Context: an optimization exercise on an open-source flow, tuned for small area. The choices shown serve that exercise and are no tape-out recipe.
Where RTL was checked, it was by simulation tests only, not by an equivalence proof against the original.
Not every run is shown, and edits may drop behaviour that the tests do not exercise.
The RTL of runs 7 to 9 was laid out without a check of its function.
No driver is modelled on the clock port, so clocking that relies on it looks cheaper here than on a real chip.

**flow/config.mk**
```make
export PLATFORM = sky130hd
export DESIGN_NAME = dx_spi_core
export DESIGN_NICKNAME = dx_spi_core
export VERILOG_FILES = /design/flow/design.v
export SDC_FILE = /design/flow/constraint.sdc
export NUM_CORES = 4
export LEC_CHECK = 0
export CAP_MARGIN = 20
export CORE_MARGIN = 2
export CORE_UTILIZATION = 40
export SLEW_MARGIN = 20
```
**flow/constraint.sdc**
```tcl
create_clock -name core_clock -period 5.0 [get_ports {clk}]
set_input_delay 1.0000 -clock core_clock [delete_from_list [all_inputs] [get_ports {clk}]]
set_output_delay 1.0000 -clock core_clock [all_outputs]
set_load 0.01 [all_outputs]
```
**flow/run.sh**
```bash
#!/bin/bash
# synth_recipe.tcl (not shown) runs the flow's synth.tcl, then flattens the netlist and writes it again
# the make line also repeats each setting of config.mk as NAME=value (left out here)
make -C /OpenROAD-flow-scripts/flow DESIGN_CONFIG=/design/flow/config.mk WORK_HOME=/design/flow/orfs CLKGATE_MAP_FILE= SYNTH_SCRIPT=/design/flow/synth_recipe.tcl finish
```
**flow/design.v**
```verilog
`timescale 1ns / 100ps
module dx_spi_core
#(
	parameter DATA_WIDTH = 32,
	parameter DATA_COUNT_WIDTH = 8,   
	parameter SCLK_COUNT_WIDTH = 16
)
(
	input wire clk,
	input wire rst,
	input wire [DATA_COUNT_WIDTH-1:0] spi_width_i,
	input wire cpol_i,  
	input wire cpha_i,
	input wire [SCLK_COUNT_WIDTH-1:0] sclk_div_i,
	input wire mosi_stb,
	input wire [DATA_WIDTH-1:0] mosi_data_i,
	output reg miso_stb,
	output wire [DATA_WIDTH-1:0] miso_data_o,
	output wire ready_o,
	output reg [2:0] state_o,
	output wire [DATA_COUNT_WIDTH-1:0] data_count_o,
	output reg wr_edge,
	output reg rd_edge,
	output reg sclk,
	output reg mosi,
	input wire miso,
	output reg csn
);
reg [2:0] state;
reg ready;
reg [DATA_COUNT_WIDTH-1:0] spi_width;
reg cpol;
reg cpha;
reg [SCLK_COUNT_WIDTH-1:0] sclk_div;
reg [DATA_COUNT_WIDTH-1:0] data_count;
reg [DATA_WIDTH-1:0] mosi_data;
reg [DATA_WIDTH-1:0] miso_data;
reg [SCLK_COUNT_WIDTH-1:0] sclk_count;
wire sclk_count_begin;
wire sclk_count_done;
always @(posedge clk) begin
	if(rst | (mosi_stb & ready) | (mosi_stb & miso_stb)) begin
		sclk_count <= {SCLK_COUNT_WIDTH{1'b0}};
	end else if(~ready) begin
		if(sclk_count_done) begin
			sclk_count <= {SCLK_COUNT_WIDTH{1'b0}};
		end
		else begin
			sclk_count <= sclk_count + 1'b1;
		end
	end else begin
		sclk_count <= {SCLK_COUNT_WIDTH{1'b0}};
	end
end
assign sclk_count_begin = (sclk_count == {SCLK_COUNT_WIDTH{1'b0}});
assign sclk_count_done  = (sclk_count == sclk_div);
wire   data_count_done;
assign data_count_done  = (data_count == spi_width);
localparam ST_IDLE = 0;
localparam ST_CONFIG = 1;
localparam ST_PRE = 2;
localparam ST_EDGE_A = 3;
localparam ST_EDGE_B = 4;
localparam ST_POST = 5;
always @(posedge clk) begin
	if(rst) begin
		state <= ST_IDLE;
		ready <= 1'b1;
		data_count <= {DATA_COUNT_WIDTH{1'b0}};
		wr_edge    <= 1'b0;
		rd_edge    <= 1'b0;
		csn  <= 1'b1;
		sclk <= cpol;
		cpol <= 1'b0;
		mosi <= 1'b0;
		miso_data <= {DATA_WIDTH{1'b0}};
		miso_stb  <= 1'b0;
	end else begin
		case(state)
		ST_IDLE: begin
			data_count <= {DATA_COUNT_WIDTH{1'b0}};
			wr_edge    <= 1'b0;
			rd_edge    <= 1'b0;
			csn  <= 1'b1;
			sclk <= cpol;
			mosi <= 1'b0;
			miso_stb <= 1'b0;
			if(mosi_stb) begin
				state <= ST_CONFIG;
				ready <= 1'b0;
				spi_width <= spi_width_i;
				cpol      <= cpol_i;
				cpha      <= cpha_i;
				sclk_div  <= sclk_div_i;
				mosi_data <= mosi_data_i;
			end else begin
				ready <= 1'b1;
			end
		end
		ST_CONFIG: begin
			if(sclk_count_done) begin
				state <= ST_PRE;
			end else begin
				sclk <= cpol;
				miso_data <= {DATA_WIDTH{1'b0}};
			end
		end
		ST_PRE: begin
			if(sclk_count_done) begin
				state <= ST_EDGE_A;
			end
			if(sclk_count_begin) begin
				csn <= 1'b0;
			end
			if(~cpha) begin  
				if(sclk_count_done) begin
				end else if(sclk_count_begin) begin
					data_count <= data_count + 1'b1;
					wr_edge    <= 1'b1;
					mosi      <= mosi_data[DATA_WIDTH-1];
					mosi_data <= {mosi_data[DATA_WIDTH-2:0], 1'b0};
				end else begin
				end
			end else begin   
				if(sclk_count_done) begin
				end else if(sclk_count_begin) begin
				end else begin
				end
			end
		end
		ST_EDGE_A: begin
			if(sclk_count_done) begin
				if(data_count_done) begin
					state <= ST_POST;
				end else begin
					state <= ST_EDGE_B;
				end
			end
			sclk <= ~cpol;
			if(~cpha) begin  
				if(sclk_count_done) begin
				end else if(sclk_count_begin) begin
    				wr_edge    <= 1'b0;
					rd_edge    <= 1'b1;
					miso_data <= {miso_data[DATA_WIDTH-2:0], miso};
				end else begin
				end
			end else begin   
				if(sclk_count_done) begin
				end else if(sclk_count_begin) begin
					data_count <= data_count + 1'b1;
					wr_edge    <= 1'b1;
					rd_edge    <= 1'b0;
					mosi      <= mosi_data[DATA_WIDTH-1];
					mosi_data <= {mosi_data[DATA_WIDTH-2:0], 1'b0};
				end else begin
				end
			end
		end
		ST_EDGE_B: begin
			if(sclk_count_done) begin
				state <= ST_EDGE_A;
			end
			sclk <= cpol;
			if(~cpha) begin  
				if(sclk_count_done) begin
				end else if(sclk_count_begin) begin
					data_count <= data_count + 1'b1;
					wr_edge    <= 1'b1;
					rd_edge    <= 1'b0;
					mosi      <= mosi_data[DATA_WIDTH-1];
					mosi_data <= {mosi_data[DATA_WIDTH-2:0], 1'b0};
				end else begin
				end
			end else begin   
				if(sclk_count_done) begin
				end else if(sclk_count_begin) begin
    				wr_edge    <= 1'b0;
					rd_edge    <= 1'b1;
					miso_data <= {miso_data[DATA_WIDTH-2:0], miso};
				end else begin
				end
			end
		end
		ST_POST: begin
			if(sclk_count_done) begin
				state <= ST_IDLE;
				miso_stb <= 1'b1;
			end
			sclk <= cpol;
			if(~cpha) begin  
				if(sclk_count_done) begin
				end else if(sclk_count_begin) begin
					data_count <= {DATA_COUNT_WIDTH{1'b0}};
					rd_edge    <= 1'b0;
					mosi <= 1'b0;
				end else begin
				end
			end else begin   
				if(sclk_count_done) begin
				end else if(sclk_count_begin) begin
				    wr_edge    <= 1'b0;
					rd_edge    <= 1'b1;
					miso_data <= {miso_data[DATA_WIDTH-2:0], miso};
				end else begin
				end
			end
		end
		default: begin
			state <= ST_IDLE;
		end
		endcase
	end
end
assign miso_data_o = miso_data;
assign ready_o = ready;
assign data_count_o = data_count;
always @(posedge clk) begin
	state_o <= state;
end
endmodule
```
run_1/drive_strength.png
Drawn at 4 px/um.
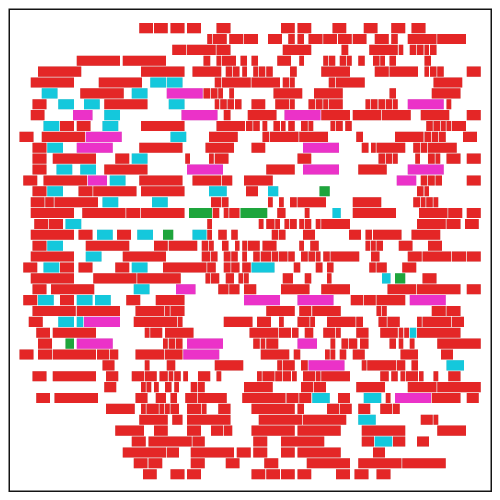
| size | color | cells | most used |
|---|---|---|---|
| drive 6 and up | magenta | 24 | clkbuf_16 |
| drive 3 to 4 | green | 6 | buf_4 |
| drive 1 or less | red | 539 | clkdlybuf4s50_1 |
| drive 2 | cyan | 44 | mux2_2 |

run_1/clock_map.png
Drawn at 4 px/um.
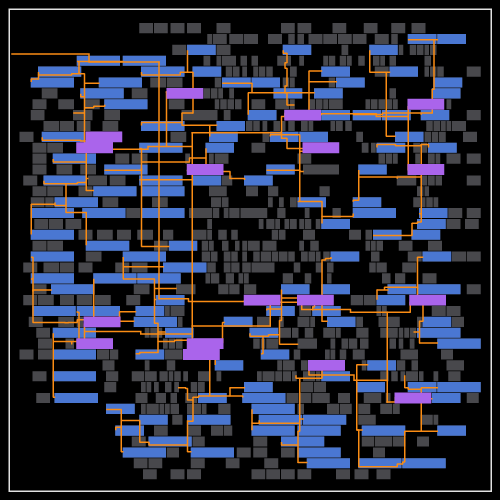
[clock wires] orange | length: 1580 um
[flip-flops] blue | count: 127
[cells driving clock nets] purple | count: 17
flops lie: spread over the die
routed clock nets: 18

==> out/metrics.yaml, run 1 <==
floorplan:
  rows: 42
  die-area_mm2: 0.0144
  die_h_um: 120
  start_util: 0.409
  core_mm2: 0.0132
  pin_count: 112
  die_w_um: 120
setup_path:
  critPathTopFamily: "flip-flops"
  path_common_cell: "nor2_1"
  critPathRequiredTime_ns: 5.06
  crit_chain: "nor2_1 > a21oi_4 > nor2_1 > nor3_2 > buf_4"
  critPathMaxStageDelay_ns: 0.91
  end_kind: "flop"
  crit_path_start_kind: "flop"
  slowest_stage: "dfxtp_1"
  crit_type: "reg2reg"
  crit_fanout: 33
  arrival_ns: 3.13
layout:
  antennaDiodeCount: 0
  fin_cells: 789
  syn_to_final_growth_pct: 33.7
  final_util: 0.547
  drive_gt1_frac: 0.121
cts:
  htreeDepth: 4
  ctsResizeCount: 0
  cts_buffers: 17
  cts_tree: "built"
  ctsLongestPathBuffers: 2
  clkTransAtPathRegs_ns: 0.05
  cts_setup_buffers: 0
  cts.sinks: 127
  clock_latency_ns: 0.41
  clock-root-buffer: "clkbuf_16"
placed_design:
  placed_cells: 757
  gp_congestion: 0.824
  io_buffers: 111
  dp_hpwl_um: 7750
grt:
  top_usage_layer: "met2"
  gr-total-overflow: 0
  antenna_found_initial: 0
  grt_max_degree: 34
  track_usage: 0.167
  use_met3: 0.0642
  grt_use_met1: 0.210
  grtUsageMet2: 0.259
route:
  vias: 3965
  drtAntennaViolNets: 0
  vias_per_cell: 5.03
  first_pass_iters: 4
  drtIter0Drc: 211
sta:
  finalCritPeriodShare: 0.613
  worst_slew_pin_slew_ns: 1.06
  final_max_slew_viol_count: 0
  report.final.hold_viol_count: 0
  rsz0062_at_grt: "no"
  fin_skew_ns: 0.0106
  final.min_clock_period_ns: 3.07
  finalSetupTns_ns: 0
  setup_viol_count_final: 0
  fmax_mhz: 326
logic_synthesis:
  synth_ff_type: "dfxtp_1"
  async_flop_share: 0
  synth_top_area_share: 0.323
  yosys_warnings: 1
  ys_types: 43
  yosysSeqAreaShare: 0.579
  synth_cells: 498
  ys_seq_elements: 127
  syn_area_per_cell_um2: 10.8
  syn_area_mm2: 0.00539
  synth_edf_count: 58
status:
  status: "no timing/DRC/antenna violations"
hold_path:
  hold_class: "reg2reg"
run_1/final_routing.png
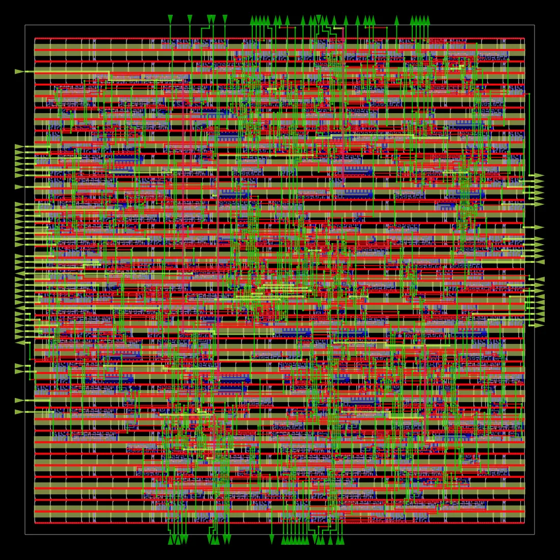
WL final: 11500 um
routed wl met3: 766 um
top sig layer: met4
drt wl/cell: 14.6 um

==> run 1: area by class of cell <==
type | instances | area, um^2
clock buffers | 29 | 563
clock inverters | 3 | 16.3
fillers | 1127 | 5980
inverters | 8 | 30.0
multi-input cells | 332 | 2120
flip-flops and latches | 127 | 3120
well taps | 176 | 220
repair buffers | 114 | 1130
==> run 1: synthesized netlist by cell type (all sizes together), types with 6 or more instances <==
master  count
mux2       31
nand3      49
edfxtp     58
dfxtp      69
xor2       33
a21oi      50
nor4       10
inv         7
nor2       41
clkbuf     21
nand2      45
xnor2      12
nor3        9
and2        6
buf        10
==> run 1: placed cells by master, fill, tap and decap left out, drive strengths merged <==
cell type,instances
nand4,4
buf,3
clkinv,3
o21bai,2
o21ai,5
or4,1
a211o,1
a31o,1
edfxtp,58
dfxtp,69
a31oi,2
nor2b,3
nor3b,1
xor2,33
nand2b,2
a211oi,4
o211ai,2
and4,1
or2,1
clkbuf,29
o22a,2
inv,8
a21oi,50
o31ai,2
nor4,10
mux2i,2
a41oi,2
and3,3
nor3,9
clkdlybuf4s50,111
or3,1
xnor2,12
nand2,45
nand3,49
and2,6
ha,3
nor4b,1
mux2,31
nor2,41
==> run 1: sequential cells by signal (all words and copies together) (netlist names) <==
signal and flops:
wr_edge 1, state_o 3, mosi_data 32, cpol 1, ready 1, data_count 8, sclk 1, sclk_div 16
sclk_count 16, miso_stb 1, rd_edge 1, miso_data 32, state 3, mosi 1, cpha 1, csn 1
spi_width 8
==> run 1: cell families after synthesis <==
family                   share of synthesized area
AO/OA/AOI/OAI                               0.0793
XOR/XNOR                                    0.0731
adder cells (fa/ha/maj)                    0.00696
buffers and inverters                       0.0329
flip-flops                                   0.579
multiplexers                                0.0684
AND/OR/NAND/NOR                              0.160
==> run 1: worst paths after layout <==
kind                                                 start                    endpoint  slack, ns  depth (start not counted)
worst min register to register  miso_data[31]$_SDFFE_PP0P_  miso_data[31]$_SDFFE_PP0P_       0.45                          2
worst max register to register       state[2]$_SDFFE_PP0P_      mosi_data[7]$_DFFE_PP_       1.93                          5
worst max-delay path                 state[2]$_SDFFE_PP0P_      mosi_data[7]$_DFFE_PP_       1.93                          5
worst min-delay path            miso_data[31]$_SDFFE_PP0P_  miso_data[31]$_SDFFE_PP0P_       0.45                          2
==> run 1: metal layers <==
metal	up-vias	wire [um]	share of wire
met5	-	0	0
met2	101	5360	0.47
met1	1872	5200	0.45
li1	1975	-	-
met3	17	766	0.066
met4	0	195	0.017
==> run 1: through the flow <==
stage	setup WS, ns	hold WS [ns]	area (um^2)
after floorplan	0.784	0.378	5390
after global placement	1.99	0.444	6620
after detailed placement	1.92	0.451	6630
after CTS	1.91	0.458	7210
after global routing	1.64	0.483	7210
final	1.93	0.454	7210
==> run 1: worst min-delay path, delay by kind of cell, from the launching register on <==
kind,cells,cell delay [ns]
AO/OA/AOI/OAI,1,0.05
AND/OR/NAND/NOR,1,0.05
flip-flops,1,0.31
--- run 2 (diff from run 1) ---
==> flow/design.v (replaced) <==
`timescale 1ns / 100ps
module dx_spi_core
#(
	parameter DATA_WIDTH = 32,
	parameter DATA_COUNT_WIDTH = 8,
	parameter SCLK_COUNT_WIDTH = 16
)
(
	input wire clk,
	input wire rst,
	input wire [DATA_COUNT_WIDTH-1:0] spi_width_i,
	input wire cpol_i,
	input wire cpha_i,
	input wire [SCLK_COUNT_WIDTH-1:0] sclk_div_i,
	input wire mosi_stb,
	input wire [DATA_WIDTH-1:0] mosi_data_i,
	output wire miso_stb,
	output wire [DATA_WIDTH-1:0] miso_data_o,
	output wire ready_o,
	output reg [2:0] state_o,
	output wire [DATA_COUNT_WIDTH-1:0] data_count_o,
	output reg wr_edge,
	output reg rd_edge,
	output reg sclk,
	output reg mosi,
	input wire miso,
	output wire csn
);
localparam ST_IDLE   = 3'd0;
localparam ST_CONFIG = 3'd1;
localparam ST_PRE    = 3'd2;
localparam ST_EDGE_A = 3'd3;
localparam ST_EDGE_B = 3'd4;
localparam ST_POST   = 3'd5;
reg [2:0] state;
reg [4:0] spi_width;      
reg cpol;
reg cpha;
reg [15:0] sclk_div;
reg [15:0] sclk_count;
reg [5:0] data_count;
reg [31:0] sr;
wire st_idle = (state == ST_IDLE);
wire st_cfg  = (state == ST_CONFIG);
wire st_pre  = (state == ST_PRE);
wire st_a    = (state == ST_EDGE_A);
wire st_b    = (state == ST_EDGE_B);
wire st_post = (state == ST_POST);
wire accept  = st_idle & mosi_stb;
reg cnt_begin;            
wire cnt_done  = (sclk_count == sclk_div);
wire wr_ev = cnt_begin & (cpha ? st_a : (st_pre | st_b));
wire rd_ev = cnt_begin & (cpha ? (st_b | st_post) : st_a);
wire end_ev = cnt_begin & st_post & ~cpha;
wire [4:0] w_in = spi_width_i[4:0];
wire [31:0] keep;
genvar gi;
generate
	for (gi = 0; gi < 32; gi = gi + 1) begin : g_keep
		if (gi == 31)
			assign keep[gi] = ~rst;
		else
			assign keep[gi] = ~rst & ((w_in == 5'd0) | ({1'b0, w_in} >= 6'd32 - gi));
	end
endgenerate
always @(posedge clk) begin
	if (st_idle | cnt_done)
		sclk_count <= 16'd0;
	else
		sclk_count <= sclk_count + 1'b1;
	cnt_begin <= st_idle | cnt_done;
end
always @(posedge clk) begin
	if (rst) begin
		state <= ST_IDLE;
	end else begin
		case (state)
		ST_IDLE:   if (mosi_stb) state <= ST_CONFIG;
		ST_CONFIG: if (cnt_done) state <= ST_PRE;
		ST_PRE:    if (cnt_done) state <= ST_EDGE_A;
		ST_EDGE_A: if (cnt_done) state <= (data_count[4:0] == spi_width) ? ST_POST : ST_EDGE_B;
		ST_EDGE_B: if (cnt_done) state <= ST_EDGE_A;
		ST_POST:   if (cnt_done) state <= ST_IDLE;
		default:   state <= ST_IDLE;
		endcase
	end
end
always @(posedge clk) begin
	if (rst)
		cpol <= 1'b0;
	else if (accept)
		cpol <= cpol_i;
end
always @(posedge clk) begin
	if (accept) begin
		spi_width <= spi_width_i[4:0];
		cpha      <= cpha_i;
		sclk_div  <= sclk_div_i;
	end
end
always @(posedge clk) begin
	if (rst | accept)
		sr <= mosi_data_i & keep;
	else if (rd_ev)
		sr <= {sr[30:0], miso};
end
always @(posedge clk) begin
	sclk <= cpol ^ st_a;
end
always @(posedge clk) begin
	if (st_idle | end_ev)
		mosi <= 1'b0;
	else if (wr_ev)
		mosi <= sr[31];
end
always @(posedge clk) begin
	if (st_idle | end_ev)
		data_count <= 6'd0;
	else if (wr_ev)
		data_count <= data_count + 1'b1;
end
always @(posedge clk) begin
	if (st_idle) begin
		wr_edge <= 1'b0;
		rd_edge <= 1'b0;
	end else if (wr_ev) begin
		wr_edge <= 1'b1;
		rd_edge <= 1'b0;
	end else if (rd_ev) begin
		wr_edge <= 1'b0;
		rd_edge <= 1'b1;
	end else if (end_ev) begin
		rd_edge <= 1'b0;
	end
end
always @(posedge clk) begin
	state_o <= state;
end
assign miso_stb = st_idle & (state_o == ST_POST);
assign ready_o = st_idle & ~miso_stb;
assign csn = ready_o | st_cfg | (st_pre & cnt_begin);
assign miso_data_o = sr;
assign data_count_o = {2'b00, data_count};
endmodule
==> flow/flow/run.sh (new file) <==
#!/bin/bash
export BUFFER_PORTS_ARGS="-buffer_cell sky130_fd_sc_hd__buf_1"
bash standard.sh > standard.log 2>&1
==> flow/standard.sh (new file) <==
#!/bin/bash
# synth_recipe.tcl (not shown) runs the flow's synth.tcl, then flattens the netlist and writes it again
# the make line also repeats each setting of config.mk as NAME=value (left out here)
make -C /OpenROAD-flow-scripts/flow DESIGN_CONFIG=/design/flow/config.mk WORK_HOME=/design/flow/orfs CLKGATE_MAP_FILE= SYNTH_SCRIPT=/design/flow/synth_recipe.tcl "${@:-finish}"
removed: flow/run.sh
==> out/metrics.yaml, run 2 <==
logic_synthesis:
  syn_area_mm2: 0.00412  # -24%
  synth_cells: 395  # -21%
  yosysSeqAreaShare: 0.559  # -0.0195
  yosys-top-cells-area: "edfxtp_1 39%, dfxtp_1 17%, xnor2_1 5.5%, nand2_1 4.7%, nand3_1 4.3%"
  synth_top_cell_by_area: "edfxtp_1"
  syn_area_per_cell_um2: 10.4  # -3.8%
  async_flop_share: 0  # unchanged
  synth_top_area_share: 0.394  # +0.0711
  yosysMostFrequentCell: "edfxtp_1"
  ys_top_cells_by_count: "54 x edfxtp_1, 51 x nand2_1, 36 x nor2_1, 35 x nand3_1, 34 x dfxtp_1"
  synth_ff_type: "edfxtp_1"
  yosys_warnings: 1  # unchanged
  synth_edf_count: 54  # -6.9%
  ys_types: 49  # +14%
  ys_seq_elements: 88  # -31%
grt:
  grt_max_degree: 45  # +32%
  track_usage: 0.175  # +0.00773
  antenna_found_initial: 0  # unchanged
  grt_pass1_wl_um: 15000
  gr-total-overflow: 0  # unchanged
  grt_pass1_vias: 3028
floorplan:
  rows: 37  # -12%
  die-area_mm2: 0.0111  # -23%
  die_w_um: 105  # -12%
  die_h_um: 105  # -12%
  core_mm2: 0.0101  # -23%
  start_util: 0.406  # -0.00304
  pin_count: 112  # unchanged
placed_design:
  dp_hpwl_um: 6780  # -12%
  gp_congestion: 0.805  # -2.3%
  place_ws_ns: 1.47  # -0.451 ns
  io_buffers: 106  # -4.5%
sta:
  fin_skew_ns: 0.00963  # -0.00102 ns
  worst_slew_pin_slew_ns: 1.04  # -0.0146 ns
  report.final.hold_viol_count: 0  # unchanged
  finalSetupTns_ns: 0  # unchanged
  finalCritPeriodShare: 0.647  # +0.0334
  whs_ns: 0.466  # +0.0129 ns
  layout_setup_ws_ns: 1.77  # -0.167 ns
  final_max_slew_viol_count: 0  # unchanged
  max_slew_margin: 0.303
  fmax_mhz: 309  # -5.2%
  setup_viol_count_final: 0  # unchanged
  rsz0062_at_grt: "no"
  final.min_clock_period_ns: 3.23  # +0.167 ns
setup_path:
  path_common_cell: "buf_4"
  critPathTopFamily: "simple AND/OR/NAND/NOR gates"
  cp-startpoint: "state[0]$_SDFFE_PP0P_"
  regToRegSetupSlack_ns: 1.77  # -0.17 ns
  crit_path_start_kind: "flop"
  slowest_stage: "nor2_1"
  rr_worst_depth: 7  # +2
  crit_fanout: 44  # +33%
  critPathRequiredTime_ns: 5.08  # +0.02 ns
  path_buf_inv: 3
  crit_type: "reg2reg"
  reg2reg_from: "state[0]$_SDFFE_PP0P_"
  r2r-end: "sr[3]$_DFFE_PP_"
  crit_chain: "nor3_2 > nand2_1 > buf_4 > inv_2 > nor2_1 > o21ai_2 > buf_4"
  arrival_ns: 3.32  # +0.19 ns
  critPathMaxStageDelay_ns: 0.92  # about the same
  end_kind: "flop"
hold_path:
  whs_endpoint: "mosi$_SDFFE_PP0P_"
  min_path_cells: 2  # unchanged
  hold_class: "reg2reg"
  hp-start: "mosi$_SDFFE_PP0P_"
layout:
  antennaDiodeCount: 0  # unchanged
  drive_gt1_frac: 0.0502  # -0.0705
  reg_top3: "sr x32, sclk_count x16, sclk_div x16"
  largest_reg_flops: 32
  final_cell_mix: "106 x buf_1, 54 x edfxtp_1, 51 x nand2_1"
  final.fill_count: 1003  # -11%
  syn_to_final_growth_pct: 16.6
  final_nets: 557
  top_register: "sr"
  layout_commonest_cell: "buf_1"
cts:
  cts_setup_buffers: 0  # unchanged
  hold_buffers: 0
  ctsResizeCount: 0  # unchanged
  htreeDepth: 3  # -1
  cts_buffers: 9  # -8
  cts.sinks: 88  # -31%
  cts_tree: "built"
  clock-root-buffer: "clkbuf_8"
  clock_latency_ns: 0.37  # -0.04 ns
  clkTransAtPathRegs_ns: 0.09  # +0.04 ns
  ctsLongestPathBuffers: 2  # unchanged
route:
  vias_per_cell: 5.13  # +2.2%
  first_pass_iters: 4  # unchanged
  drtIter0Drc: 160  # -24%
  drtAntennaViolNets: 0  # unchanged
  wl_per_cell_um: 15.1  # +3.1%
  drc_errors: 0
flow_run:
  drv_cap: 0
status:
  status: "no timing/DRC/antenna violations"
run 2: changes by cell type in the layout (fill, tap and decap cells not counted), moves of 5 or more:
cell,before,now
a32o_1,0,11
nand3_1,49,35
dfxtp_1,69,34
a21oi_1,49,32
xor2_1,33,16
o21ai_0,5,10
nand2_1,45,51
xnor2_1,12,26
clkdlybuf4s50_1,111,0
buf_1,0,106
nand4_1,3,11
mux2_2,31,0
nor3_1,8,2
clkbuf_16,19,0
run 2: worst reg2reg max path, cell delays in order, from the launching register on:
cell	delay [ns]
dfxtp_1	0.69
nor3_2	0.12
nand2_1	0.11
buf_4	0.29
inv_2	0.40
nor2_1	0.93
o21ai_2	0.10
buf_4	0.30
run 2: layer usage:
metal | vias up | GRT usage | part of all wire
met3 | 13 | 0.0606 | 0.081
met4 | 0 | 0.0714 | 0.015
li1 | 1605 | - | -
met5 | - | 0 | 0
met2 | 120 | 0.263 | 0.46
met1 | 1517 | 0.230 | 0.44
run 2: area by class of cell:
cell class,instances,area (um^2),area share
clock buffers,10,128,0.0266
clock inverters,6,83.8,0.0175
inverters,6,22.5,0.00469
multi-input cells,279,1670,0.348
flip-flops and latches,88,2300,0.480
well taps,136,170,0.0355
repair buffers,109,420,0.0876
run 2: worst max path at each step:
stage / end / slack [ns] / cells after the start
floorplan: sr[0]$_DFFE_PP_ / 1.30 / 6
global placement: sr[8]$_DFFE_PP_ / 1.55 / 7
detailed placement: sr[5]$_DFFE_PP_ / 1.47 / 7
CTS: sr[22]$_DFFE_PP_ / 1.71 / 7
global route: sr[3]$_DFFE_PP_ / 1.43 / 7
finish: sr[3]$_DFFE_PP_ / 1.77 / 7
run 2: kinds of logic (layout without fill, tap and decap cells):
| logic type | Yosys count | count (layout) | share of synthesized area |
|---|---|---|---|
| compound gates | 66 | 66 | 0.104 |
| xor+xnor | 42 | 42 | 0.0894 |
| fa+ha+maj | 3 | 3 | 0.00851 |
| buf+inv | 29 | 131 | 0.0365 |
| flops | 88 | 88 | 0.559 |
| mux | 2 | 2 | 0.00486 |
| other cells | 1 | 2 | 0.000911 |
| simple gates | 164 | 164 | 0.196 |
run 2: stage by stage:
| step | cells | utilization | instance area (um^2) |
|---|---|---|---|
| floorplan | 396 | - | 4120 |
| global placement | 618 | 0.452 | 4590 |
| detailed placement | 618 | 0.452 | 4590 |
| CTS | 634 | 0.473 | 4800 |
| global route | 634 | 0.473 | 4800 |
| finish | 634 | 0.473 | 4800 |
run_2/final_routing.png
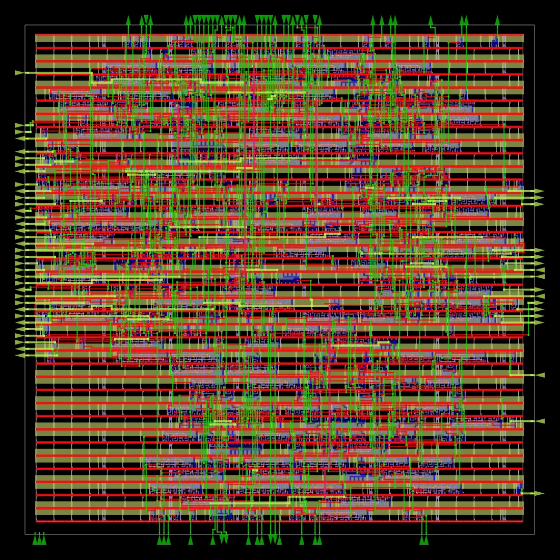
Via Count: 3255
WL final: 9540 um

run_2/met2.png
Drawn at 4 px/um. Cells faint in the background.
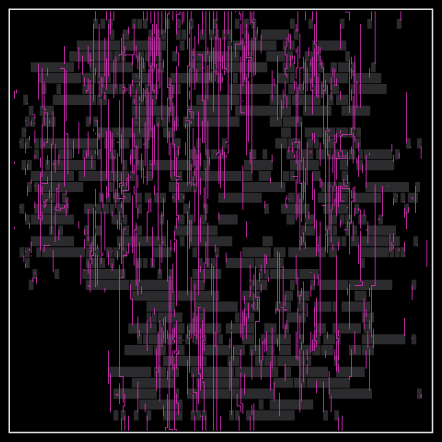
main direction: vertical
nets with wire on the layer: 465
share of all routed wire: 46%
longest straight run: 45.9 um

run_2/drive_strength.png
Drawn at 6 px/um.
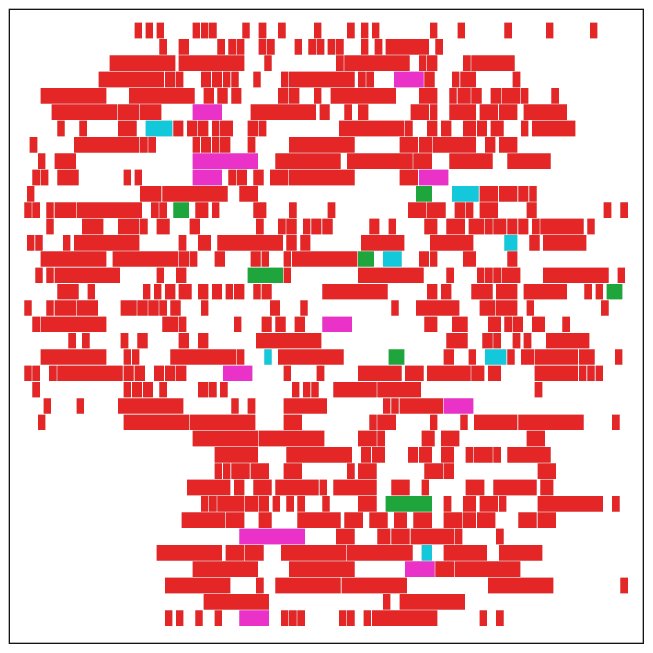
| size | color | cells |
|---|---|---|
| drive 3 to 4 | green | 7 |
| drive 1 or less | red | 473 |
| drive 6 and up | magenta | 11 |
| drive 2 | cyan | 7 |

--- run 3 (diff from run 2) ---
==> flow/flow/run.sh (replaced) <==
#!/bin/bash
export BUFFER_PORTS_ARGS="-buffer_cell sky130_fd_sc_hd__buf_1"
export CTS_ARGS="-sink_clustering_enable -repair_clock_nets -dont_use_dummy_load -buf_list sky130_fd_sc_hd__clkbuf_8"
bash standard.sh > standard.log 2>&1
==> out/metrics.yaml, run 3 <==
status:
  status: "no timing/DRC/antenna violations"
cts:
  ctsLongestPathBuffers: 2  # unchanged
  cts_setup_buffers: 0  # unchanged
  clkTransAtPathRegs_ns: 0.08  # about the same
  cts_buffers: 9  # unchanged
  cts_tree: "built"
  clock_latency_ns: 0.36  # about the same
  cts.sinks: 88  # unchanged
  htreeDepth: 3  # unchanged
flow_run:
  drv_cap: 0  # unchanged
logic_synthesis:
  synth_ff_type: "edfxtp_1"
  ys_seq_elements: 88  # unchanged
  ys_top_cells_by_count: "54 x edfxtp_1, 51 x nand2_1, 36 x nor2_1, 35 x nand3_1, 34 x dfxtp_1"
  synth_top_cell_by_area: "edfxtp_1"
  async_flop_share: 0  # unchanged
  synth_edf_count: 54  # unchanged
  yosys_warnings: 1  # unchanged
  yosysMostFrequentCell: "edfxtp_1"
  ys_types: 49  # unchanged
  syn_area_mm2: 0.00412  # unchanged
  synth_top_area_share: 0.394  # unchanged
  synth_cells: 395  # unchanged
layout:
  reg_top3: "sr x32, sclk_count x16, sclk_div x16"
  antennaDiodeCount: 0  # unchanged
  multi_input_area_mm2: 0.00167  # unchanged
  top_register: "sr"
  regArea_mm2: 0.00230  # unchanged
  syn_to_final_growth_pct: 14.4
  final.fill_count: 1007  # +0.40%
  final_nets: 557  # unchanged
  largest_reg_flops: 32  # unchanged
  layout_commonest_cell: "buf_1"
  final_cell_mix: "106 x buf_1, 54 x edfxtp_1, 51 x nand2_1"
grt:
  grt_pass1_vias: 3021  # -0.23%
  grt_pass1_wl_um: 14900  # -0.55%
  gr-total-overflow: 0  # unchanged
  antenna_found_initial: 0  # unchanged
  grt_max_degree: 45  # unchanged
floorplan:
  die_h_um: 105  # unchanged
  pin_count: 112  # unchanged
  die_w_um: 105  # unchanged
  core_mm2: 0.0101  # unchanged
  rows: 37  # unchanged
route:
  wl_per_cell_um: 15.1  # +0.64%
  drc_errors: 0  # unchanged
  vias: 3236  # -0.58%
  drtAntennaViolNets: 0  # unchanged
  wl_um: 9500  # -0.47%
  vias_per_cell: 5.16  # +0.53%
  drtIter0Drc: 156  # -2.5%
placed_design:
  placed_cells: 618  # unchanged
  io_buffers: 106  # unchanged
  place_ws_ns: 1.47  # unchanged
  gp_congestion: 0.805  # unchanged
  dp_hpwl_um: 6780  # unchanged
sta:
  final_max_slew_viol_count: 0  # unchanged
  final.min_clock_period_ns: 3.26  # +0.0220 ns
  rsz0062_at_grt: "no"
  finalSetupTns_ns: 0  # unchanged
  setup_viol_count_final: 0  # unchanged
  fmax_mhz: 307  # -0.68%
  fin_skew_ns: 0.0199  # +0.0103 ns
  layout_setup_ws_ns: 1.74  # -0.0220 ns
  worst_slew_pin_slew_ns: 1.05  # +0.0115 ns
  report.final.hold_viol_count: 0  # unchanged
  max_slew_margin: 0.295  # -0.00773
  finalCritPeriodShare: 0.651  # +0.00440
hold_path:
  hold_class: "reg2reg"
  whs_endpoint: "mosi$_SDFFE_PP0P_"
  hp-start: "mosi$_SDFFE_PP0P_"
setup_path:
  reg2reg_from: "state[1]$_SDFFE_PP0P_"
  critPathRequiredTime_ns: 5.06  # -0.02 ns
  crit_fanout: 44  # unchanged
  r2r-end: "sr[3]$_DFFE_PP_"
  rr_worst_depth: 7  # unchanged
  regToRegSetupSlack_ns: 1.74  # -0.02 ns
  crit_type: "reg2reg"
  cp-startpoint: "state[1]$_SDFFE_PP0P_"
  arrival_ns: 3.32  # about the same
  end_kind: "flop"
-- run 3: logic make-up (layout without fill, tap and decap cells) --
kind of cell    count (synthesis)  in the layout  share of synthesized area
xor+xnor                       42             42                     0.0894
other cells                     1              2                   0.000911
fa+ha+maj                       3              3                    0.00851
mux                             2              2                    0.00486
compound gates                 66             66                      0.104
buf+inv                        29            124                     0.0365
simple gates                  164            164                      0.196
flops                          88             88                      0.559
-- run 3: area by class of cell --
cell class              instances  area share
flip-flops and latches         88       0.489
repair buffers                109      0.0893
well taps                     136      0.0361
clock buffers                   9      0.0263
multi-input cells             279       0.355
inverters                       6     0.00478
-- run 3: per-stage QoR --
step,util,hold WS (ns),cell area (um^2)
after global routing,0.465,0.519,4710
after detailed placement,0.452,0.456,4590
final,0.465,0.467,4710
after CTS,0.465,0.469,4710
after global placement,0.452,0.446,4590
after floorplan,-,0.326,4120
-- run 3: worst max-delay path by stage --
| stage | depth (start not counted) | to | slack, ns |
|---|---|---|---|
| CTS | 7 | sr[22]$_DFFE_PP_ | 1.71 |
| global route | 7 | sr[3]$_DFFE_PP_ | 1.43 |
| floorplan | 6 | sr[0]$_DFFE_PP_ | 1.30 |
| global placement | 7 | sr[8]$_DFFE_PP_ | 1.55 |
| finish | 7 | sr[3]$_DFFE_PP_ | 1.74 |
| detailed placement | 7 | sr[5]$_DFFE_PP_ | 1.47 |
-- run 3: per-layer routing --
| metal | share of wire | vias to the layer above | track usage |
|---|---|---|---|
| met2 | 0.46 | 98 | 0.262 |
| met3 | 0.068 | 14 | 0.0606 |
| met4 | 0.015 | 0 | 0.0657 |
| met5 | 0 | - | 0 |
| met1 | 0.45 | 1525 | 0.229 |
| li1 | - | 1599 | - |
-- run 3: worst max-delay path, stage by stage (launching register included) --
cell	delay (ns)
dfxtp_1	0.69
nor3_2	0.11
nand2_1	0.11
buf_4	0.29
inv_2	0.40
nor2_1	0.93
o21ai_2	0.10
buf_4	0.31
run_3/clock_map.png
Drawn at 6 px/um.
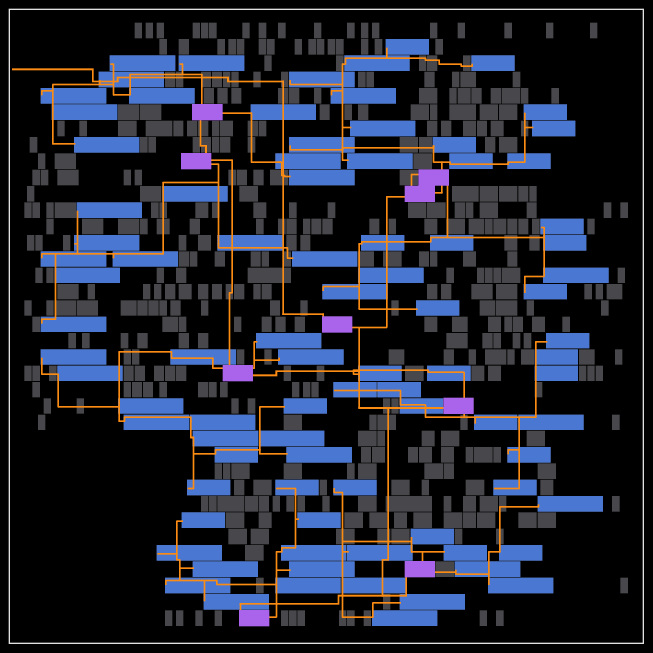
[clock wires] orange | length: 1070 um
[flip-flops] blue | count: 88
[cells driving clock nets] purple | count: 9
flops lie: spread over the die
routed clock nets: 10

run_3/met2.png
Drawn at 4 px/um. Cells faint in the background.
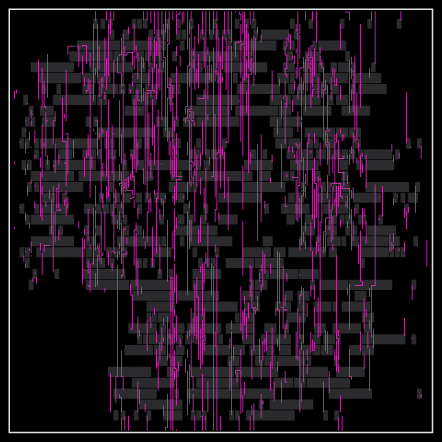
main direction: vertical
share of all routed wire: 46%

run_3/final_routing.png
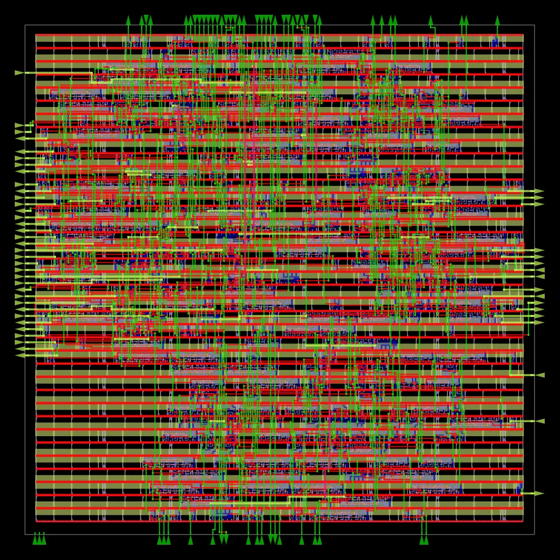
All-Layer GR Usage: 0.173
WL met2: 4420 um

--- run 4 (diff from run 3) ---
==> flow/flow/run.sh (replaced) <==
#!/bin/bash
export BUFFER_PORTS_ARGS="-buffer_cell sky130_fd_sc_hd__buf_1"
export CTS_ARGS="-sink_clustering_enable -repair_clock_nets -dont_use_dummy_load -buf_list {sky130_fd_sc_hd__clkbuf_4 sky130_fd_sc_hd__clkbuf_8}"
bash standard.sh > standard.log 2>&1
==> out/metrics.yaml, run 4 <==
placed_design:
  io_buffers: 106  # unchanged
  gp_congestion: 0.805  # unchanged
  place_area_mm2: 0.00459  # unchanged
  placed_cells: 618  # unchanged
  dp_hpwl_um: 6780  # unchanged
hold_path:
  hp-start: "mosi$_SDFFE_PP0P_"
  hold_class: "reg2reg"
sta:
  setup_viol_count_final: 0  # unchanged
  final_max_slew_viol_count: 0  # unchanged
  fin_skew_ns: 0.0199  # unchanged
  finalCritPeriodShare: 0.651  # unchanged
  whs_ns: 0.467  # unchanged
  worst_slew_pin_slew_ns: 1.05  # unchanged
  finalSetupTns_ns: 0  # unchanged
  report.final.hold_viol_count: 0  # unchanged
  max_slew_margin: 0.295  # unchanged
  final.min_clock_period_ns: 3.26  # unchanged
  rsz0062_at_grt: "no"
  fmax_mhz: 307  # unchanged
logic_synthesis:
  synth_edf_count: 54  # unchanged
  ys_seq_elements: 88  # unchanged
  yosys_warnings: 1  # unchanged
  yosysMostFrequentCell: "edfxtp_1"
  syn_area_mm2: 0.00412  # unchanged
  synth_top_area_share: 0.394  # unchanged
  synth_top_cell_by_area: "edfxtp_1"
  yosysSeqAreaShare: 0.559
  syn_area_per_cell_um2: 10.4
  ys_top_cells_by_count: "54 x edfxtp_1, 51 x nand2_1, 36 x nor2_1, 35 x nand3_1, 34 x dfxtp_1"
  synth_ff_type: "edfxtp_1"
  synth_cells: 395  # unchanged
  ys_types: 49  # unchanged
  async_flop_share: 0  # unchanged
grt:
  antenna_found_initial: 0  # unchanged
  track_usage: 0.173  # unchanged
  grt_max_degree: 45  # unchanged
  grt_pass1_vias: 3021  # unchanged
  gr-total-overflow: 0  # unchanged
  grt_pass1_wl_um: 14900  # unchanged
setup_path:
  crit_type: "reg2reg"
  crit_fanout: 44  # unchanged
  regToRegSetupSlack_ns: 1.74  # about the same
  arrival_ns: 3.32  # about the same
  endpoint: "sr[3]$_DFFE_PP_"
  critPathRequiredTime_ns: 5.06  # about the same
  rr_worst_depth: 7  # unchanged
  reg2reg_from: "state[1]$_SDFFE_PP0P_"
  r2r-end: "sr[3]$_DFFE_PP_"
  end_kind: "flop"
layout:
  layout_commonest_cell: "buf_1"
  drive_gt1_frac: 0.0407
  top_register: "sr"
  antennaDiodeCount: 0  # unchanged
  final_util: 0.465  # unchanged
  reg_top3: "sr x32, sclk_count x16, sclk_div x16"
  largest_reg_flops: 32  # unchanged
  final_cell_mix: "106 x buf_1, 54 x edfxtp_1, 51 x nand2_1"
  finalInstanceArea_mm2: 0.00471  # unchanged
  final_nets: 557  # unchanged
  syn_to_final_growth_pct: 14.4  # unchanged
floorplan:
  die_h_um: 105  # unchanged
  pin_count: 112  # unchanged
  die-area_mm2: 0.0111
  die_w_um: 105  # unchanged
  rows: 37  # unchanged
  core_mm2: 0.0101  # unchanged
flow_run:
  drv_cap: 0  # unchanged
route:
  drc_errors: 0  # unchanged
  vias: 3236  # unchanged
  vias_per_cell: 5.16  # unchanged
  wl_um: 9500  # unchanged
  drtAntennaViolNets: 0  # unchanged
  drtIter0Drc: 156  # unchanged
cts:
  ctsLongestPathBuffers: 2  # unchanged
  htreeDepth: 3  # unchanged
  cts.sinks: 88  # unchanged
  clock_latency_ns: 0.36  # about the same
  cts_tree: "built"
  hold_buffers: 0
  cts_setup_buffers: 0  # unchanged
  clkTransAtPathRegs_ns: 0.08  # about the same
  cts_buffers: 9  # unchanged
status:
  status: "no timing/DRC/antenna violations"
[run 4: kinds of logic (layout without fill, tap and decap cells)]
kind of cell,count (synthesis),in the layout,synth area share
AOI/OAI and AO/OA,66,66,0.104
xor gates and xnor gates,42,42,0.0894
adders and majority gates,3,3,0.00851
buffers and inverters,29,124,0.0365
DFF,88,88,0.559
muxes,2,2,0.00486
other,1,2,0.000911
and+or+nand+nor,164,164,0.196
[run 4: critical path, cell delays in order (launching register included)]
cell and delay, ns:
dfxtp_1 0.69, nor3_2 0.11, nand2_1 0.11, buf_4 0.29, inv_2 0.40, nor2_1 0.93
o21ai_2 0.10, buf_4 0.31
[run 4: how the worst min path moves through the flow]
stage / end / slack, ns
6_report: mosi$_SDFFE_PP0P_ / 0.47
5_1_grt: mosi$_SDFFE_PP0P_ / 0.52
4_1_cts: mosi$_SDFFE_PP0P_ / 0.47
3_5_place_dp: mosi$_SDFFE_PP0P_ / 0.46
3_3_place_gp: mosi$_SDFFE_PP0P_ / 0.45
2_1_floorplan: state_o[0]$_DFF_P_ / 0.33
[run 4: area by class of cell]
class	count	area, um^2
clock buffer	9	124
fill	1007	5430
inverter	6	22.5
multi-input combinational	279	1670
sequential	88	2300
tap	136	170
timing repair buffer	109	420
[run 4: stage by stage]
stage / setup slack (ns)
CTS: 1.71
floorplan: 1.30
global placement: 1.55
detailed placement: 1.47
finish: 1.74
global route: 1.43
[run 4: routing by layer]
metal / up-vias / wire length (um) / global-route usage / share of wire
met5: - / 0 / 0 / 0
met4: 0 / 143 / 0.0657 / 0.015
met3: 14 / 646 / 0.0606 / 0.068
met2: 98 / 4420 / 0.262 / 0.46
met1: 1525 / 4290 / 0.229 / 0.45
li1: 1599 / - / - / -
run_4/drive_strength.png
Drawn at 6 px/um.
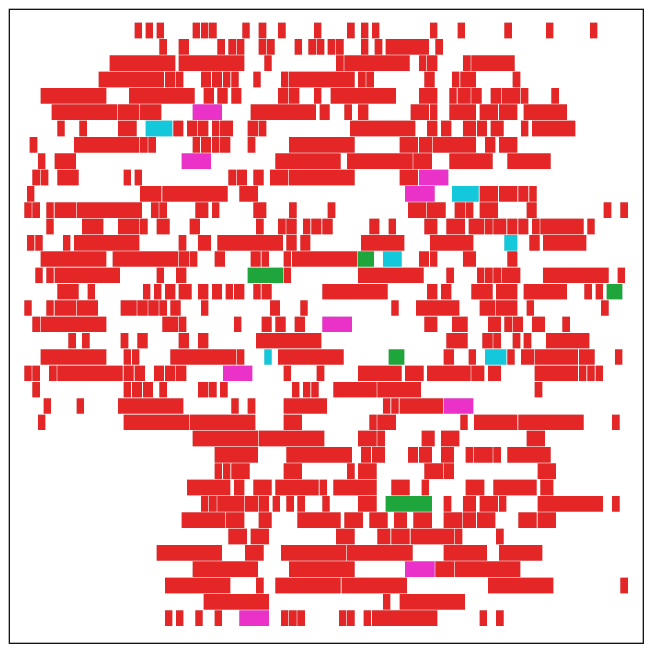
| size | color | cells |
|---|---|---|
| drive 6 and up | magenta | 9 |
| drive 1 or less | red | 471 |
| drive 3 to 4 | green | 5 |
| drive 2 | cyan | 6 |

run_4/registers.png
Drawn at 4 px/um. Other sequential cells in the stronger gray, the rest of the logic in the fainter gray.
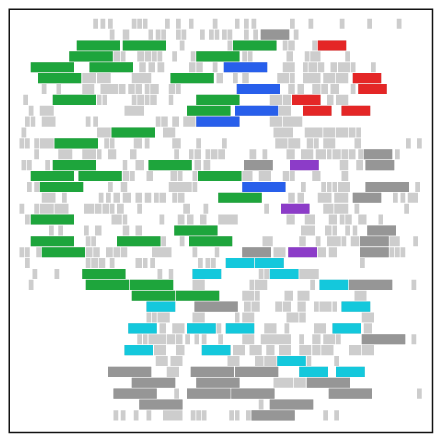
| name in the netlist | color | placed flops |
|---|---|---|
| sr | green | 32 |
| spi_width | blue | 5 |
| state | purple | 3 |
| sclk_count | cyan | 16 |
| data_count | red | 6 |
not colored: 26

--- run 5 (diff from run 4) ---
--- a/flow/design.v
+++ b/flow/design.v
@@ -47,7 +47,7 @@
 wire st_b    = (state == ST_EDGE_B);
 wire st_post = (state == ST_POST);
 wire accept  = st_idle & mosi_stb;
-reg cnt_begin;            
+wire cnt_begin = (sclk_count == 16'd0);
 wire cnt_done  = (sclk_count == sclk_div);
 wire wr_ev = cnt_begin & (cpha ? st_a : (st_pre | st_b));
 wire rd_ev = cnt_begin & (cpha ? (st_b | st_post) : st_a);
@@ -68,7 +68,6 @@
 		sclk_count <= 16'd0;
 	else
 		sclk_count <= sclk_count + 1'b1;
-	cnt_begin <= st_idle | cnt_done;
 end
 always @(posedge clk) begin
 	if (rst) begin
@@ -101,8 +100,10 @@
 always @(posedge clk) begin
 	if (rst | accept)
 		sr <= mosi_data_i & keep;
+	else if (wr_ev)
+		sr <= {sr[30:0], 1'b0};
 	else if (rd_ev)
-		sr <= {sr[30:0], miso};
+		sr[0] <= miso;
 end
 always @(posedge clk) begin
 	sclk <= cpol ^ st_a;
==> flow/run.sh (new file) <==
#!/bin/bash
# synth_recipe.tcl (not shown) runs the flow's synth.tcl, then flattens the netlist and writes it again
# the make line also repeats each setting of config.mk as NAME=value (left out here)
make -C /OpenROAD-flow-scripts/flow DESIGN_CONFIG=/design/flow/config.mk WORK_HOME=/design/flow/orfs CLKGATE_MAP_FILE= SYNTH_SCRIPT=/design/flow/synth_recipe.tcl finish
removed: flow/flow/run.sh
removed: flow/standard.sh
==> out/metrics.yaml, run 5 <==
status:
  status: "no timing/DRC/antenna violations"
cts:
  clock_latency_ns: 0.36  # about the same
  cts.sinks: 87  # -1.1%
  clkTransAtPathRegs_ns: 0.09  # about the same
  clock-root-buffer: "clkbuf_8"
  cts_buffers: 9  # unchanged
  cts_tree: "built"
  hold_buffers: 0  # unchanged
  ctsLongestPathBuffers: 2  # unchanged
  cts_setup_buffers: 0  # unchanged
  ctsResizeCount: 0
  htreeDepth: 3  # unchanged
placed_design:
  placed_cells: 656  # +6.1%
  gp_congestion: 0.867  # +7.8%
  io_buffers: 106  # unchanged
  place_ws_ns: 1.53  # +0.0626 ns
  dp_hpwl_um: 7420  # +9.5%
logic_synthesis:
  synth_ff_type: "edfxtp_1"
  yosys_warnings: 1  # unchanged
  synth_top_cell_by_area: "edfxtp_1"
  synth_top_area_share: 0.377  # -0.0166
  yosysSeqAreaShare: 0.531  # -0.0283
  syn_area_per_cell_um2: 9.79  # -6.1%
  ys_top_cells_by_count: "64 x nand2_1, 54 x edfxtp_1, 42 x a21oi_1, 33 x dfxtp_1, 33 x nor2_1"
  async_flop_share: 0  # unchanged
  synth_cells: 439  # +11%
  synth_edf_count: 54  # unchanged
  yosysMostFrequentCell: "nand2_1"
  yosys-top-cells-area: "edfxtp_1 38%, dfxtp_1 15%, nand2_1 5.6%, a21oi_1 4.9%, xnor2_1 4.9%"
  ys_types: 56  # +14%
  syn_area_mm2: 0.00430  # +4.4%
  ys_seq_elements: 87  # -1.1%
grt:
  track_usage: 0.196  # +0.0229
  antenna_found_initial: 0  # unchanged
  grt_pass1_wl_um: 17700  # +19%
  grt_max_degree: 36  # -20%
  gr-total-overflow: 0  # unchanged
  grt_pass1_vias: 3481  # +15%
floorplan:
  core_mm2: 0.0104  # +2.3%
  die-area_mm2: 0.0116  # +4.2%
  start_util: 0.414
  pin_count: 112  # unchanged
  die_w_um: 108  # +2.1%
  rows: 37  # unchanged
  die_h_um: 108  # +2.1%
layout:
  layout_commonest_cell: "clkdlybuf4s50_1"
  syn_to_final_growth_pct: 31.0
  largest_reg_flops: 32  # unchanged
  antennaDiodeCount: 0  # unchanged
  final.fill_count: 987  # -2.0%
  final_util: 0.543  # +0.0781
  drive_gt1_frac: 0.0616  # +0.0208
  top_register: "sr"
  final_nets: 596  # +7.0%
  final_cell_mix: "106 x clkdlybuf4s50_1, 64 x nand2_1, 54 x edfxtp_1"
  fin_cells: 672
  reg_top3: "sr x32, sclk_count x16, sclk_div x16"
sta:
  rsz0062_at_grt: "no"
  final_max_slew_viol_count: 0  # unchanged
  max_slew_margin: 0.513  # +0.218
  layout_setup_ws_ns: 1.08  # -0.664 ns
  fin_skew_ns: 0.0141  # -0.00586 ns
  finalSetupTns_ns: 0  # unchanged
  report.final.hold_viol_count: 0  # unchanged
  setup_viol_count_final: 0  # unchanged
  final.min_clock_period_ns: 3.92  # +0.664 ns
  finalCritPeriodShare: 0.784  # +0.133
  fmax_mhz: 255  # -17%
  worst_slew_pin_slew_ns: 0.728  # -0.326 ns
route:
  wl_per_cell_um: 16.1
  drtIter0Drc: 169  # +8.3%
  drtAntennaViolNets: 0  # unchanged
  drc_errors: 0  # unchanged
  vias_per_cell: 5.20  # +0.77%
  vias: 3495  # +8.0%
  first_pass_iters: 4
  wl_um: 10800  # +14%
flow_run:
  drv_cap: 0  # unchanged
setup_path:
  reg2reg_from: "state[2]$_SDFFE_PP0P_"
  rr_worst_depth: 7  # unchanged
  critPathRequiredTime_ns: 4.00  # -1.06 ns
  arrival_ns: 2.92  # -0.40 ns
  crit_fanout: 18  # -59%
  regToRegSetupSlack_ns: 2.42  # +0.68 ns
  crit_type: "reg2out"
  r2r-end: "sr[27]$_DFFE_PP_"
  crit_path_start_kind: "flop"
  end_kind: "primary output"
hold_path:
  whs_endpoint: "sclk$_DFF_P_"
  hold_class: "reg2reg"
  hp-start: "cpol$_SDFFE_PP0P_"
  min_path_cells: 1
==> run 5: how the worst max path moves through the flow <==
stage | from | end | slack, ns | depth (start not counted)
3_3_place_gp | sclk_count[0]$_SDFF_PP0_ | csn | 1.54 | 7
5_1_grt | sclk_count[0]$_SDFF_PP0_ | csn | 0.92 | 7
3_5_place_dp | sclk_count[0]$_SDFF_PP0_ | csn | 1.53 | 7
6_report | sclk_count[0]$_SDFF_PP0_ | csn | 1.08 | 7
2_1_floorplan | sclk_count[0]$_SDFF_PP0_ | sr[10]$_DFFE_PP_ | 1.12 | 6
4_1_cts | sclk_count[0]$_SDFF_PP0_ | csn | 1.08 | 7
==> run 5: stage by stage <==
step	cell area [um^2]	hold WS, ns
after floorplan	4300	0.329
after global placement	5430	0.450
after detailed placement	5430	0.449
after CTS	5630	0.475
after global routing	5630	0.506
final	5630	0.470
==> run 5: kinds of logic (layout without fill, tap and decap cells) <==
kind of cell,after synthesis,in the layout,share of synthesized area
xor+xnor,41,41,0.0836
other cells,1,2,0.000873
flops,87,87,0.531
fa+ha+maj,3,3,0.00874
buf+inv,38,134,0.0387
compound gates,86,86,0.121
mux,2,2,0.00466
simple gates,181,181,0.211
==> run 5: cell type report <==
cell class	instances	area, um^2	share of cell area
Sequential cell	87	2280	0.406
Clock buffer	10	138	0.0245
Tap cell	136	170	0.0302
Clock inverter	6	60.1	0.0107
Inverter	8	30.0	0.00534
Multi-Input combinational cell	315	1860	0.330
Timing Repair Buffer	110	1090	0.194
==> run 5: metal layers <==
| layer | vias up | global-route usage | wire [um] |
|---|---|---|---|
| li1 | 1733 | - | - |
| met1 | 1647 | 0.268 | 4900 |
| met2 | 107 | 0.296 | 4980 |
| met3 | 8 | 0.0660 | 791 |
| met4 | 0 | 0.0586 | 132 |
| met5 | - | 0 | 0 |
==> run 5: worst max-delay path: stages (launching register included) <==
cell and delay, ns:
dfxtp_1 0.36, inv_1 0.10, ha_1 0.18, nor4b_2 0.27, nand4_2 0.47, or3_1 0.48, a21oi_1 0.14, clkdlybuf4s50_1 0.56
run_5/final_routing.png
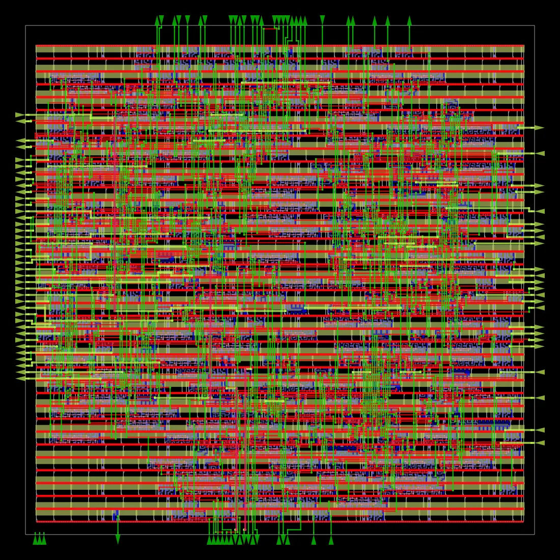
routed wl met3: 791 um
WL met2: 4980 um

run_5/clock_map.png
Drawn at 6 px/um.
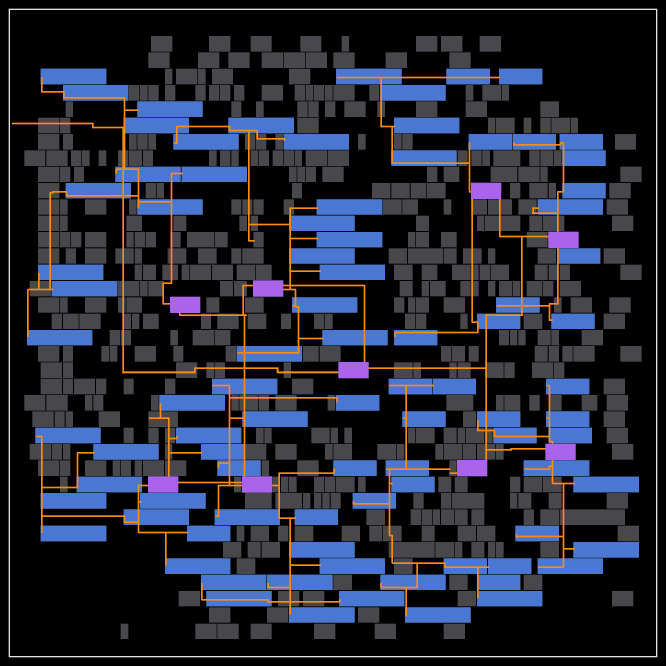
[flip-flops] blue | count: 87
[cells driving clock nets] purple | count: 9
[clock wires] orange | length: 1090 um
routed clock nets: 10
flops lie: spread over the die

run_5/drive_strength.png
Drawn at 6 px/um.
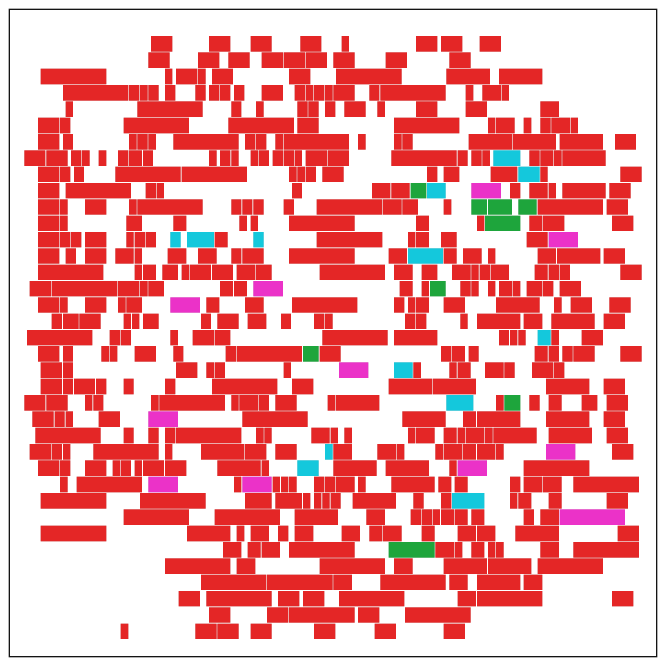
| size | color | cells |
|---|---|---|
| drive 3 to 4 | green | 9 |
| drive 2 | cyan | 13 |
| drive 1 or less | red | 503 |
| drive 6 and up | magenta | 11 |

--- run 6 (diff from run 5) ---
--- a/flow/design.v
+++ b/flow/design.v
@@ -47,7 +47,7 @@
 wire st_b    = (state == ST_EDGE_B);
 wire st_post = (state == ST_POST);
 wire accept  = st_idle & mosi_stb;
-wire cnt_begin = (sclk_count == 16'd0);
+reg cnt_begin;            
 wire cnt_done  = (sclk_count == sclk_div);
 wire wr_ev = cnt_begin & (cpha ? st_a : (st_pre | st_b));
 wire rd_ev = cnt_begin & (cpha ? (st_b | st_post) : st_a);
@@ -68,6 +68,7 @@
 		sclk_count <= 16'd0;
 	else
 		sclk_count <= sclk_count + 1'b1;
+	cnt_begin <= st_idle | cnt_done;
 end
 always @(posedge clk) begin
 	if (rst) begin
@@ -100,10 +101,8 @@
 always @(posedge clk) begin
 	if (rst | accept)
 		sr <= mosi_data_i & keep;
-	else if (wr_ev)
-		sr <= {sr[30:0], 1'b0};
 	else if (rd_ev)
-		sr[0] <= miso;
+		sr <= {sr[30:0], miso};
 end
 always @(posedge clk) begin
 	sclk <= cpol ^ st_a;
==> flow/flow/run.sh (new file) <==
#!/bin/bash
# The standard layout (standard.sh) with three changes:
#  - synthesis maps the logic with an area-oriented ABC script (synth_area.tcl),
#  - the port buffers are the smallest buffer cell (buf_1),
#  - the clock tree uses clkbuf_8 and no dummy loads.
set -euo pipefail
here=$(pwd)
export AREA_ABC_SCRIPT="$here/flow/area.abc"
export BUFFER_PORTS_ARGS="-buffer_cell sky130_fd_sc_hd__buf_1"
export CTS_ARGS="-sink_clustering_enable -repair_clock_nets -dont_use_dummy_load -buf_list sky130_fd_sc_hd__clkbuf_8"
sed "s#SYNTH_SCRIPT=[^ ]*#SYNTH_SCRIPT=$here/flow/synth_area.tcl#" standard.sh > standard_area.sh
grep -q "SYNTH_SCRIPT=$here/flow/synth_area.tcl" standard_area.sh
bash standard_area.sh > standard.log 2>&1
==> flow/flow/area.abc (new file) <==
strash
dch
amap
strash
dch -f
amap
strash
dch -f
amap
strash
dch -f
amap
topo
==> flow/flow/synth_area.tcl (new file) <==
# The standard synthesis (synth_recipe.tcl), with the final technology
# mapping done by an area-oriented ABC script (flow/area.abc) instead of
# ORFS's delay-oriented one. Registers are not touched by ABC.
proc synth {args} { yosys synth -nofsm -noshare {*}$args }
proc abc {args} {
  set i [lsearch -exact $args -script]
  if { $i >= 0 } {
    set args [lreplace $args [expr {$i + 1}] [expr {$i + 1}] $::env(AREA_ABC_SCRIPT)]
  }
  yosys abc {*}$args
}
source $::env(SCRIPTS_DIR)/synth.tcl
# left out here: clear keep_hierarchy, flatten, clean up, hide names made inside functions, write 1_2_yosys.v
==> flow/standard.sh (new file) <==
#!/bin/bash
# synth_recipe.tcl (not shown) runs the flow's synth.tcl, then flattens the netlist and writes it again
# the make line also repeats each setting of config.mk as NAME=value (left out here)
make -C /OpenROAD-flow-scripts/flow DESIGN_CONFIG=/design/flow/config.mk WORK_HOME=/design/flow/orfs CLKGATE_MAP_FILE= SYNTH_SCRIPT=/design/flow/synth_recipe.tcl "${@:-finish}"
removed: flow/run.sh
==> out/metrics.yaml, run 6 <==
status:
  status: "no timing/DRC/antenna violations"
cts:
  clock-root-buffer: "clkbuf_8"
  htreeDepth: 3  # unchanged
  cts.sinks: 88  # +1.1%
  clkTransAtPathRegs_ns: 0.05  # -0.04 ns
  cts_tree: "built"
  ctsLongestPathBuffers: 2  # unchanged
  hold_buffers: 0  # unchanged
  cts_setup_buffers: 0  # unchanged
  ctsResizeCount: 0  # unchanged
  clock_latency_ns: 0.36  # about the same
  cts_buffers: 9  # unchanged
grt:
  grt_max_degree: 34  # -5.6%
  grt_pass1_wl_um: 14400  # -18%
  grt_pass1_vias: 2992  # -14%
  gr-total-overflow: 0  # unchanged
  antenna_found_initial: 0  # unchanged
setup_path:
  crit_path_start_kind: "flop"
  end_kind: "primary output"
  path_buf_inv: 2  # unchanged
  arrival_ns: 2.11  # -0.81 ns
  crit_type: "reg2out"
  reg2reg_from: "state[2]$_SDFFE_PP0P_"
  slowest_stage: "nor3_1"
  cp-startpoint: "state[2]$_SDFFE_PP0P_"
  critPathMaxStageDelay_ns: 0.64  # +0.08 ns
  regToRegSetupSlack_ns: 2.05  # -0.37 ns
  critPathRequiredTime_ns: 4.00  # about the same
  crit_chain: "nor3_1 > clkinv_1 > nor2b_1 > nor2_1 > o31ai_1 > buf_1"
  critPathTopFamily: "simple AND/OR/NAND/NOR gates"
  crit_fanout: 7  # -11
flow_run:
  drv_cap: 0  # unchanged
route:
  first_pass_iters: 4  # unchanged
  wl_um: 8950  # -17%
  drc_errors: 0  # unchanged
  vias_per_cell: 5.25  # +0.98%
  drtAntennaViolNets: 0  # unchanged
  drtIter0Drc: 111  # -34%
  wl_per_cell_um: 15.0  # -6.6%
  vias: 3130  # -10%
logic_synthesis:
  synth_edf_count: 54  # unchanged
  synth_ff_type: "edfxtp_1"
  syn_area_per_cell_um2: 10.2  # +3.9%
  yosysMostFrequentCell: "nor2_1"
  yosys_warnings: 1  # unchanged
  async_flop_share: 0  # unchanged
  synth_top_area_share: 0.433  # +0.0559
  ys_seq_elements: 88  # +1.1%
  yosysSeqAreaShare: 0.615  # +0.0840
  synth_top_cell_by_area: "edfxtp_1"
  yosys-top-cells-area: "edfxtp_1 43%, dfxtp_1 18%, nor2_1 5.8%, o21ai_0 4.5%, nand2_1 4.5%"
  syn_area_mm2: 0.00374  # -13%
  ys_top_cells_by_count: "58 x nor2_1, 54 x edfxtp_1, 45 x nand2_1, 36 x clkinv_1"
  synth_cells: 368  # -16%
  ys_types: 35  # -38%
floorplan:
  rows: 35  # -5.4%
  die_w_um: 101  # -6.4%
  core_mm2: 0.00915  # -12%
  die_h_um: 101  # -6.4%
  start_util: 0.409  # -0.00545
  die-area_mm2: 0.0101  # -12%
  pin_count: 112  # unchanged
layout:
  antennaDiodeCount: 0  # unchanged
  final_cell_mix: "106 x buf_1, 57 x nor2_1, 54 x edfxtp_1"
  final_nets: 551  # -7.6%
  largest_reg_flops: 32  # unchanged
  layout_commonest_cell: "buf_1"
  top_register: "sr"
  drive_gt1_frac: 0.0268  # -0.0348
  reg_top3: "sr x32, sclk_count x16, sclk_div x16"
  syn_to_final_growth_pct: 18.0
placed_design:
  dp_hpwl_um: 6700  # -9.8%
  gp_congestion: 0.794  # -8.5%
  io_buffers: 106  # unchanged
sta:
  final.min_clock_period_ns: 3.11  # -0.810 ns
  final_max_slew_viol_count: 0  # unchanged
  report.final.hold_viol_count: 0  # unchanged
  max_slew_margin: 0.419  # -0.0940
  setup_viol_count_final: 0  # unchanged
  fmax_mhz: 322  # +26%
  fin_skew_ns: 0.0307  # +0.0166 ns
  finalSetupTns_ns: 0  # unchanged
  rsz0062_at_grt: "no"
  finalCritPeriodShare: 0.622  # -0.162
  worst_slew_pin_slew_ns: 0.866  # +0.138 ns
  whs_ns: 0.402  # -0.0674 ns
hold_path:
  hold_class: "reg2reg"
  hp-start: "state[0]$_SDFFE_PP0P_"
[run 6: cell families (layout without fill, tap and decap cells)]
kind of cell    after synthesis  count (layout)  share of synthesized area
flops                        88              88                      0.615
simple gates                129             129                      0.144
fa+ha+maj                     2               2                    0.00669
other cells                   1               2                    0.00100
buf+inv                      38             154                     0.0401
compound gates              110             110                      0.193
[run 6: worst paths after layout]
| check | end | cells after the start |
|---|---|---|
| setup reg to reg | sr[7]$_DFFE_PP_ | 8 |
| setup / recovery | csn | 6 |
| hold / removal | state_o[0]$_DFF_P_ | 0 |
| hold reg to reg | state_o[0]$_DFF_P_ | 0 |
[run 6: stage by stage]
step,utilization,std cells,setup slack (ns),area [um^2]
3_3_place_gp,0.469,587,1.61,4290
5_1_grt,0.483,596,1.54,4420
3_5_place_dp,0.469,587,1.56,4290
4_1_cts,0.483,596,1.89,4420
2_1_floorplan,-,369,0.688,3750
6_report,0.483,596,1.89,4420
[run 6: per-layer routing]
metal | vias up | wire [um] | track usage
li1 | 1584 | - | -
met1 | 1425 | 4140 | 0.240
met2 | 119 | 4030 | 0.294
met3 | 2 | 737 | 0.0818
met4 | 0 | 30 | 0.0379
met5 | - | 0 | 0
[run 6: cell type report]
class / instances / area, um^2
fillers: 882 / 4740
clock buffers: 9 / 124
repair buffers: 109 / 420
well taps: 111 / 139
inverters: 36 / 135
multi-input cells: 243 / 1300
flip-flops and latches: 88 / 2300
[run 6: worst reg2reg max path: stages, from the launching register on]
cell,delay (ns)
dfxtp_1,0.35
nor3_1,0.64
nand2_1,0.21
nor2_1,0.13
buf_4,0.24
clkinv_1,0.15
nor2_1,0.49
o21ai_0,0.35
o21ai_0,0.25
run_6/drive_strength.png
Drawn at 6 px/um.
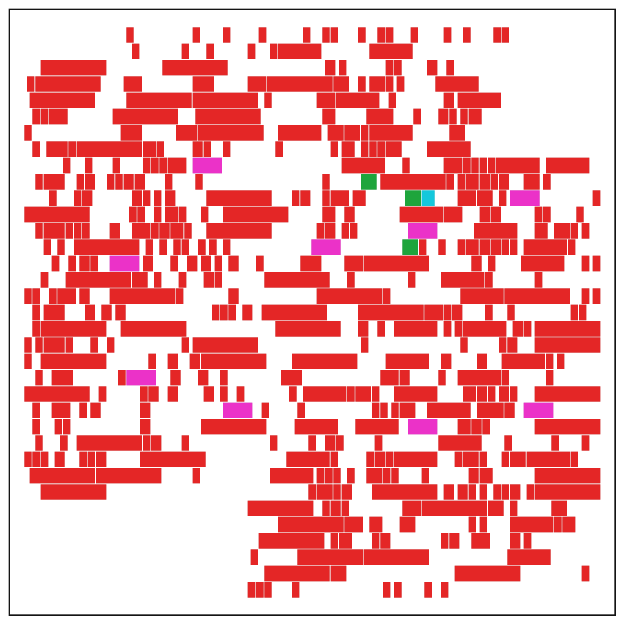
| size | color | cells | most used |
|---|---|---|---|
| drive 2 | cyan | 1 | nor2_2 |
| drive 6 and up | magenta | 9 | clkbuf_8 |
| drive 1 or less | red | 472 | buf_1 |
| drive 3 to 4 | green | 3 | buf_4 |

run_6/final_routing.png
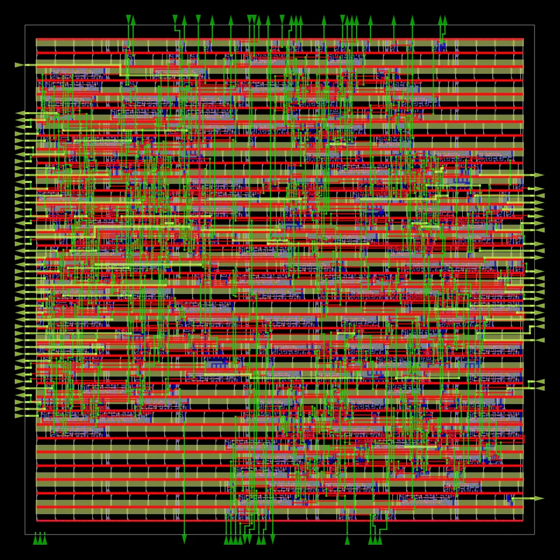
WL met1: 4140 um
All-Layer GR Usage: 0.187

run_6/met2.png
Drawn at 4 px/um. Cells faint in the background.
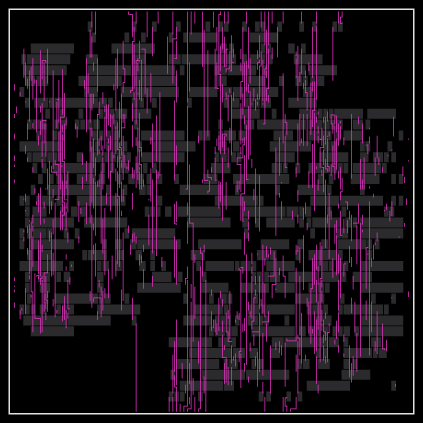
wire length on this layer: 4030 um
share of all routed wire: 45%
nets with wire on the layer: 448

--- run 7 (diff from run 6) ---
--- a/flow/design.v
+++ b/flow/design.v
@@ -98,11 +98,13 @@
 		sclk_div  <= sclk_div_i;
 	end
 end
+wire sr_load  = rst | accept;
+wire sr_shift = ~sr_load & rd_ev;
+wire sr_hold  = ~sr_load & ~rd_ev;
 always @(posedge clk) begin
-	if (rst | accept)
-		sr <= mosi_data_i & keep;
-	else if (rd_ev)
-		sr <= {sr[30:0], miso};
+	sr <= (mosi_data_i & keep & {32{accept}})
+	    | ({sr[30:0], miso} & {32{sr_shift}})
+	    | (sr & {32{sr_hold}});
 end
 always @(posedge clk) begin
 	sclk <= cpol ^ st_a;
==> flow/flow/run.sh (replaced) <==
#!/bin/bash
# The standard layout (standard.sh) with these changes:
#  - synthesis maps the logic with an area-oriented ABC script (synth_area.tcl),
#  - the port buffers are the smallest buffer cell (buf_1),
#  - the clock tree uses clkbuf_8 and no dummy loads; after CTS, clock
#    buffers driving at most CLK_SMALL_FANOUT pins become clkbuf_4.
set -euo pipefail
here=$(pwd)
export AREA_ABC_SCRIPT="$here/flow/area.abc"
export BUFFER_PORTS_ARGS="-buffer_cell sky130_fd_sc_hd__buf_1"
export CTS_ARGS="-sink_clustering_enable -repair_clock_nets -dont_use_dummy_load -buf_list sky130_fd_sc_hd__clkbuf_8"
export POST_CTS_TCL="$here/flow/clk_resize.tcl"
export CLK_SMALL_FANOUT=11
sed "s#SYNTH_SCRIPT=[^ ]*#SYNTH_SCRIPT=$here/flow/synth_area.tcl#" standard.sh > standard_area.sh
grep -q "SYNTH_SCRIPT=$here/flow/synth_area.tcl" standard_area.sh
bash standard_area.sh > standard.log 2>&1
==> flow/flow/clk_resize.tcl (new file) <==
# POST_CTS hook: the clock tree is built with clkbuf_8; buffers that drive
# few pins are then swapped to clkbuf_4 (same footprint origin, narrower, so
# the placement stays legal).
set small_fanout $::env(CLK_SMALL_FANOUT)
set block [ord::get_db_block]
foreach inst [$block getInsts] {
  if { [[$inst getMaster] getName] ne "sky130_fd_sc_hd__clkbuf_8" } { continue }
  set fo 0
  foreach it [$inst getITerms] {
    if { [$it isOutputSignal] && [$it getNet] ne "NULL" } {
      set fo [expr {[llength [[$it getNet] getITerms]] - 1}]
    }
  }
  if { $fo <= $small_fanout } {
    puts "clk_resize: [$inst getName] fanout $fo -> clkbuf_4"
    replace_cell [$inst getName] sky130_fd_sc_hd__clkbuf_4
  }
}
==> out/metrics.yaml, run 7 <==
status:
  status: "no timing/DRC/antenna violations"
hold_path:
  hold_class: "reg2reg"
  min_path_cells: 0  # unchanged
  whs_endpoint: "state_o[2]$_DFF_P_"
  hp-start: "state[2]$_SDFFE_PP0P_"
logic_synthesis:
  syn_area_mm2: 0.00365  # -2.5%
  syn_area_per_cell_um2: 9.05  # -11%
  ys_types: 36  # +2.9%
  synth_edf_count: 22  # -59%
  yosysSeqAreaShare: 0.543  # -0.0718
  async_flop_share: 0  # unchanged
  ys_top_cells_by_count: "66 x dfxtp_1, 60 x clkinv_1, 53 x nor2_1, 38 x nand2_1, 27 x o21ai_0"
  yosys_warnings: 1  # unchanged
  synth_ff_type: "dfxtp_1"
  ys_seq_elements: 88  # unchanged
  yosys-top-cells-area: "dfxtp_1 36%, edfxtp_1 18%, clkinv_1 6.2%, nor2_1 5.5%, o221ai_1 4.6%"
  yosysMostFrequentCell: "dfxtp_1"
  synth_top_area_share: 0.362  # -0.0710
  synth_cells: 403  # +9.5%
  synth_top_cell_by_area: "dfxtp_1"
placed_design:
  io_buffers: 106  # unchanged
  place_ws_ns: 1.41  # -0.152 ns
  gp_congestion: 0.900  # +13%
  dp_hpwl_um: 7000  # +4.5%
sta:
  finalCritPeriodShare: 0.624  # +0.00187
  max_slew_margin: 0.483  # +0.0634
  report.final.hold_viol_count: 0  # unchanged
  worst_slew_pin_slew_ns: 0.771  # -0.0945 ns
  final.min_clock_period_ns: 3.12  # +0.00934 ns
  layout_setup_ws_ns: 1.88  # -0.00934 ns
  setup_viol_count_final: 0  # unchanged
  final_max_slew_viol_count: 0  # unchanged
  finalSetupTns_ns: 0  # unchanged
  fin_skew_ns: 0.0426  # +0.0119 ns
  fmax_mhz: 321  # -0.30%
  rsz0062_at_grt: "no"
setup_path:
  critPathRequiredTime_ns: 5.29  # +1.29 ns
  rr_worst_depth: 9  # +1
  regToRegSetupSlack_ns: 1.89  # -0.16 ns
  crit_type: "in2reg"
  crit_path_start_kind: "input pin"
  arrival_ns: 3.41  # +1.30 ns
  r2r-end: "sr[23]$_DFF_P_"
  crit_fanout: 23  # +16
  reg2reg_from: "state[1]$_SDFFE_PP0P_"
  end_kind: "flop"
layout:
  antennaDiodeCount: 0  # unchanged
  reg_top3: "sr x32, sclk_count x16, sclk_div x16"
  final_nets: 586  # +6.4%
  final.fill_count: 876  # -0.68%
  regArea_mm2: 0.00198  # -14%
  drive_gt1_frac: 0.0231  # -0.00373
  multi_input_area_mm2: 0.00143  # +10%
  layout_commonest_cell: "buf_1"
  top_register: "sr"
  final_cell_mix: "106 x buf_1, 66 x dfxtp_1, 60 x clkinv_1"
  largest_reg_flops: 32  # unchanged
  syn_to_final_growth_pct: 17.3
cts:
  clock_latency_ns: 0.42  # +0.06 ns
  cts.sinks: 88  # unchanged
  clkTransAtPathRegs_ns: 0.08  # +0.03 ns
  cts_tree: "built"
route:
  drtAntennaViolNets: 0  # unchanged
  vias_per_cell: 5.34  # +1.7%
  drc_errors: 0  # unchanged
  first_pass_iters: 5  # +1
  vias: 3353  # +7.1%
  drtIter0Drc: 205  # +85%
grt:
  grt_pass1_wl_um: 14600  # +1.6%
  grt_pass1_vias: 3068  # +2.5%
  grt_use_met1: 0.264  # +0.0235
  use_met3: 0.0471  # -0.0347
  gr-total-overflow: 0  # unchanged
  top_usage_layer: "met2"
  grt_max_degree: 24  # -29%
  antenna_found_initial: 0  # unchanged
  grtUsageMet2: 0.280  # -0.0142
floorplan:
  die_w_um: 99.5  # -1.2%
  start_util: 0.416  # +0.00730
  die-area_mm2: 0.00990  # -2.4%
  pin_count: 112  # unchanged
  die_h_um: 99.5  # -1.2%
  rows: 34  # -2.9%
  core_mm2: 0.00876  # -4.3%
flow_run:
  drv_cap: 0  # unchanged
## run 7: cell types whose count changed after synthesis, moves of 6 or more
cell,change
edfxtp_1,-32
a221o_1,+6
a32o_1,-11
a211oi_1,-6
o21ai_0,-7
a22o_1,-7
nand2_1,-7
o221ai_1,+17
nand3_1,+10
clkinv_1,+24
o211ai_1,+6
dfxtp_1,+32
## run 7: cell families after synthesis
family,after synthesis,share of synthesized area
AOI/OAI and AO/OA,111,0.213
xor gates and xnor gates,3,0.00721
adders and majority gates,2,0.00686
buffers and inverters,62,0.0659
DFF,88,0.543
other,1,0.00103
and+or+nand+nor,136,0.163
## run 7: area by class of cell
class	instances	area share
flip-flops and latches	88	0.463
multi-input cells	254	0.334
clock buffers	9	0.0202
inverters	60	0.0526
well taps	108	0.0316
repair buffers	109	0.0983
## run 7: worst max-delay path by stage
| stage | start | end | slack, ns | cells after the start |
|---|---|---|---|---|
| floorplan | mosi_stb | sr[1]$_DFF_P_ | 1.65 | 6 |
| global placement | mosi_stb | sr[1]$_DFF_P_ | 1.48 | 8 |
| detailed placement | mosi_stb | sr[1]$_DFF_P_ | 1.41 | 8 |
| global route | state[1]$_SDFFE_PP0P_ | sr[23]$_DFF_P_ | 1.51 | 9 |
| finish | mosi_stb | sr[23]$_DFF_P_ | 1.88 | 8 |
## run 7: routing by layer
| layer | vias up | wire length [um] |
|---|---|---|
| met4 | 0 | 107 |
| li1 | 1696 | - |
| met1 | 1529 | 4440 |
| met2 | 117 | 4090 |
| met3 | 11 | 593 |
| met5 | - | 0 |
## run 7: metrics by stage
step	utilization	cell area (um^2)	instances	hold slack (ns)
2_1_floorplan	-	3650	404	0.351
3_3_place_gp	0.478	4190	619	0.361
3_5_place_dp	0.478	4190	619	0.360
5_1_grt	0.488	4280	628	0.389
6_report	0.488	4280	628	0.379
## run 7: worst max-delay path, cell delays in order
cell	delay, ns
buf_1	0.09
nand2_1	0.10
clkinv_1	0.62
or2_0	0.49
nor2_1	0.10
buf_4	0.24
clkinv_1	0.43
o221ai_1	0.34
run_7/final_routing.png
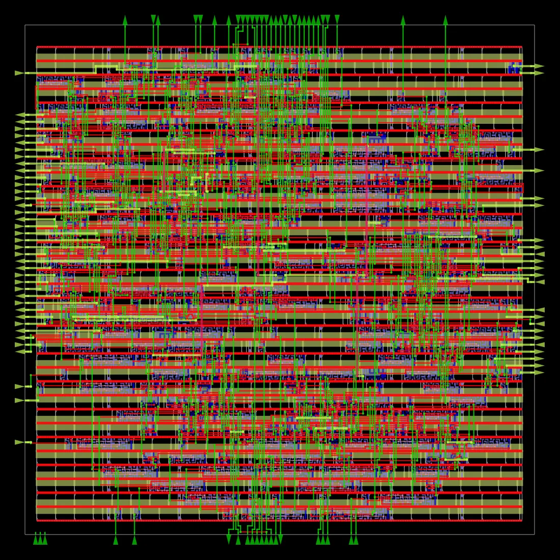
All-Layer GR Usage: 0.188
WL met1: 4440 um
routed wl met3: 593 um
WL final: 9240 um
drt wl/cell: 14.7 um

run_7/clock_map.png
Drawn at 6 px/um.
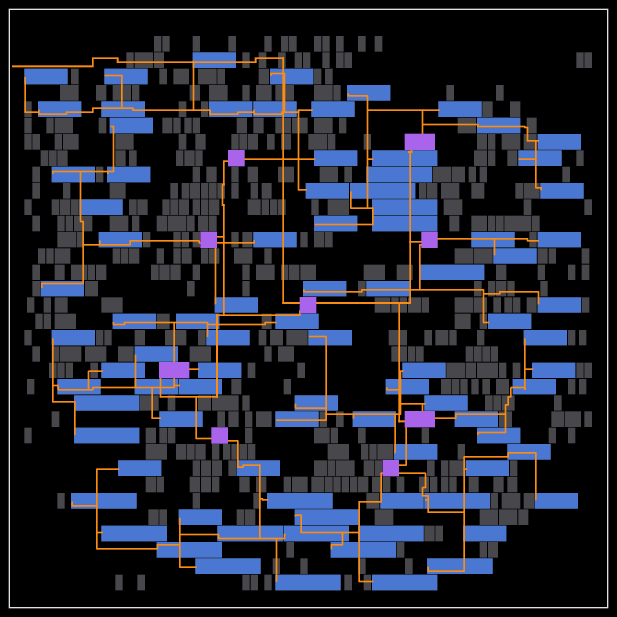
[flip-flops] blue | count: 88
[clock wires] orange | length: 1050 um
[cells driving clock nets] purple | count: 9
flops lie: spread over the die

run_7/registers.png
Drawn at 4 px/um. Other sequential cells in the stronger gray, the rest of the logic in the fainter gray.
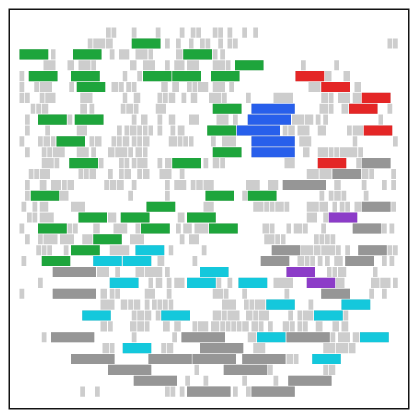
| name in the netlist | color | placed flops |
|---|---|---|
| state | purple | 3 |
| data_count | red | 6 |
| sclk_count | cyan | 16 |
| sr | green | 32 |
| spi_width | blue | 5 |

--- run 8 (diff from run 7) ---
--- a/flow/flow/run.sh
+++ b/flow/flow/run.sh
@@ -10,7 +10,7 @@
 export BUFFER_PORTS_ARGS="-buffer_cell sky130_fd_sc_hd__buf_1"
 export CTS_ARGS="-sink_clustering_enable -repair_clock_nets -dont_use_dummy_load -buf_list sky130_fd_sc_hd__clkbuf_8"
 export POST_CTS_TCL="$here/flow/clk_resize.tcl"
-export CLK_SMALL_FANOUT=11
+export CLK_SMALL_FANOUT=10
 sed "s#SYNTH_SCRIPT=[^ ]*#SYNTH_SCRIPT=$here/flow/synth_area.tcl#" standard.sh > standard_area.sh
 grep -q "SYNTH_SCRIPT=$here/flow/synth_area.tcl" standard_area.sh
 bash standard_area.sh > standard.log 2>&1
==> flow/flow/clk_resize.tcl (replaced) <==
# POST_CTS hook: the clock tree is built with clkbuf_8; buffers that drive
# few pins (all but the root) are then swapped to clkbuf_4 (same footprint origin, narrower, so
# the placement stays legal).
set small_fanout $::env(CLK_SMALL_FANOUT)
set block [ord::get_db_block]
foreach inst [$block getInsts] {
  if { [[$inst getMaster] getName] ne "sky130_fd_sc_hd__clkbuf_8" } { continue }
  set fo 0
  set root 0
  foreach it [$inst getITerms] {
    if { [$it getNet] eq "NULL" } { continue }
    if { [$it isOutputSignal] } {
      set fo [expr {[llength [[$it getNet] getITerms]] - 1}]
    } elseif { [$it isInputSignal] && [llength [[$it getNet] getBTerms]] > 0 } {
      # driven straight from the clock port: the root buffer, left as it is
      set root 1
    }
  }
  if { $root } { continue }
  if { $fo <= $small_fanout } {
    puts "clk_resize: [$inst getName] fanout $fo -> clkbuf_4"
    replace_cell [$inst getName] sky130_fd_sc_hd__clkbuf_4
  }
}
==> out/metrics.yaml, run 8 <==
status:
  status: "no timing/DRC/antenna violations"
layout:
  regArea_mm2: 0.00198  # unchanged
  layout_commonest_cell: "buf_1"
  final_nets: 586  # unchanged
  largest_reg_flops: 32  # unchanged
  final.fill_count: 874  # -0.23%
  multi_input_area_mm2: 0.00143  # unchanged
  syn_to_final_growth_pct: 18.0
  top_register: "sr"
  antennaDiodeCount: 0  # unchanged
  final_util: 0.491  # +0.00286
floorplan:
  start_util: 0.416  # unchanged
  core_mm2: 0.00876  # unchanged
  die_h_um: 99.5  # unchanged
  rows: 34  # unchanged
  pin_count: 112  # unchanged
  die-area_mm2: 0.00990  # unchanged
sta:
  finalCritPeriodShare: 0.635  # +0.0113
  rsz0062_at_grt: "no"
  max_slew_margin: 0.479  # -0.00376
  finalSetupTns_ns: 0  # unchanged
  setup_viol_count_final: 0  # unchanged
  fin_skew_ns: 0.0208  # -0.0218 ns
  report.final.hold_viol_count: 0  # unchanged
route:
  vias_per_cell: 5.36  # +0.36%
  vias: 3365  # +0.36%
  drc_errors: 0  # unchanged
  first_pass_iters: 5  # unchanged
  drtAntennaViolNets: 0  # unchanged
  drtIter0Drc: 197  # -3.9%
  wl_per_cell_um: 14.7  # about the same
grt:
  grt_pass1_wl_um: 14600  # unchanged
  gr-total-overflow: 0  # unchanged
  antenna_found_initial: 0  # unchanged
  track_usage: 0.188  # unchanged
  grt_max_degree: 24  # unchanged
logic_synthesis:
  synth_edf_count: 22  # unchanged
  ys_top_cells_by_count: "66 x dfxtp_1, 60 x clkinv_1, 53 x nor2_1, 38 x nand2_1, 27 x o21ai_0"
  synth_top_cell_by_area: "dfxtp_1"
  synth_top_area_share: 0.362  # unchanged
  synth_ff_type: "dfxtp_1"
  yosys_warnings: 1  # unchanged
  synth_cells: 403  # unchanged
  ys_seq_elements: 88  # unchanged
  yosys-top-cells-area: "dfxtp_1 36%, edfxtp_1 18%, clkinv_1 6.2%, nor2_1 5.5%, o221ai_1 4.6%"
setup_path:
  crit_chain: "buf_1 > nand2_1 > clkinv_1 > or2_0 > nor2_1 > buf_4 > clkinv_1 > o221ai_1"
  crit_type: "in2reg"
  critPathRequiredTime_ns: 5.24  # -0.05 ns
  end_kind: "flop"
  crit_path_start_kind: "input pin"
cts:
  cts_tree: "built"
  clock_latency_ns: 0.35  # -0.07 ns
placed_design:
  placed_cells: 619  # unchanged
  dp_hpwl_um: 7000  # unchanged
  io_buffers: 106  # unchanged
## run 8: path summary, 6_finish.rpt
path / start / to / slack [ns] / depth (start not counted)
setup / recovery: mosi_stb / sr[5]$_DFF_P_ / 1.82 / 8
hold / removal: state[2]$_SDFFE_PP0P_ / state_o[2]$_DFF_P_ / 0.38 / 0
setup reg to reg: state[1]$_SDFFE_PP0P_ / sr[5]$_DFF_P_ / 1.89 / 9
hold reg to reg: state[2]$_SDFFE_PP0P_ / state_o[2]$_DFF_P_ / 0.38 / 0
## run 8: cells by family after synthesis
group / count (synthesis) / synth area share
simple gates: 136 / 0.163
compound gates: 111 / 0.213
flops: 88 / 0.543
buf+inv: 62 / 0.0659
xor+xnor: 3 / 0.00721
fa+ha+maj: 2 / 0.00686
other cells: 1 / 0.00103
## run 8: area by class of cell
type | instances | share of cell area
Clock buffer | 9 | 0.0259
Multi-Input combinational cell | 254 | 0.332
Inverter | 60 | 0.0523
Timing Repair Buffer | 109 | 0.0977
Sequential cell | 88 | 0.461
Tap cell | 108 | 0.0314
## run 8: metrics by stage
stage / instance area [um^2] / setup WS [ns] / hold WS [ns]
floorplan: 3650 / 1.65 / 0.351
global placement: 4190 / 1.48 / 0.361
detailed placement: 4190 / 1.41 / 0.360
global route: 4300 / 1.50 / 0.389
finish: 4300 / 1.82 / 0.379
## run 8: layer usage
metal / vias up / global-route usage / part of all wire / wire, um
li1: 1696 / - / - / -
met1: 1538 / 0.264 / 0.48 / 4440
met2: 122 / 0.280 / 0.44 / 4100
met3: 9 / 0.0471 / 0.065 / 599
met4: 0 / 0.0706 / 0.010 / 92
met5: - / 0 / 0 / 0
## run 8: worst max-delay path, delay by kind of cell
kind,cells,cell delay (ns)
AND/OR/NAND/NOR,3,0.70
buffers and inverters,4,1.37
AO/OA/AOI/OAI,1,0.34
run_8/final_routing.png
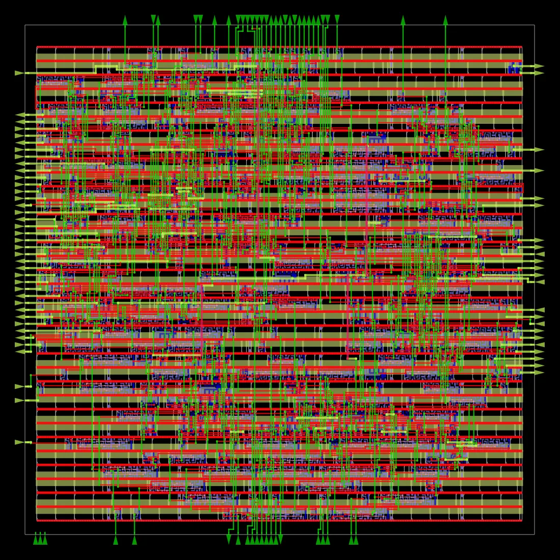
WL final: 9240 um
WL met2: 4100 um

run_8/met2.png
Drawn at 4 px/um. Cells faint in the background.
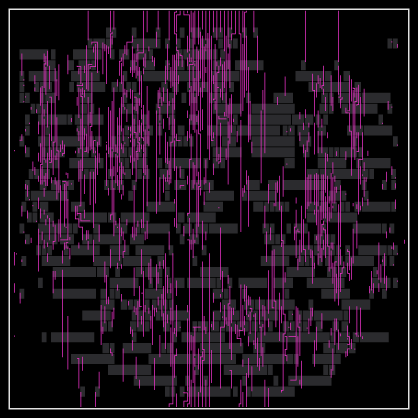
share of all routed wire: 44%
main direction: vertical
nets with wire on the layer: 483

run_8/clock_map.png
Drawn at 6 px/um.
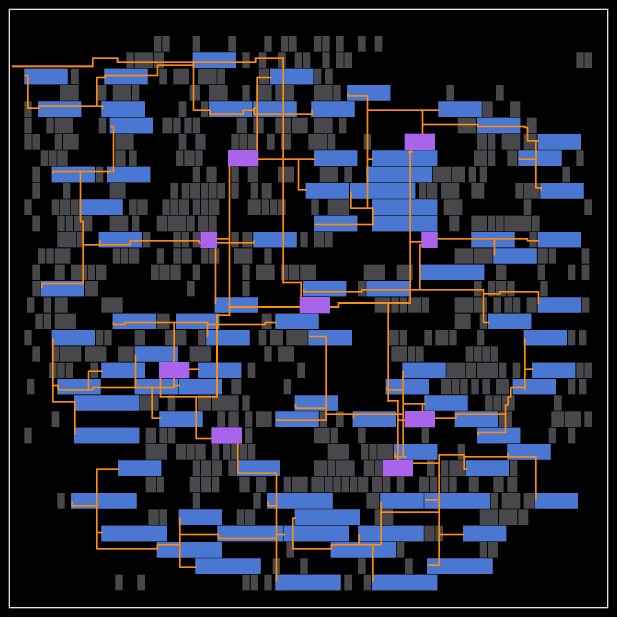
[cells driving clock nets] purple | count: 9
[flip-flops] blue | count: 88
[clock wires] orange | length: 1040 um
routed clock nets: 10

--- run 9 (diff from run 8) ---
--- a/flow/flow/run.sh
+++ b/flow/flow/run.sh
@@ -10,7 +10,7 @@
 export BUFFER_PORTS_ARGS="-buffer_cell sky130_fd_sc_hd__buf_1"
 export CTS_ARGS="-sink_clustering_enable -repair_clock_nets -dont_use_dummy_load -buf_list sky130_fd_sc_hd__clkbuf_8"
 export POST_CTS_TCL="$here/flow/clk_resize.tcl"
-export CLK_SMALL_FANOUT=10
+export CLK_SMALL_FANOUT=11
 sed "s#SYNTH_SCRIPT=[^ ]*#SYNTH_SCRIPT=$here/flow/synth_area.tcl#" standard.sh > standard_area.sh
 grep -q "SYNTH_SCRIPT=$here/flow/synth_area.tcl" standard_area.sh
 bash standard_area.sh > standard.log 2>&1
==> out/metrics.yaml, run 9 <==
hold_path:
  whs_endpoint: "state_o[2]$_DFF_P_"
  hp-start: "state[2]$_SDFFE_PP0P_"
  hold_class: "reg2reg"
  min_path_cells: 0  # unchanged
logic_synthesis:
  yosysMostFrequentCell: "dfxtp_1"
  syn_area_per_cell_um2: 9.05
  async_flop_share: 0
  ys_seq_elements: 88  # unchanged
  synth_ff_type: "dfxtp_1"
  syn_area_mm2: 0.00365
  ys_types: 36
  yosysSeqAreaShare: 0.543
  synth_top_cell_by_area: "dfxtp_1"
  synth_cells: 403  # unchanged
  yosys_warnings: 1  # unchanged
  yosys-top-cells-area: "dfxtp_1 36%, edfxtp_1 18%, clkinv_1 6.2%, nor2_1 5.5%, o221ai_1 4.6%"
  ys_top_cells_by_count: "66 x dfxtp_1, 60 x clkinv_1, 53 x nor2_1, 38 x nand2_1, 27 x o21ai_0"
  synth_edf_count: 22  # unchanged
  synth_top_area_share: 0.362  # unchanged
setup_path:
  crit_chain: "buf_1 > nand2_1 > clkinv_1 > or2_0 > nor2_1 > buf_4 > clkinv_1 > o221ai_1"
  crit_fanout: 23
  end_kind: "flop"
  rr_worst_depth: 9  # unchanged
  crit_type: "in2reg"
  arrival_ns: 3.41
  path_common_cell: "clkinv_1"
  critPathRequiredTime_ns: 5.23  # about the same
  regToRegSetupSlack_ns: 1.90  # about the same
  reg2reg_from: "state[1]$_SDFFE_PP0P_"
  r2r-end: "sr[23]$_DFF_P_"
  critPathMaxStageDelay_ns: 0.62
  crit_path_start_kind: "input pin"
  slowest_stage: "clkinv_1"
layout:
  largest_reg_flops: 32  # unchanged
  final_util: 0.489  # -0.00214
  reg_top3: "sr x32, sclk_count x16, sclk_div x16"
  top_register: "sr"
  syn_to_final_growth_pct: 17.5
  final.fill_count: 875  # +0.11%
  drive_gt1_frac: 0.0231
  final_cell_mix: "106 x buf_1, 66 x dfxtp_1, 60 x clkinv_1"
  antennaDiodeCount: 0  # unchanged
  final_nets: 586  # unchanged
  finalInstanceArea_mm2: 0.00428  # -0.44%
  layout_commonest_cell: "buf_1"
grt:
  track_usage: 0.188  # unchanged
  grt_pass1_wl_um: 14600  # unchanged
  antenna_found_initial: 0  # unchanged
  grt_max_degree: 24  # unchanged
  gr-total-overflow: 0  # unchanged
  grt_pass1_vias: 3068
sta:
  max_slew_margin: 0.483  # +0.00377
  finalSetupTns_ns: 0  # unchanged
  final_max_slew_viol_count: 0
  fmax_mhz: 315
  rsz0062_at_grt: "no"
  worst_slew_pin_slew_ns: 0.771
  finalCritPeriodShare: 0.635  # about the same
  report.final.hold_viol_count: 0  # unchanged
  final.min_clock_period_ns: 3.17
  setup_viol_count_final: 0  # unchanged
  fin_skew_ns: 0.0413  # +0.0205 ns
  whs_ns: 0.379  # -0.000163 ns
floorplan:
  core_mm2: 0.00876  # unchanged
  die_h_um: 99.5  # unchanged
  rows: 34  # unchanged
  pin_count: 112  # unchanged
  start_util: 0.416  # unchanged
  die-area_mm2: 0.00990  # unchanged
  die_w_um: 99.5
route:
  wl_per_cell_um: 14.7  # -0.25%
  vias: 3355  # -0.30%
  drtAntennaViolNets: 0  # unchanged
  vias_per_cell: 5.34  # -0.30%
  drtIter0Drc: 211  # +7.1%
  wl_um: 9220  # -0.25%
  drc_errors: 0  # unchanged
  first_pass_iters: 5  # unchanged
placed_design:
  gp_congestion: 0.900
  place_area_mm2: 0.00419  # unchanged
  dp_hpwl_um: 7000  # unchanged
  io_buffers: 106  # unchanged
cts:
  clkTransAtPathRegs_ns: 0.08
  clock_latency_ns: 0.36  # about the same
  cts_tree: "built"
  cts.sinks: 88
status:
  status: "no timing/DRC/antenna violations"
flow_run:
  drv_cap: 0
[run 9: cell families (layout without fill, tap and decap cells)]
logic type,count (synthesis),in the layout,share of synthesized area
adders and majority gates,2,2,0.00686
xor gates and xnor gates,3,3,0.00721
buffers and inverters,62,178,0.0659
AOI/OAI and AO/OA,111,111,0.213
other,1,2,0.00103
and+or+nand+nor,136,136,0.163
DFF,88,88,0.543
[run 9: per-layer routing]
layer | share of wire | track usage | up-vias
met4 | 0.014 | 0.0706 | 0
met3 | 0.063 | 0.0471 | 13
met5 | 0 | 0 | -
met1 | 0.48 | 0.264 | 1534
met2 | 0.44 | 0.280 | 112
li1 | - | - | 1696
[run 9: worst max path at each step]
stage	start	end	slack, ns	depth (start not counted)
2_1_floorplan	mosi_stb	sr[1]$_DFF_P_	1.65	6
3_3_place_gp	mosi_stb	sr[1]$_DFF_P_	1.48	8
3_5_place_dp	mosi_stb	sr[1]$_DFF_P_	1.41	8
5_1_grt	state[1]$_SDFFE_PP0P_	sr[23]$_DFF_P_	1.51	9
6_report	mosi_stb	sr[23]$_DFF_P_	1.83	8
[run 9: stage by stage]
stage / worst slack, ns / instances
detailed placement: 1.41 / 619
finish: 1.83 / 628
global route: 1.51 / 628
floorplan: 1.65 / 404
global placement: 1.48 / 619
[run 9: final cells by class]
type	count	area (um^2)	area share
well taps	108	135	0.0315
clock buffers	9	92.6	0.0216
multi-input cells	254	1430	0.334
inverters	60	225	0.0526
flip-flops and latches	88	1980	0.463
repair buffers	109	420	0.0981
[run 9: critical path: cells and delay by family]
family                 cells  cell delay, ns
buffers and inverters      4            1.37
and+or+nand+nor            3            0.69
AOI/OAI and AO/OA          1            0.34
run_9/met2.png
Drawn at 4 px/um. Cells faint in the background.
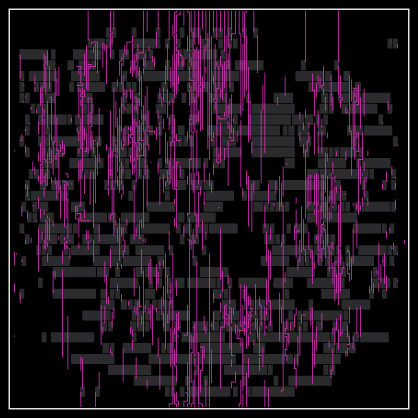
main direction: vertical
share of all routed wire: 44%
wire length on this layer: 4080 um

run_9/drive_strength.png
Drawn at 6 px/um.
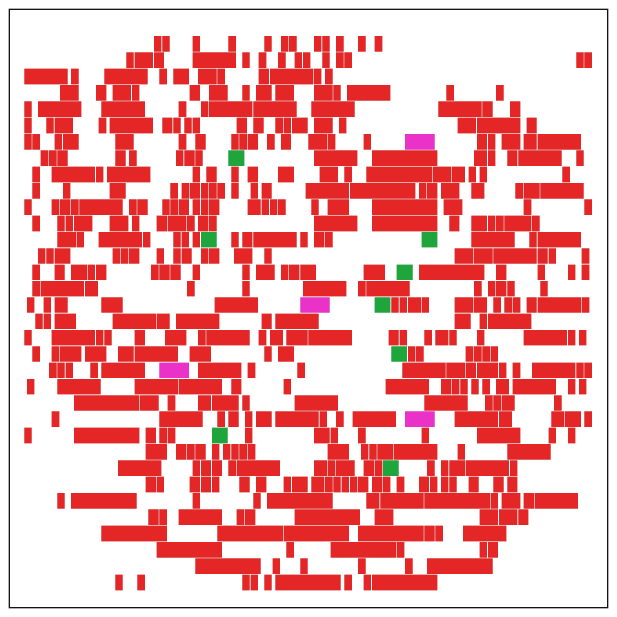
| size | color | cells | most used |
|---|---|---|---|
| drive 3 to 4 | green | 8 | clkbuf_4 |
| drive 6 and up | magenta | 4 | clkbuf_8 |
| drive 1 or less | red | 508 | buf_1 |

run_9/clock_map.png
Drawn at 6 px/um.
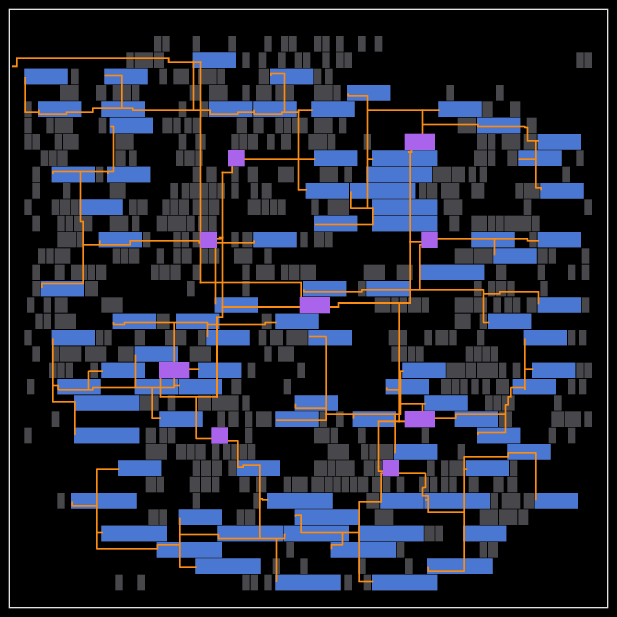
[clock wires] orange | length: 1050 um
[cells driving clock nets] purple | count: 9
[flip-flops] blue | count: 88
routed clock nets: 10

--- run 10 (diff from run 9) ---
--- a/flow/design.v
+++ b/flow/design.v
@@ -19,8 +19,8 @@
 	output wire ready_o,
 	output reg [2:0] state_o,
 	output wire [DATA_COUNT_WIDTH-1:0] data_count_o,
-	output reg wr_edge,
-	output reg rd_edge,
+	output wire wr_edge,
+	output wire rd_edge,
 	output reg sclk,
 	output reg mosi,
 	input wire miso,
@@ -121,20 +121,12 @@
 	else if (wr_ev)
 		data_count <= data_count + 1'b1;
 end
-always @(posedge clk) begin
-	if (st_idle) begin
-		wr_edge <= 1'b0;
-		rd_edge <= 1'b0;
-	end else if (wr_ev) begin
-		wr_edge <= 1'b1;
-		rd_edge <= 1'b0;
-	end else if (rd_ev) begin
-		wr_edge <= 1'b0;
-		rd_edge <= 1'b1;
-	end else if (end_ev) begin
-		rd_edge <= 1'b0;
-	end
-end
+wire st_bp = st_b | st_post;
+wire first_a = (state_o == ST_PRE);    
+assign wr_edge = cpha ? ((st_a & ~cnt_begin) | (st_bp & cnt_begin))
+                      : (((st_pre | st_b) & ~cnt_begin) | (st_a & cnt_begin));
+assign rd_edge = cpha ? ((st_a & cnt_begin & ~first_a) | (st_bp & ~cnt_begin) | miso_stb)
+                      : ((st_a & ~cnt_begin) | (st_bp & cnt_begin));
 always @(posedge clk) begin
 	state_o <= state;
 end
--- a/flow/flow/run.sh
+++ b/flow/flow/run.sh
@@ -8,9 +8,9 @@
 here=$(pwd)
 export AREA_ABC_SCRIPT="$here/flow/area.abc"
 export BUFFER_PORTS_ARGS="-buffer_cell sky130_fd_sc_hd__buf_1"
-export CTS_ARGS="-sink_clustering_enable -repair_clock_nets -dont_use_dummy_load -buf_list sky130_fd_sc_hd__clkbuf_8"
+export CTS_ARGS="-repair_clock_nets -dont_use_dummy_load -buf_list sky130_fd_sc_hd__clkbuf_16"
 export POST_CTS_TCL="$here/flow/clk_resize.tcl"
-export CLK_SMALL_FANOUT=11
+export CLK_SMALL_FANOUT=10
 sed "s#SYNTH_SCRIPT=[^ ]*#SYNTH_SCRIPT=$here/flow/synth_area.tcl#" standard.sh > standard_area.sh
 grep -q "SYNTH_SCRIPT=$here/flow/synth_area.tcl" standard_area.sh
 bash standard_area.sh > standard.log 2>&1
==> out/metrics.yaml, run 10 <==
setup_path:
  path_common_cell: "clkinv_1"
  crit_chain: "clkinv_1 > nor3_1 > clkinv_1 > nor2_1 > a221oi_1 > o21ai_0 > buf_1"
  crit_type: "reg2out"
  critPathMaxStageDelay_ns: 0.46  # -0.16 ns
  slowest_stage: "nor3_1"
  rr_worst_depth: 7  # -2
  arrival_ns: 2.35  # -1.06 ns
  crit_path_start_kind: "flop"
  end_kind: "primary output"
  crit_fanout: 6  # -74%
  critPathRequiredTime_ns: 4.00  # -1.23 ns
logic_synthesis:
  synth_edf_count: 22  # unchanged
  yosys_warnings: 1  # unchanged
  yosysMostFrequentCell: "clkinv_1"
  synth_fa_ha_area_frac: 0.00690  # +0.0000402
  synth_top_area_share: 0.353  # -0.00892
  synth_cells: 410  # +1.7%
  synth_ff_type: "dfxtp_1"
  synth-simple-area-share: 0.159  # -0.00388
  synth-compound-area-share: 0.223  # +0.0102
  synth-xor-area-share: 0  # -0.00720
  synth_top_family_by_area: "compound AO/OA/AOI/OAI gates"
  syn_area_per_cell_um2: 8.84  # -2.3%
  syn_area_mm2: 0.00363  # -0.58%
  ys_seq_elements: 86  # -2.3%
  synthMuxAreaShare: 0  # unchanged
  yosysSeqAreaShare: 0.536  # -0.00785
  ys_top_cells_by_count: "68 x clkinv_1, 64 x dfxtp_1, 64 x nor2_1, 32 x o21ai_0, 27 x nand2_1"
  ys_types: 37  # +2.8%
  async_flop_share: 0  # unchanged
  yosys-top-cells-area: "dfxtp_1 35%, edfxtp_1 18%, clkinv_1 7.0%, nor2_1 6.6%, o21ai_0 4.4%"
  synth_top_cell_by_area: "dfxtp_1"
grt:
  grt_max_degree: 23  # -4.2%
  track_usage: 0.193  # +0.00539
  grt_pass1_vias: 3233  # +5.4%
  grt_pass1_wl_um: 15100  # +3.0%
  antenna_found_initial: 0  # unchanged
  gr-total-overflow: 0  # unchanged
layout:
  reg_top3: "sr x32, sclk_count x16, sclk_div x16"
  final_cell_mix: "106 x buf_1, 68 x clkinv_1, 64 x nor2_1, 64 x dfxtp_1, 32 x o21ai_0"
  layout_commonest_cell: "buf_1"
  drive_gt1_frac: 0.0209  # -0.00216
  syn_to_final_growth_pct: 21.0
  finalInstanceArea_mm2: 0.00439  # +2.4%
  final_nets: 592  # +1.0%
  largest_reg_flops: 32  # unchanged
  antennaDiodeCount: 0  # unchanged
  top_register: "sr"
sta:
  layout_setup_ws_ns: 1.65  # -0.176 ns
  setup_viol_count_final: 0  # unchanged
  rsz0062_at_grt: "no"
  worst_slew_pin_slew_ns: 0.798  # +0.0270 ns
  report.final.hold_viol_count: 0  # unchanged
  max_slew_margin: 0.465  # -0.0181
  whs_ns: 0.402  # +0.0234 ns
  fmax_mhz: 298  # -5.3%
  fin_skew_ns: 0.0127  # -0.0286 ns
  final_max_slew_viol_count: 0  # unchanged
  finalCritPeriodShare: 0.670  # +0.0352
  finalSetupTns_ns: 0  # unchanged
  final.min_clock_period_ns: 3.35  # +0.176 ns
floorplan:
  die_h_um: 99.2  # -0.28%
  die-area_mm2: 0.00984  # -0.56%
  pin_count: 112  # unchanged
  die_w_um: 99.2  # -0.28%
  start_util: 0.414  # -0.00243
  core_mm2: 0.00876  # unchanged
  rows: 34  # unchanged
placed_design:
  place_ws_ns: 1.35  # -0.0625 ns
  gp_congestion: 0.887  # -1.4%
  io_buffers: 106  # unchanged
  place_area_mm2: 0.00416  # -0.69%
  dp_hpwl_um: 7240  # +3.4%
route:
  first_pass_iters: 5  # unchanged
  vias_per_cell: 5.36  # +0.26%
  drtIter0Drc: 173  # -18%
  drc_errors: 0  # unchanged
  drtAntennaViolNets: 0  # unchanged
cts:
  clock_latency_ns: 0.33  # -0.03 ns
  cts_tree: "built"
  clkTransAtPathRegs_ns: 0.05  # -0.03 ns
  cts.sinks: 86  # -2.3%
flow_run:
  drv_cap: 0  # unchanged
hold_path:
  hold_class: "reg2reg"
  min_path_cells: 0  # unchanged
status:
  status: "no timing/DRC/antenna violations"
==> run 10: cell types whose count changed after synthesis, sizes merged, moves of 3 or more <==
| cell | before | now |
|---|---|---|
| nor2b | 4 | 1 |
| o22ai | 3 | 6 |
| o21ai | 27 | 32 |
| clkinv | 60 | 68 |
| o211ai | 6 | 2 |
| nand2 | 38 | 27 |
| nor2 | 53 | 64 |
==> run 10: cells by family after synthesis <==
kind of cell,count (synthesis)
other,1
buffers and inverters,70
and+or+nand+nor,134
AOI/OAI and AO/OA,117
DFF,86
adders and majority gates,2
==> run 10: area by class of cell <==
class	instances	area [um^2]
multi-input cells	255	1420
flip-flops and latches	86	1940
fillers	871	4380
inverters	68	255
well taps	108	135
clock buffers	9	225
repair buffers	108	413
==> run 10: routing by layer <==
layer	track usage	up-vias	part of all wire
li1	-	1723	-
met3	0.0590	10	0.069
met2	0.320	107	0.46
met4	0.0558	0	0.015
met5	0	-	0
met1	0.244	1556	0.45
==> run 10: worst paths after layout <==
path	endpoint	slack [ns]	startpoint
setup / recovery	rd_edge	1.65	state[0]$_SDFFE_PP0P_
hold / removal	state_o[1]$_DFF_P_	0.40	state[1]$_SDFFE_PP0P_
setup reg to reg	sr[31]$_DFF_P_	1.79	state[0]$_SDFFE_PP0P_
hold reg to reg	state_o[1]$_DFF_P_	0.40	state[1]$_SDFFE_PP0P_
==> run 10: metrics by stage <==
step	instances	util
3_5_place_dp	625	0.475
5_1_grt	634	0.501
2_1_floorplan	411	-
6_report	634	0.501
3_3_place_gp	625	0.475
==> run 10: critical path, delay by kind of cell, from the launching register on <==
family | cells | cell delay, ns
AO/OA/AOI/OAI | 2 | 0.34
buffers and inverters | 3 | 0.59
flip-flops | 1 | 0.41
AND/OR/NAND/NOR | 2 | 0.68
run_10/final_routing.png
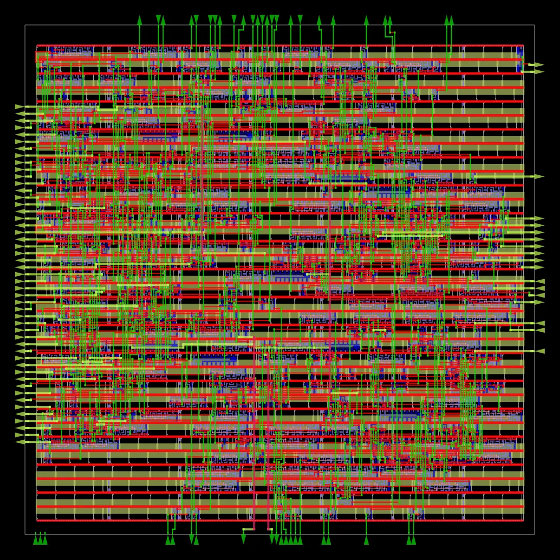
WL final: 9360 um
Via Count: 3396
drt wl/cell: 14.8 um

run_10/drive_strength.png
Drawn at 6 px/um.
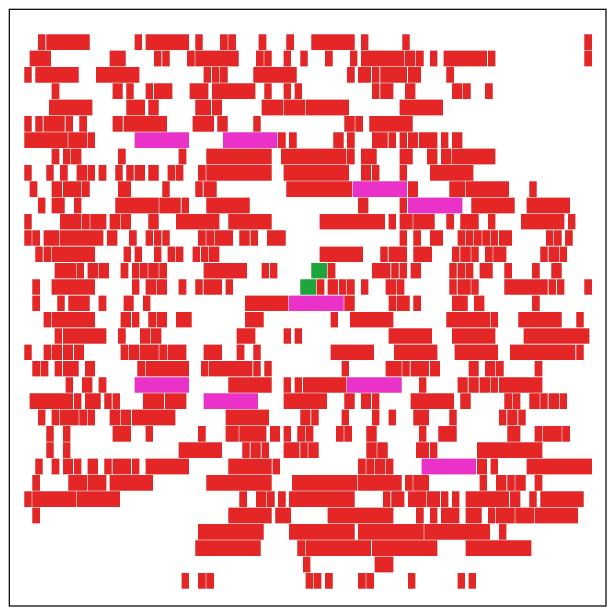
| size | color | cells | most used |
|---|---|---|---|
| drive 1 or less | red | 515 | buf_1 |
| drive 3 to 4 | green | 2 | buf_4 |
| drive 6 and up | magenta | 9 | clkbuf_16 |

run_10/registers.png
Drawn at 4 px/um. Other sequential cells in the stronger gray, the rest of the logic in the fainter gray.
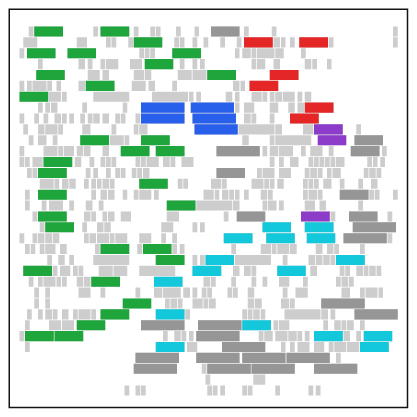
| name in the netlist | color | placed flops |
|---|---|---|
| state | purple | 3 |
| spi_width | blue | 5 |
| sr | green | 32 |
| data_count | red | 6 |
| sclk_count | cyan | 16 |

--- run 11 (diff from run 10) ---
--- a/flow/flow/run.sh
+++ b/flow/flow/run.sh
@@ -8,7 +8,7 @@
 here=$(pwd)
 export AREA_ABC_SCRIPT="$here/flow/area.abc"
 export BUFFER_PORTS_ARGS="-buffer_cell sky130_fd_sc_hd__buf_1"
-export CTS_ARGS="-repair_clock_nets -dont_use_dummy_load -buf_list sky130_fd_sc_hd__clkbuf_16"
+export CTS_ARGS="-sink_clustering_enable -repair_clock_nets -dont_use_dummy_load -buf_list sky130_fd_sc_hd__clkbuf_16 -sink_clustering_size 90 -sink_clustering_max_diameter 400"
 export POST_CTS_TCL="$here/flow/clk_resize.tcl"
 export CLK_SMALL_FANOUT=10
 sed "s#SYNTH_SCRIPT=[^ ]*#SYNTH_SCRIPT=$here/flow/synth_area.tcl#" standard.sh > standard_area.sh
==> out/metrics.yaml, run 11 <==
setup_path:
  critPathRequiredTime_ns: 4.00  # about the same
  critPathTopFamily: "simple AND/OR/NAND/NOR gates"
  crit_chain: "clkinv_1 > nor3_1 > clkinv_1 > nor2_1 > a221oi_1 > o21ai_0 > buf_1"
  crit_path_start_kind: "flop"
  crit_fanout: 6  # unchanged
  slowest_stage: "nor3_1"
  path_buf_inv: 3  # unchanged
  reg2reg_from: "state[0]$_SDFFE_PP0P_"
  crit_type: "reg2out"
  end_kind: "primary output"
  path_common_cell: "clkinv_1"
  regToRegSetupSlack_ns: 1.79  # about the same
  rr_worst_depth: 7  # unchanged
  r2r-end: "sr[31]$_DFF_P_"
  critPathMaxStageDelay_ns: 0.46  # about the same
  arrival_ns: 2.35  # about the same
logic_synthesis:
  async_flop_share: 0  # unchanged
  synth_top_area_share: 0.353  # unchanged
  synth_top_cell_by_area: "dfxtp_1"
  yosys_warnings: 1  # unchanged
  synth_cells: 410  # unchanged
  yosysSeqAreaShare: 0.536  # unchanged
  synth_edf_count: 22  # unchanged
  syn_area_per_cell_um2: 8.84  # unchanged
  synth_ff_type: "dfxtp_1"
  yosysMostFrequentCell: "clkinv_1"
  yosys-top-cells-area: "dfxtp_1 35%, edfxtp_1 18%, clkinv_1 7.0%, nor2_1 6.6%, o21ai_0 4.4%"
  syn_area_mm2: 0.00363  # unchanged
  ys_types: 37  # unchanged
  ys_seq_elements: 86  # unchanged
  ys_top_cells_by_count: "68 x clkinv_1, 64 x dfxtp_1, 64 x nor2_1, 32 x o21ai_0, 27 x nand2_1"
flow_run:
  drv_cap: 0  # unchanged
floorplan:
  die-area_mm2: 0.00984  # unchanged
  rows: 34  # unchanged
  die_h_um: 99.2  # unchanged
  start_util: 0.414  # unchanged
  core_mm2: 0.00876  # unchanged
  pin_count: 112  # unchanged
  die_w_um: 99.2  # unchanged
hold_path:
  hp-start: "state[1]$_SDFFE_PP0P_"
  whs_endpoint: "state_o[1]$_DFF_P_"
  hold_class: "reg2reg"
  min_path_cells: 0  # unchanged
layout:
  drive_gt1_frac: 0.0209  # unchanged
  top_register: "sr"
  antennaDiodeCount: 0  # unchanged
  finalInstanceArea_mm2: 0.00439  # unchanged
  syn_to_final_growth_pct: 21.0  # unchanged
  layout_commonest_cell: "buf_1"
  largest_reg_flops: 32  # unchanged
  reg_top3: "sr x32, sclk_count x16, sclk_div x16"
  final_cell_mix: "106 x buf_1, 68 x clkinv_1, 64 x nor2_1, 64 x dfxtp_1, 32 x o21ai_0"
  fin_cells: 634  # unchanged
  final_nets: 592  # unchanged
cts:
  cts.sinks: 86  # unchanged
  cts_tree: "built"
  clock_latency_ns: 0.33  # about the same
  clkTransAtPathRegs_ns: 0.05  # about the same
route:
  drtAntennaViolNets: 0  # unchanged
  drc_errors: 0  # unchanged
  drtIter0Drc: 173  # unchanged
  first_pass_iters: 5  # unchanged
  vias_per_cell: 5.36  # unchanged
  wl_per_cell_um: 14.8  # unchanged
  wl_um: 9360  # unchanged
  vias: 3396  # unchanged
sta:
  setup_viol_count_final: 0  # unchanged
  max_slew_margin: 0.465  # unchanged
  whs_ns: 0.402  # unchanged
  final.min_clock_period_ns: 3.35  # unchanged
  fmax_mhz: 298  # unchanged
  rsz0062_at_grt: "no"
  final_max_slew_viol_count: 0  # unchanged
  worst_slew_pin_slew_ns: 0.798  # unchanged
  finalSetupTns_ns: 0  # unchanged
  report.final.hold_viol_count: 0  # unchanged
  fin_skew_ns: 0.0127  # unchanged
  finalCritPeriodShare: 0.670  # unchanged
placed_design:
  gp_congestion: 0.887  # unchanged
  dp_hpwl_um: 7240  # unchanged
  placed_cells: 625  # unchanged
  io_buffers: 106  # unchanged
  place_area_mm2: 0.00416  # unchanged
status:
  status: "no timing/DRC/antenna violations"
grt:
  grt_pass1_wl_um: 15100  # unchanged
  antenna_found_initial: 0  # unchanged
  grt_pass1_vias: 3233  # unchanged
  grt_max_degree: 23  # unchanged
  track_usage: 0.193  # unchanged
  gr-total-overflow: 0  # unchanged
[run 11: cells by family (layout without fill, tap and decap cells)]
group | Yosys count | in the layout | share of synthesized area
AO/OA/AOI/OAI | 117 | 117 | 0.223
adder cells (fa/ha/maj) | 2 | 2 | 0.00690
buffers and inverters | 70 | 185 | 0.0745
flip-flops | 86 | 86 | 0.536
other | 1 | 2 | 0.00103
AND/OR/NAND/NOR | 134 | 134 | 0.159
[run 11: worst max path at each step]
stage	startpoint	end	slack (ns)	cells after the start
finish	state[0]$_SDFFE_PP0P_	rd_edge	1.65	7
floorplan	spi_width_i[2]	sr[29]$_DFF_P_	2.26	12
global route	spi_width_i[2]	sr[29]$_DFF_P_	1.39	13
detailed placement	spi_width_i[2]	sr[29]$_DFF_P_	1.35	13
global placement	spi_width_i[2]	sr[29]$_DFF_P_	1.44	13
[run 11: area by class of cell]
type                            instances  area, um^2
Clock buffer                            9         225
Inverter                               68         255
Multi-Input combinational cell        255        1420
Tap cell                              108         135
Timing Repair Buffer                  108         413
Sequential cell                        86        1940
Fill cell                             871        4380
[run 11: through the flow]
stage / util / worst slack (ns)
2_1_floorplan: - / 2.26
3_3_place_gp: 0.475 / 1.44
3_5_place_dp: 0.475 / 1.35
5_1_grt: 0.501 / 1.39
6_report: 0.501 / 1.65
[run 11: routing by layer]
metal  vias up  track usage  wire (um)
met5         -            0          0
li1       1723            -          -
met2       107        0.320       4320
met4         0       0.0558        140
met3        10       0.0590        647
met1      1556        0.244       4240
run_11/clock_map.png
Drawn at 6 px/um.
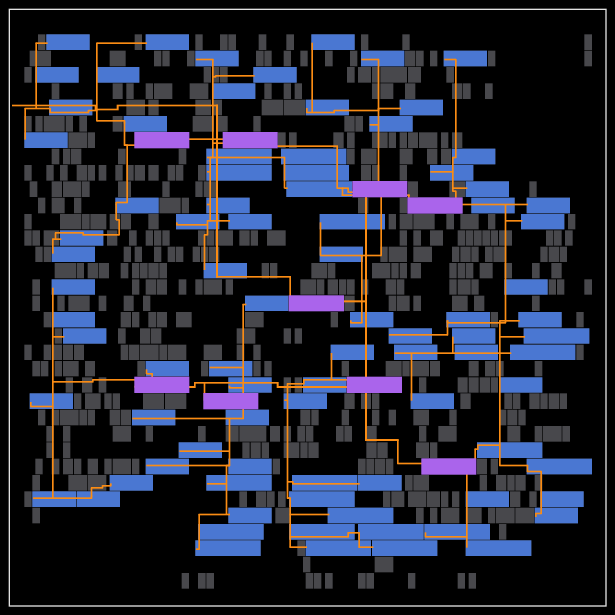
[cells driving clock nets] purple | count: 9
[clock wires] orange | length: 982 um
[flip-flops] blue | count: 86
routed clock nets: 10
flops lie: spread over the die

run_11/met2.png
Drawn at 4 px/um. Cells faint in the background.
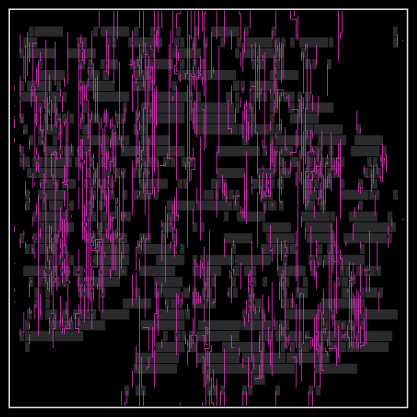
nets with wire on the layer: 513
wire length on this layer: 4320 um
main direction: vertical
share of all routed wire: 46%
longest straight run: 40.5 um


==> gallery <==
The metal 2 layer.
image #1
Drawn at 3 px/um. Cells faint in the background.
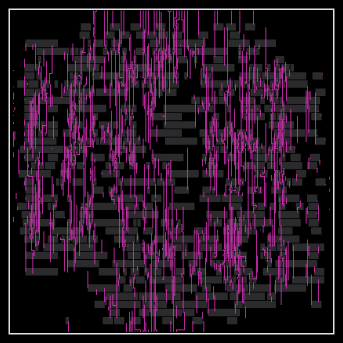
image #2
Drawn at 4 px/um. Cells faint in the background.
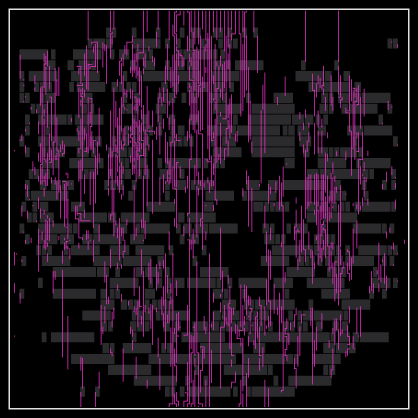
image #3
Drawn at 3 px/um. Cells faint in the background.
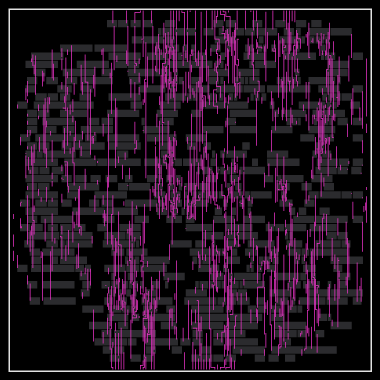
The one with the largest die is image #3.
image #2 -> run 7
image #1 -> run 5
image #3 -> run 1

Key to image #1:
share of all routed wire: 46%
longest straight run: 43.0 um


==> screenshots <==
Sequential cells colored by netlist name.
panel A
Drawn at 4 px/um. Other sequential cells in the stronger gray, the rest of the logic in the fainter gray.
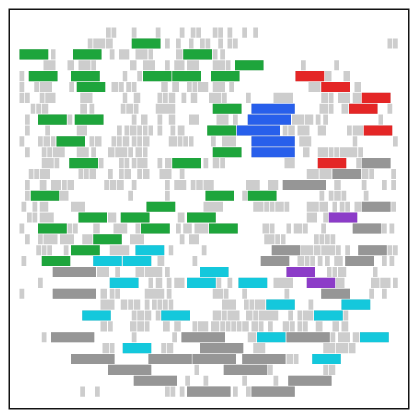
panel B
Drawn at 3 px/um. Other sequential cells in the stronger gray, the rest of the logic in the fainter gray.
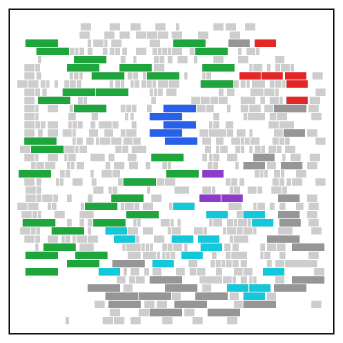
panel C
Drawn at 4 px/um. Other sequential cells in the stronger gray, the rest of the logic in the fainter gray.
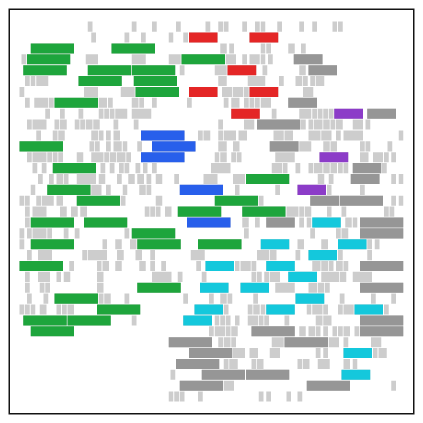
panel D
Drawn at 3 px/um. Other sequential cells in the stronger gray, the rest of the logic in the fainter gray.
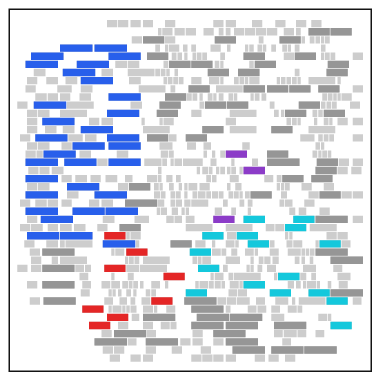
panel E
Drawn at 4 px/um. Other sequential cells in the stronger gray, the rest of the logic in the fainter gray.
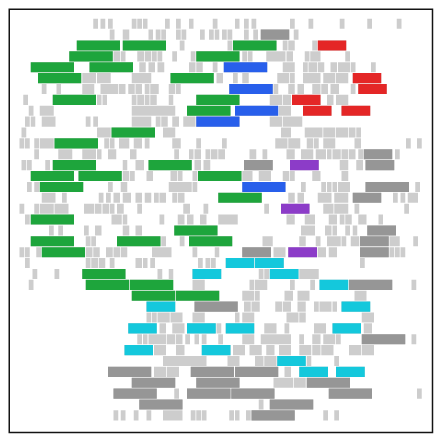
run 6: panel C
run 1: panel D
run 5: panel B
run 2: panel E
run 8: panel A

==> static timing again, ports no longer ideal <==
Ports are ideal in the flow. The routed layouts listed here were re-timed in OpenROAD.
Step 1 assumes that a clkbuf_16 drives the clock port and a buf_2 every other input.
Step 2 times the ports against the registers' clock, not the clock port: input delays grow and output delays shrink by t, the midpoint of the rising clock arrivals with the driver on.
Slacks: no drivers / after step 1 / after step 2; pairs: no drivers / after step 1.
| run | shift t [ns] | setup WS [ns] | worst setup path at the end | worst data-port slew with drivers (ns) |
|---|---|---|---|---|
| run 1 | 0.446 | 1.934 / 1.934 / 1.934 | register to register | 0.04 |
| run 2 | 0.398 | 1.767 / 1.767 / 1.502 | input to register | 0.05 |
| run 3 | 0.383 | 1.745 / 1.745 / 1.473 | input to register | 0.05 |
| run 4 | 0.383 | 1.745 / 1.745 / 1.473 | input to register | 0.05 |
| run 5 | 0.386 | 1.080 / 1.045 / 1.431 | register to output | 0.05 |
| run 6 | 0.380 | 1.890 / 1.859 / 1.526 | input to register | 0.06 |
| run 7 | 0.436 | 1.881 / 1.891 / 1.455 | input to register | 0.05 |
| run 8 | 0.372 | 1.824 / 1.837 / 1.464 | input to register | 0.05 |
| run 9 | 0.374 | 1.825 / 1.838 / 1.464 | input to register | 0.05 |
| run 10 | 0.359 | 1.649 / 1.613 / 1.302 | input to register | 0.04 |
| run 11 | 0.359 | 1.649 / 1.613 / 1.302 | input to register | 0.04 |
After both steps every run listed still meets setup and hold. The setup slack of run 7, which loses most, moves by +0.010 ns with the drivers and by -0.426 ns with both steps.
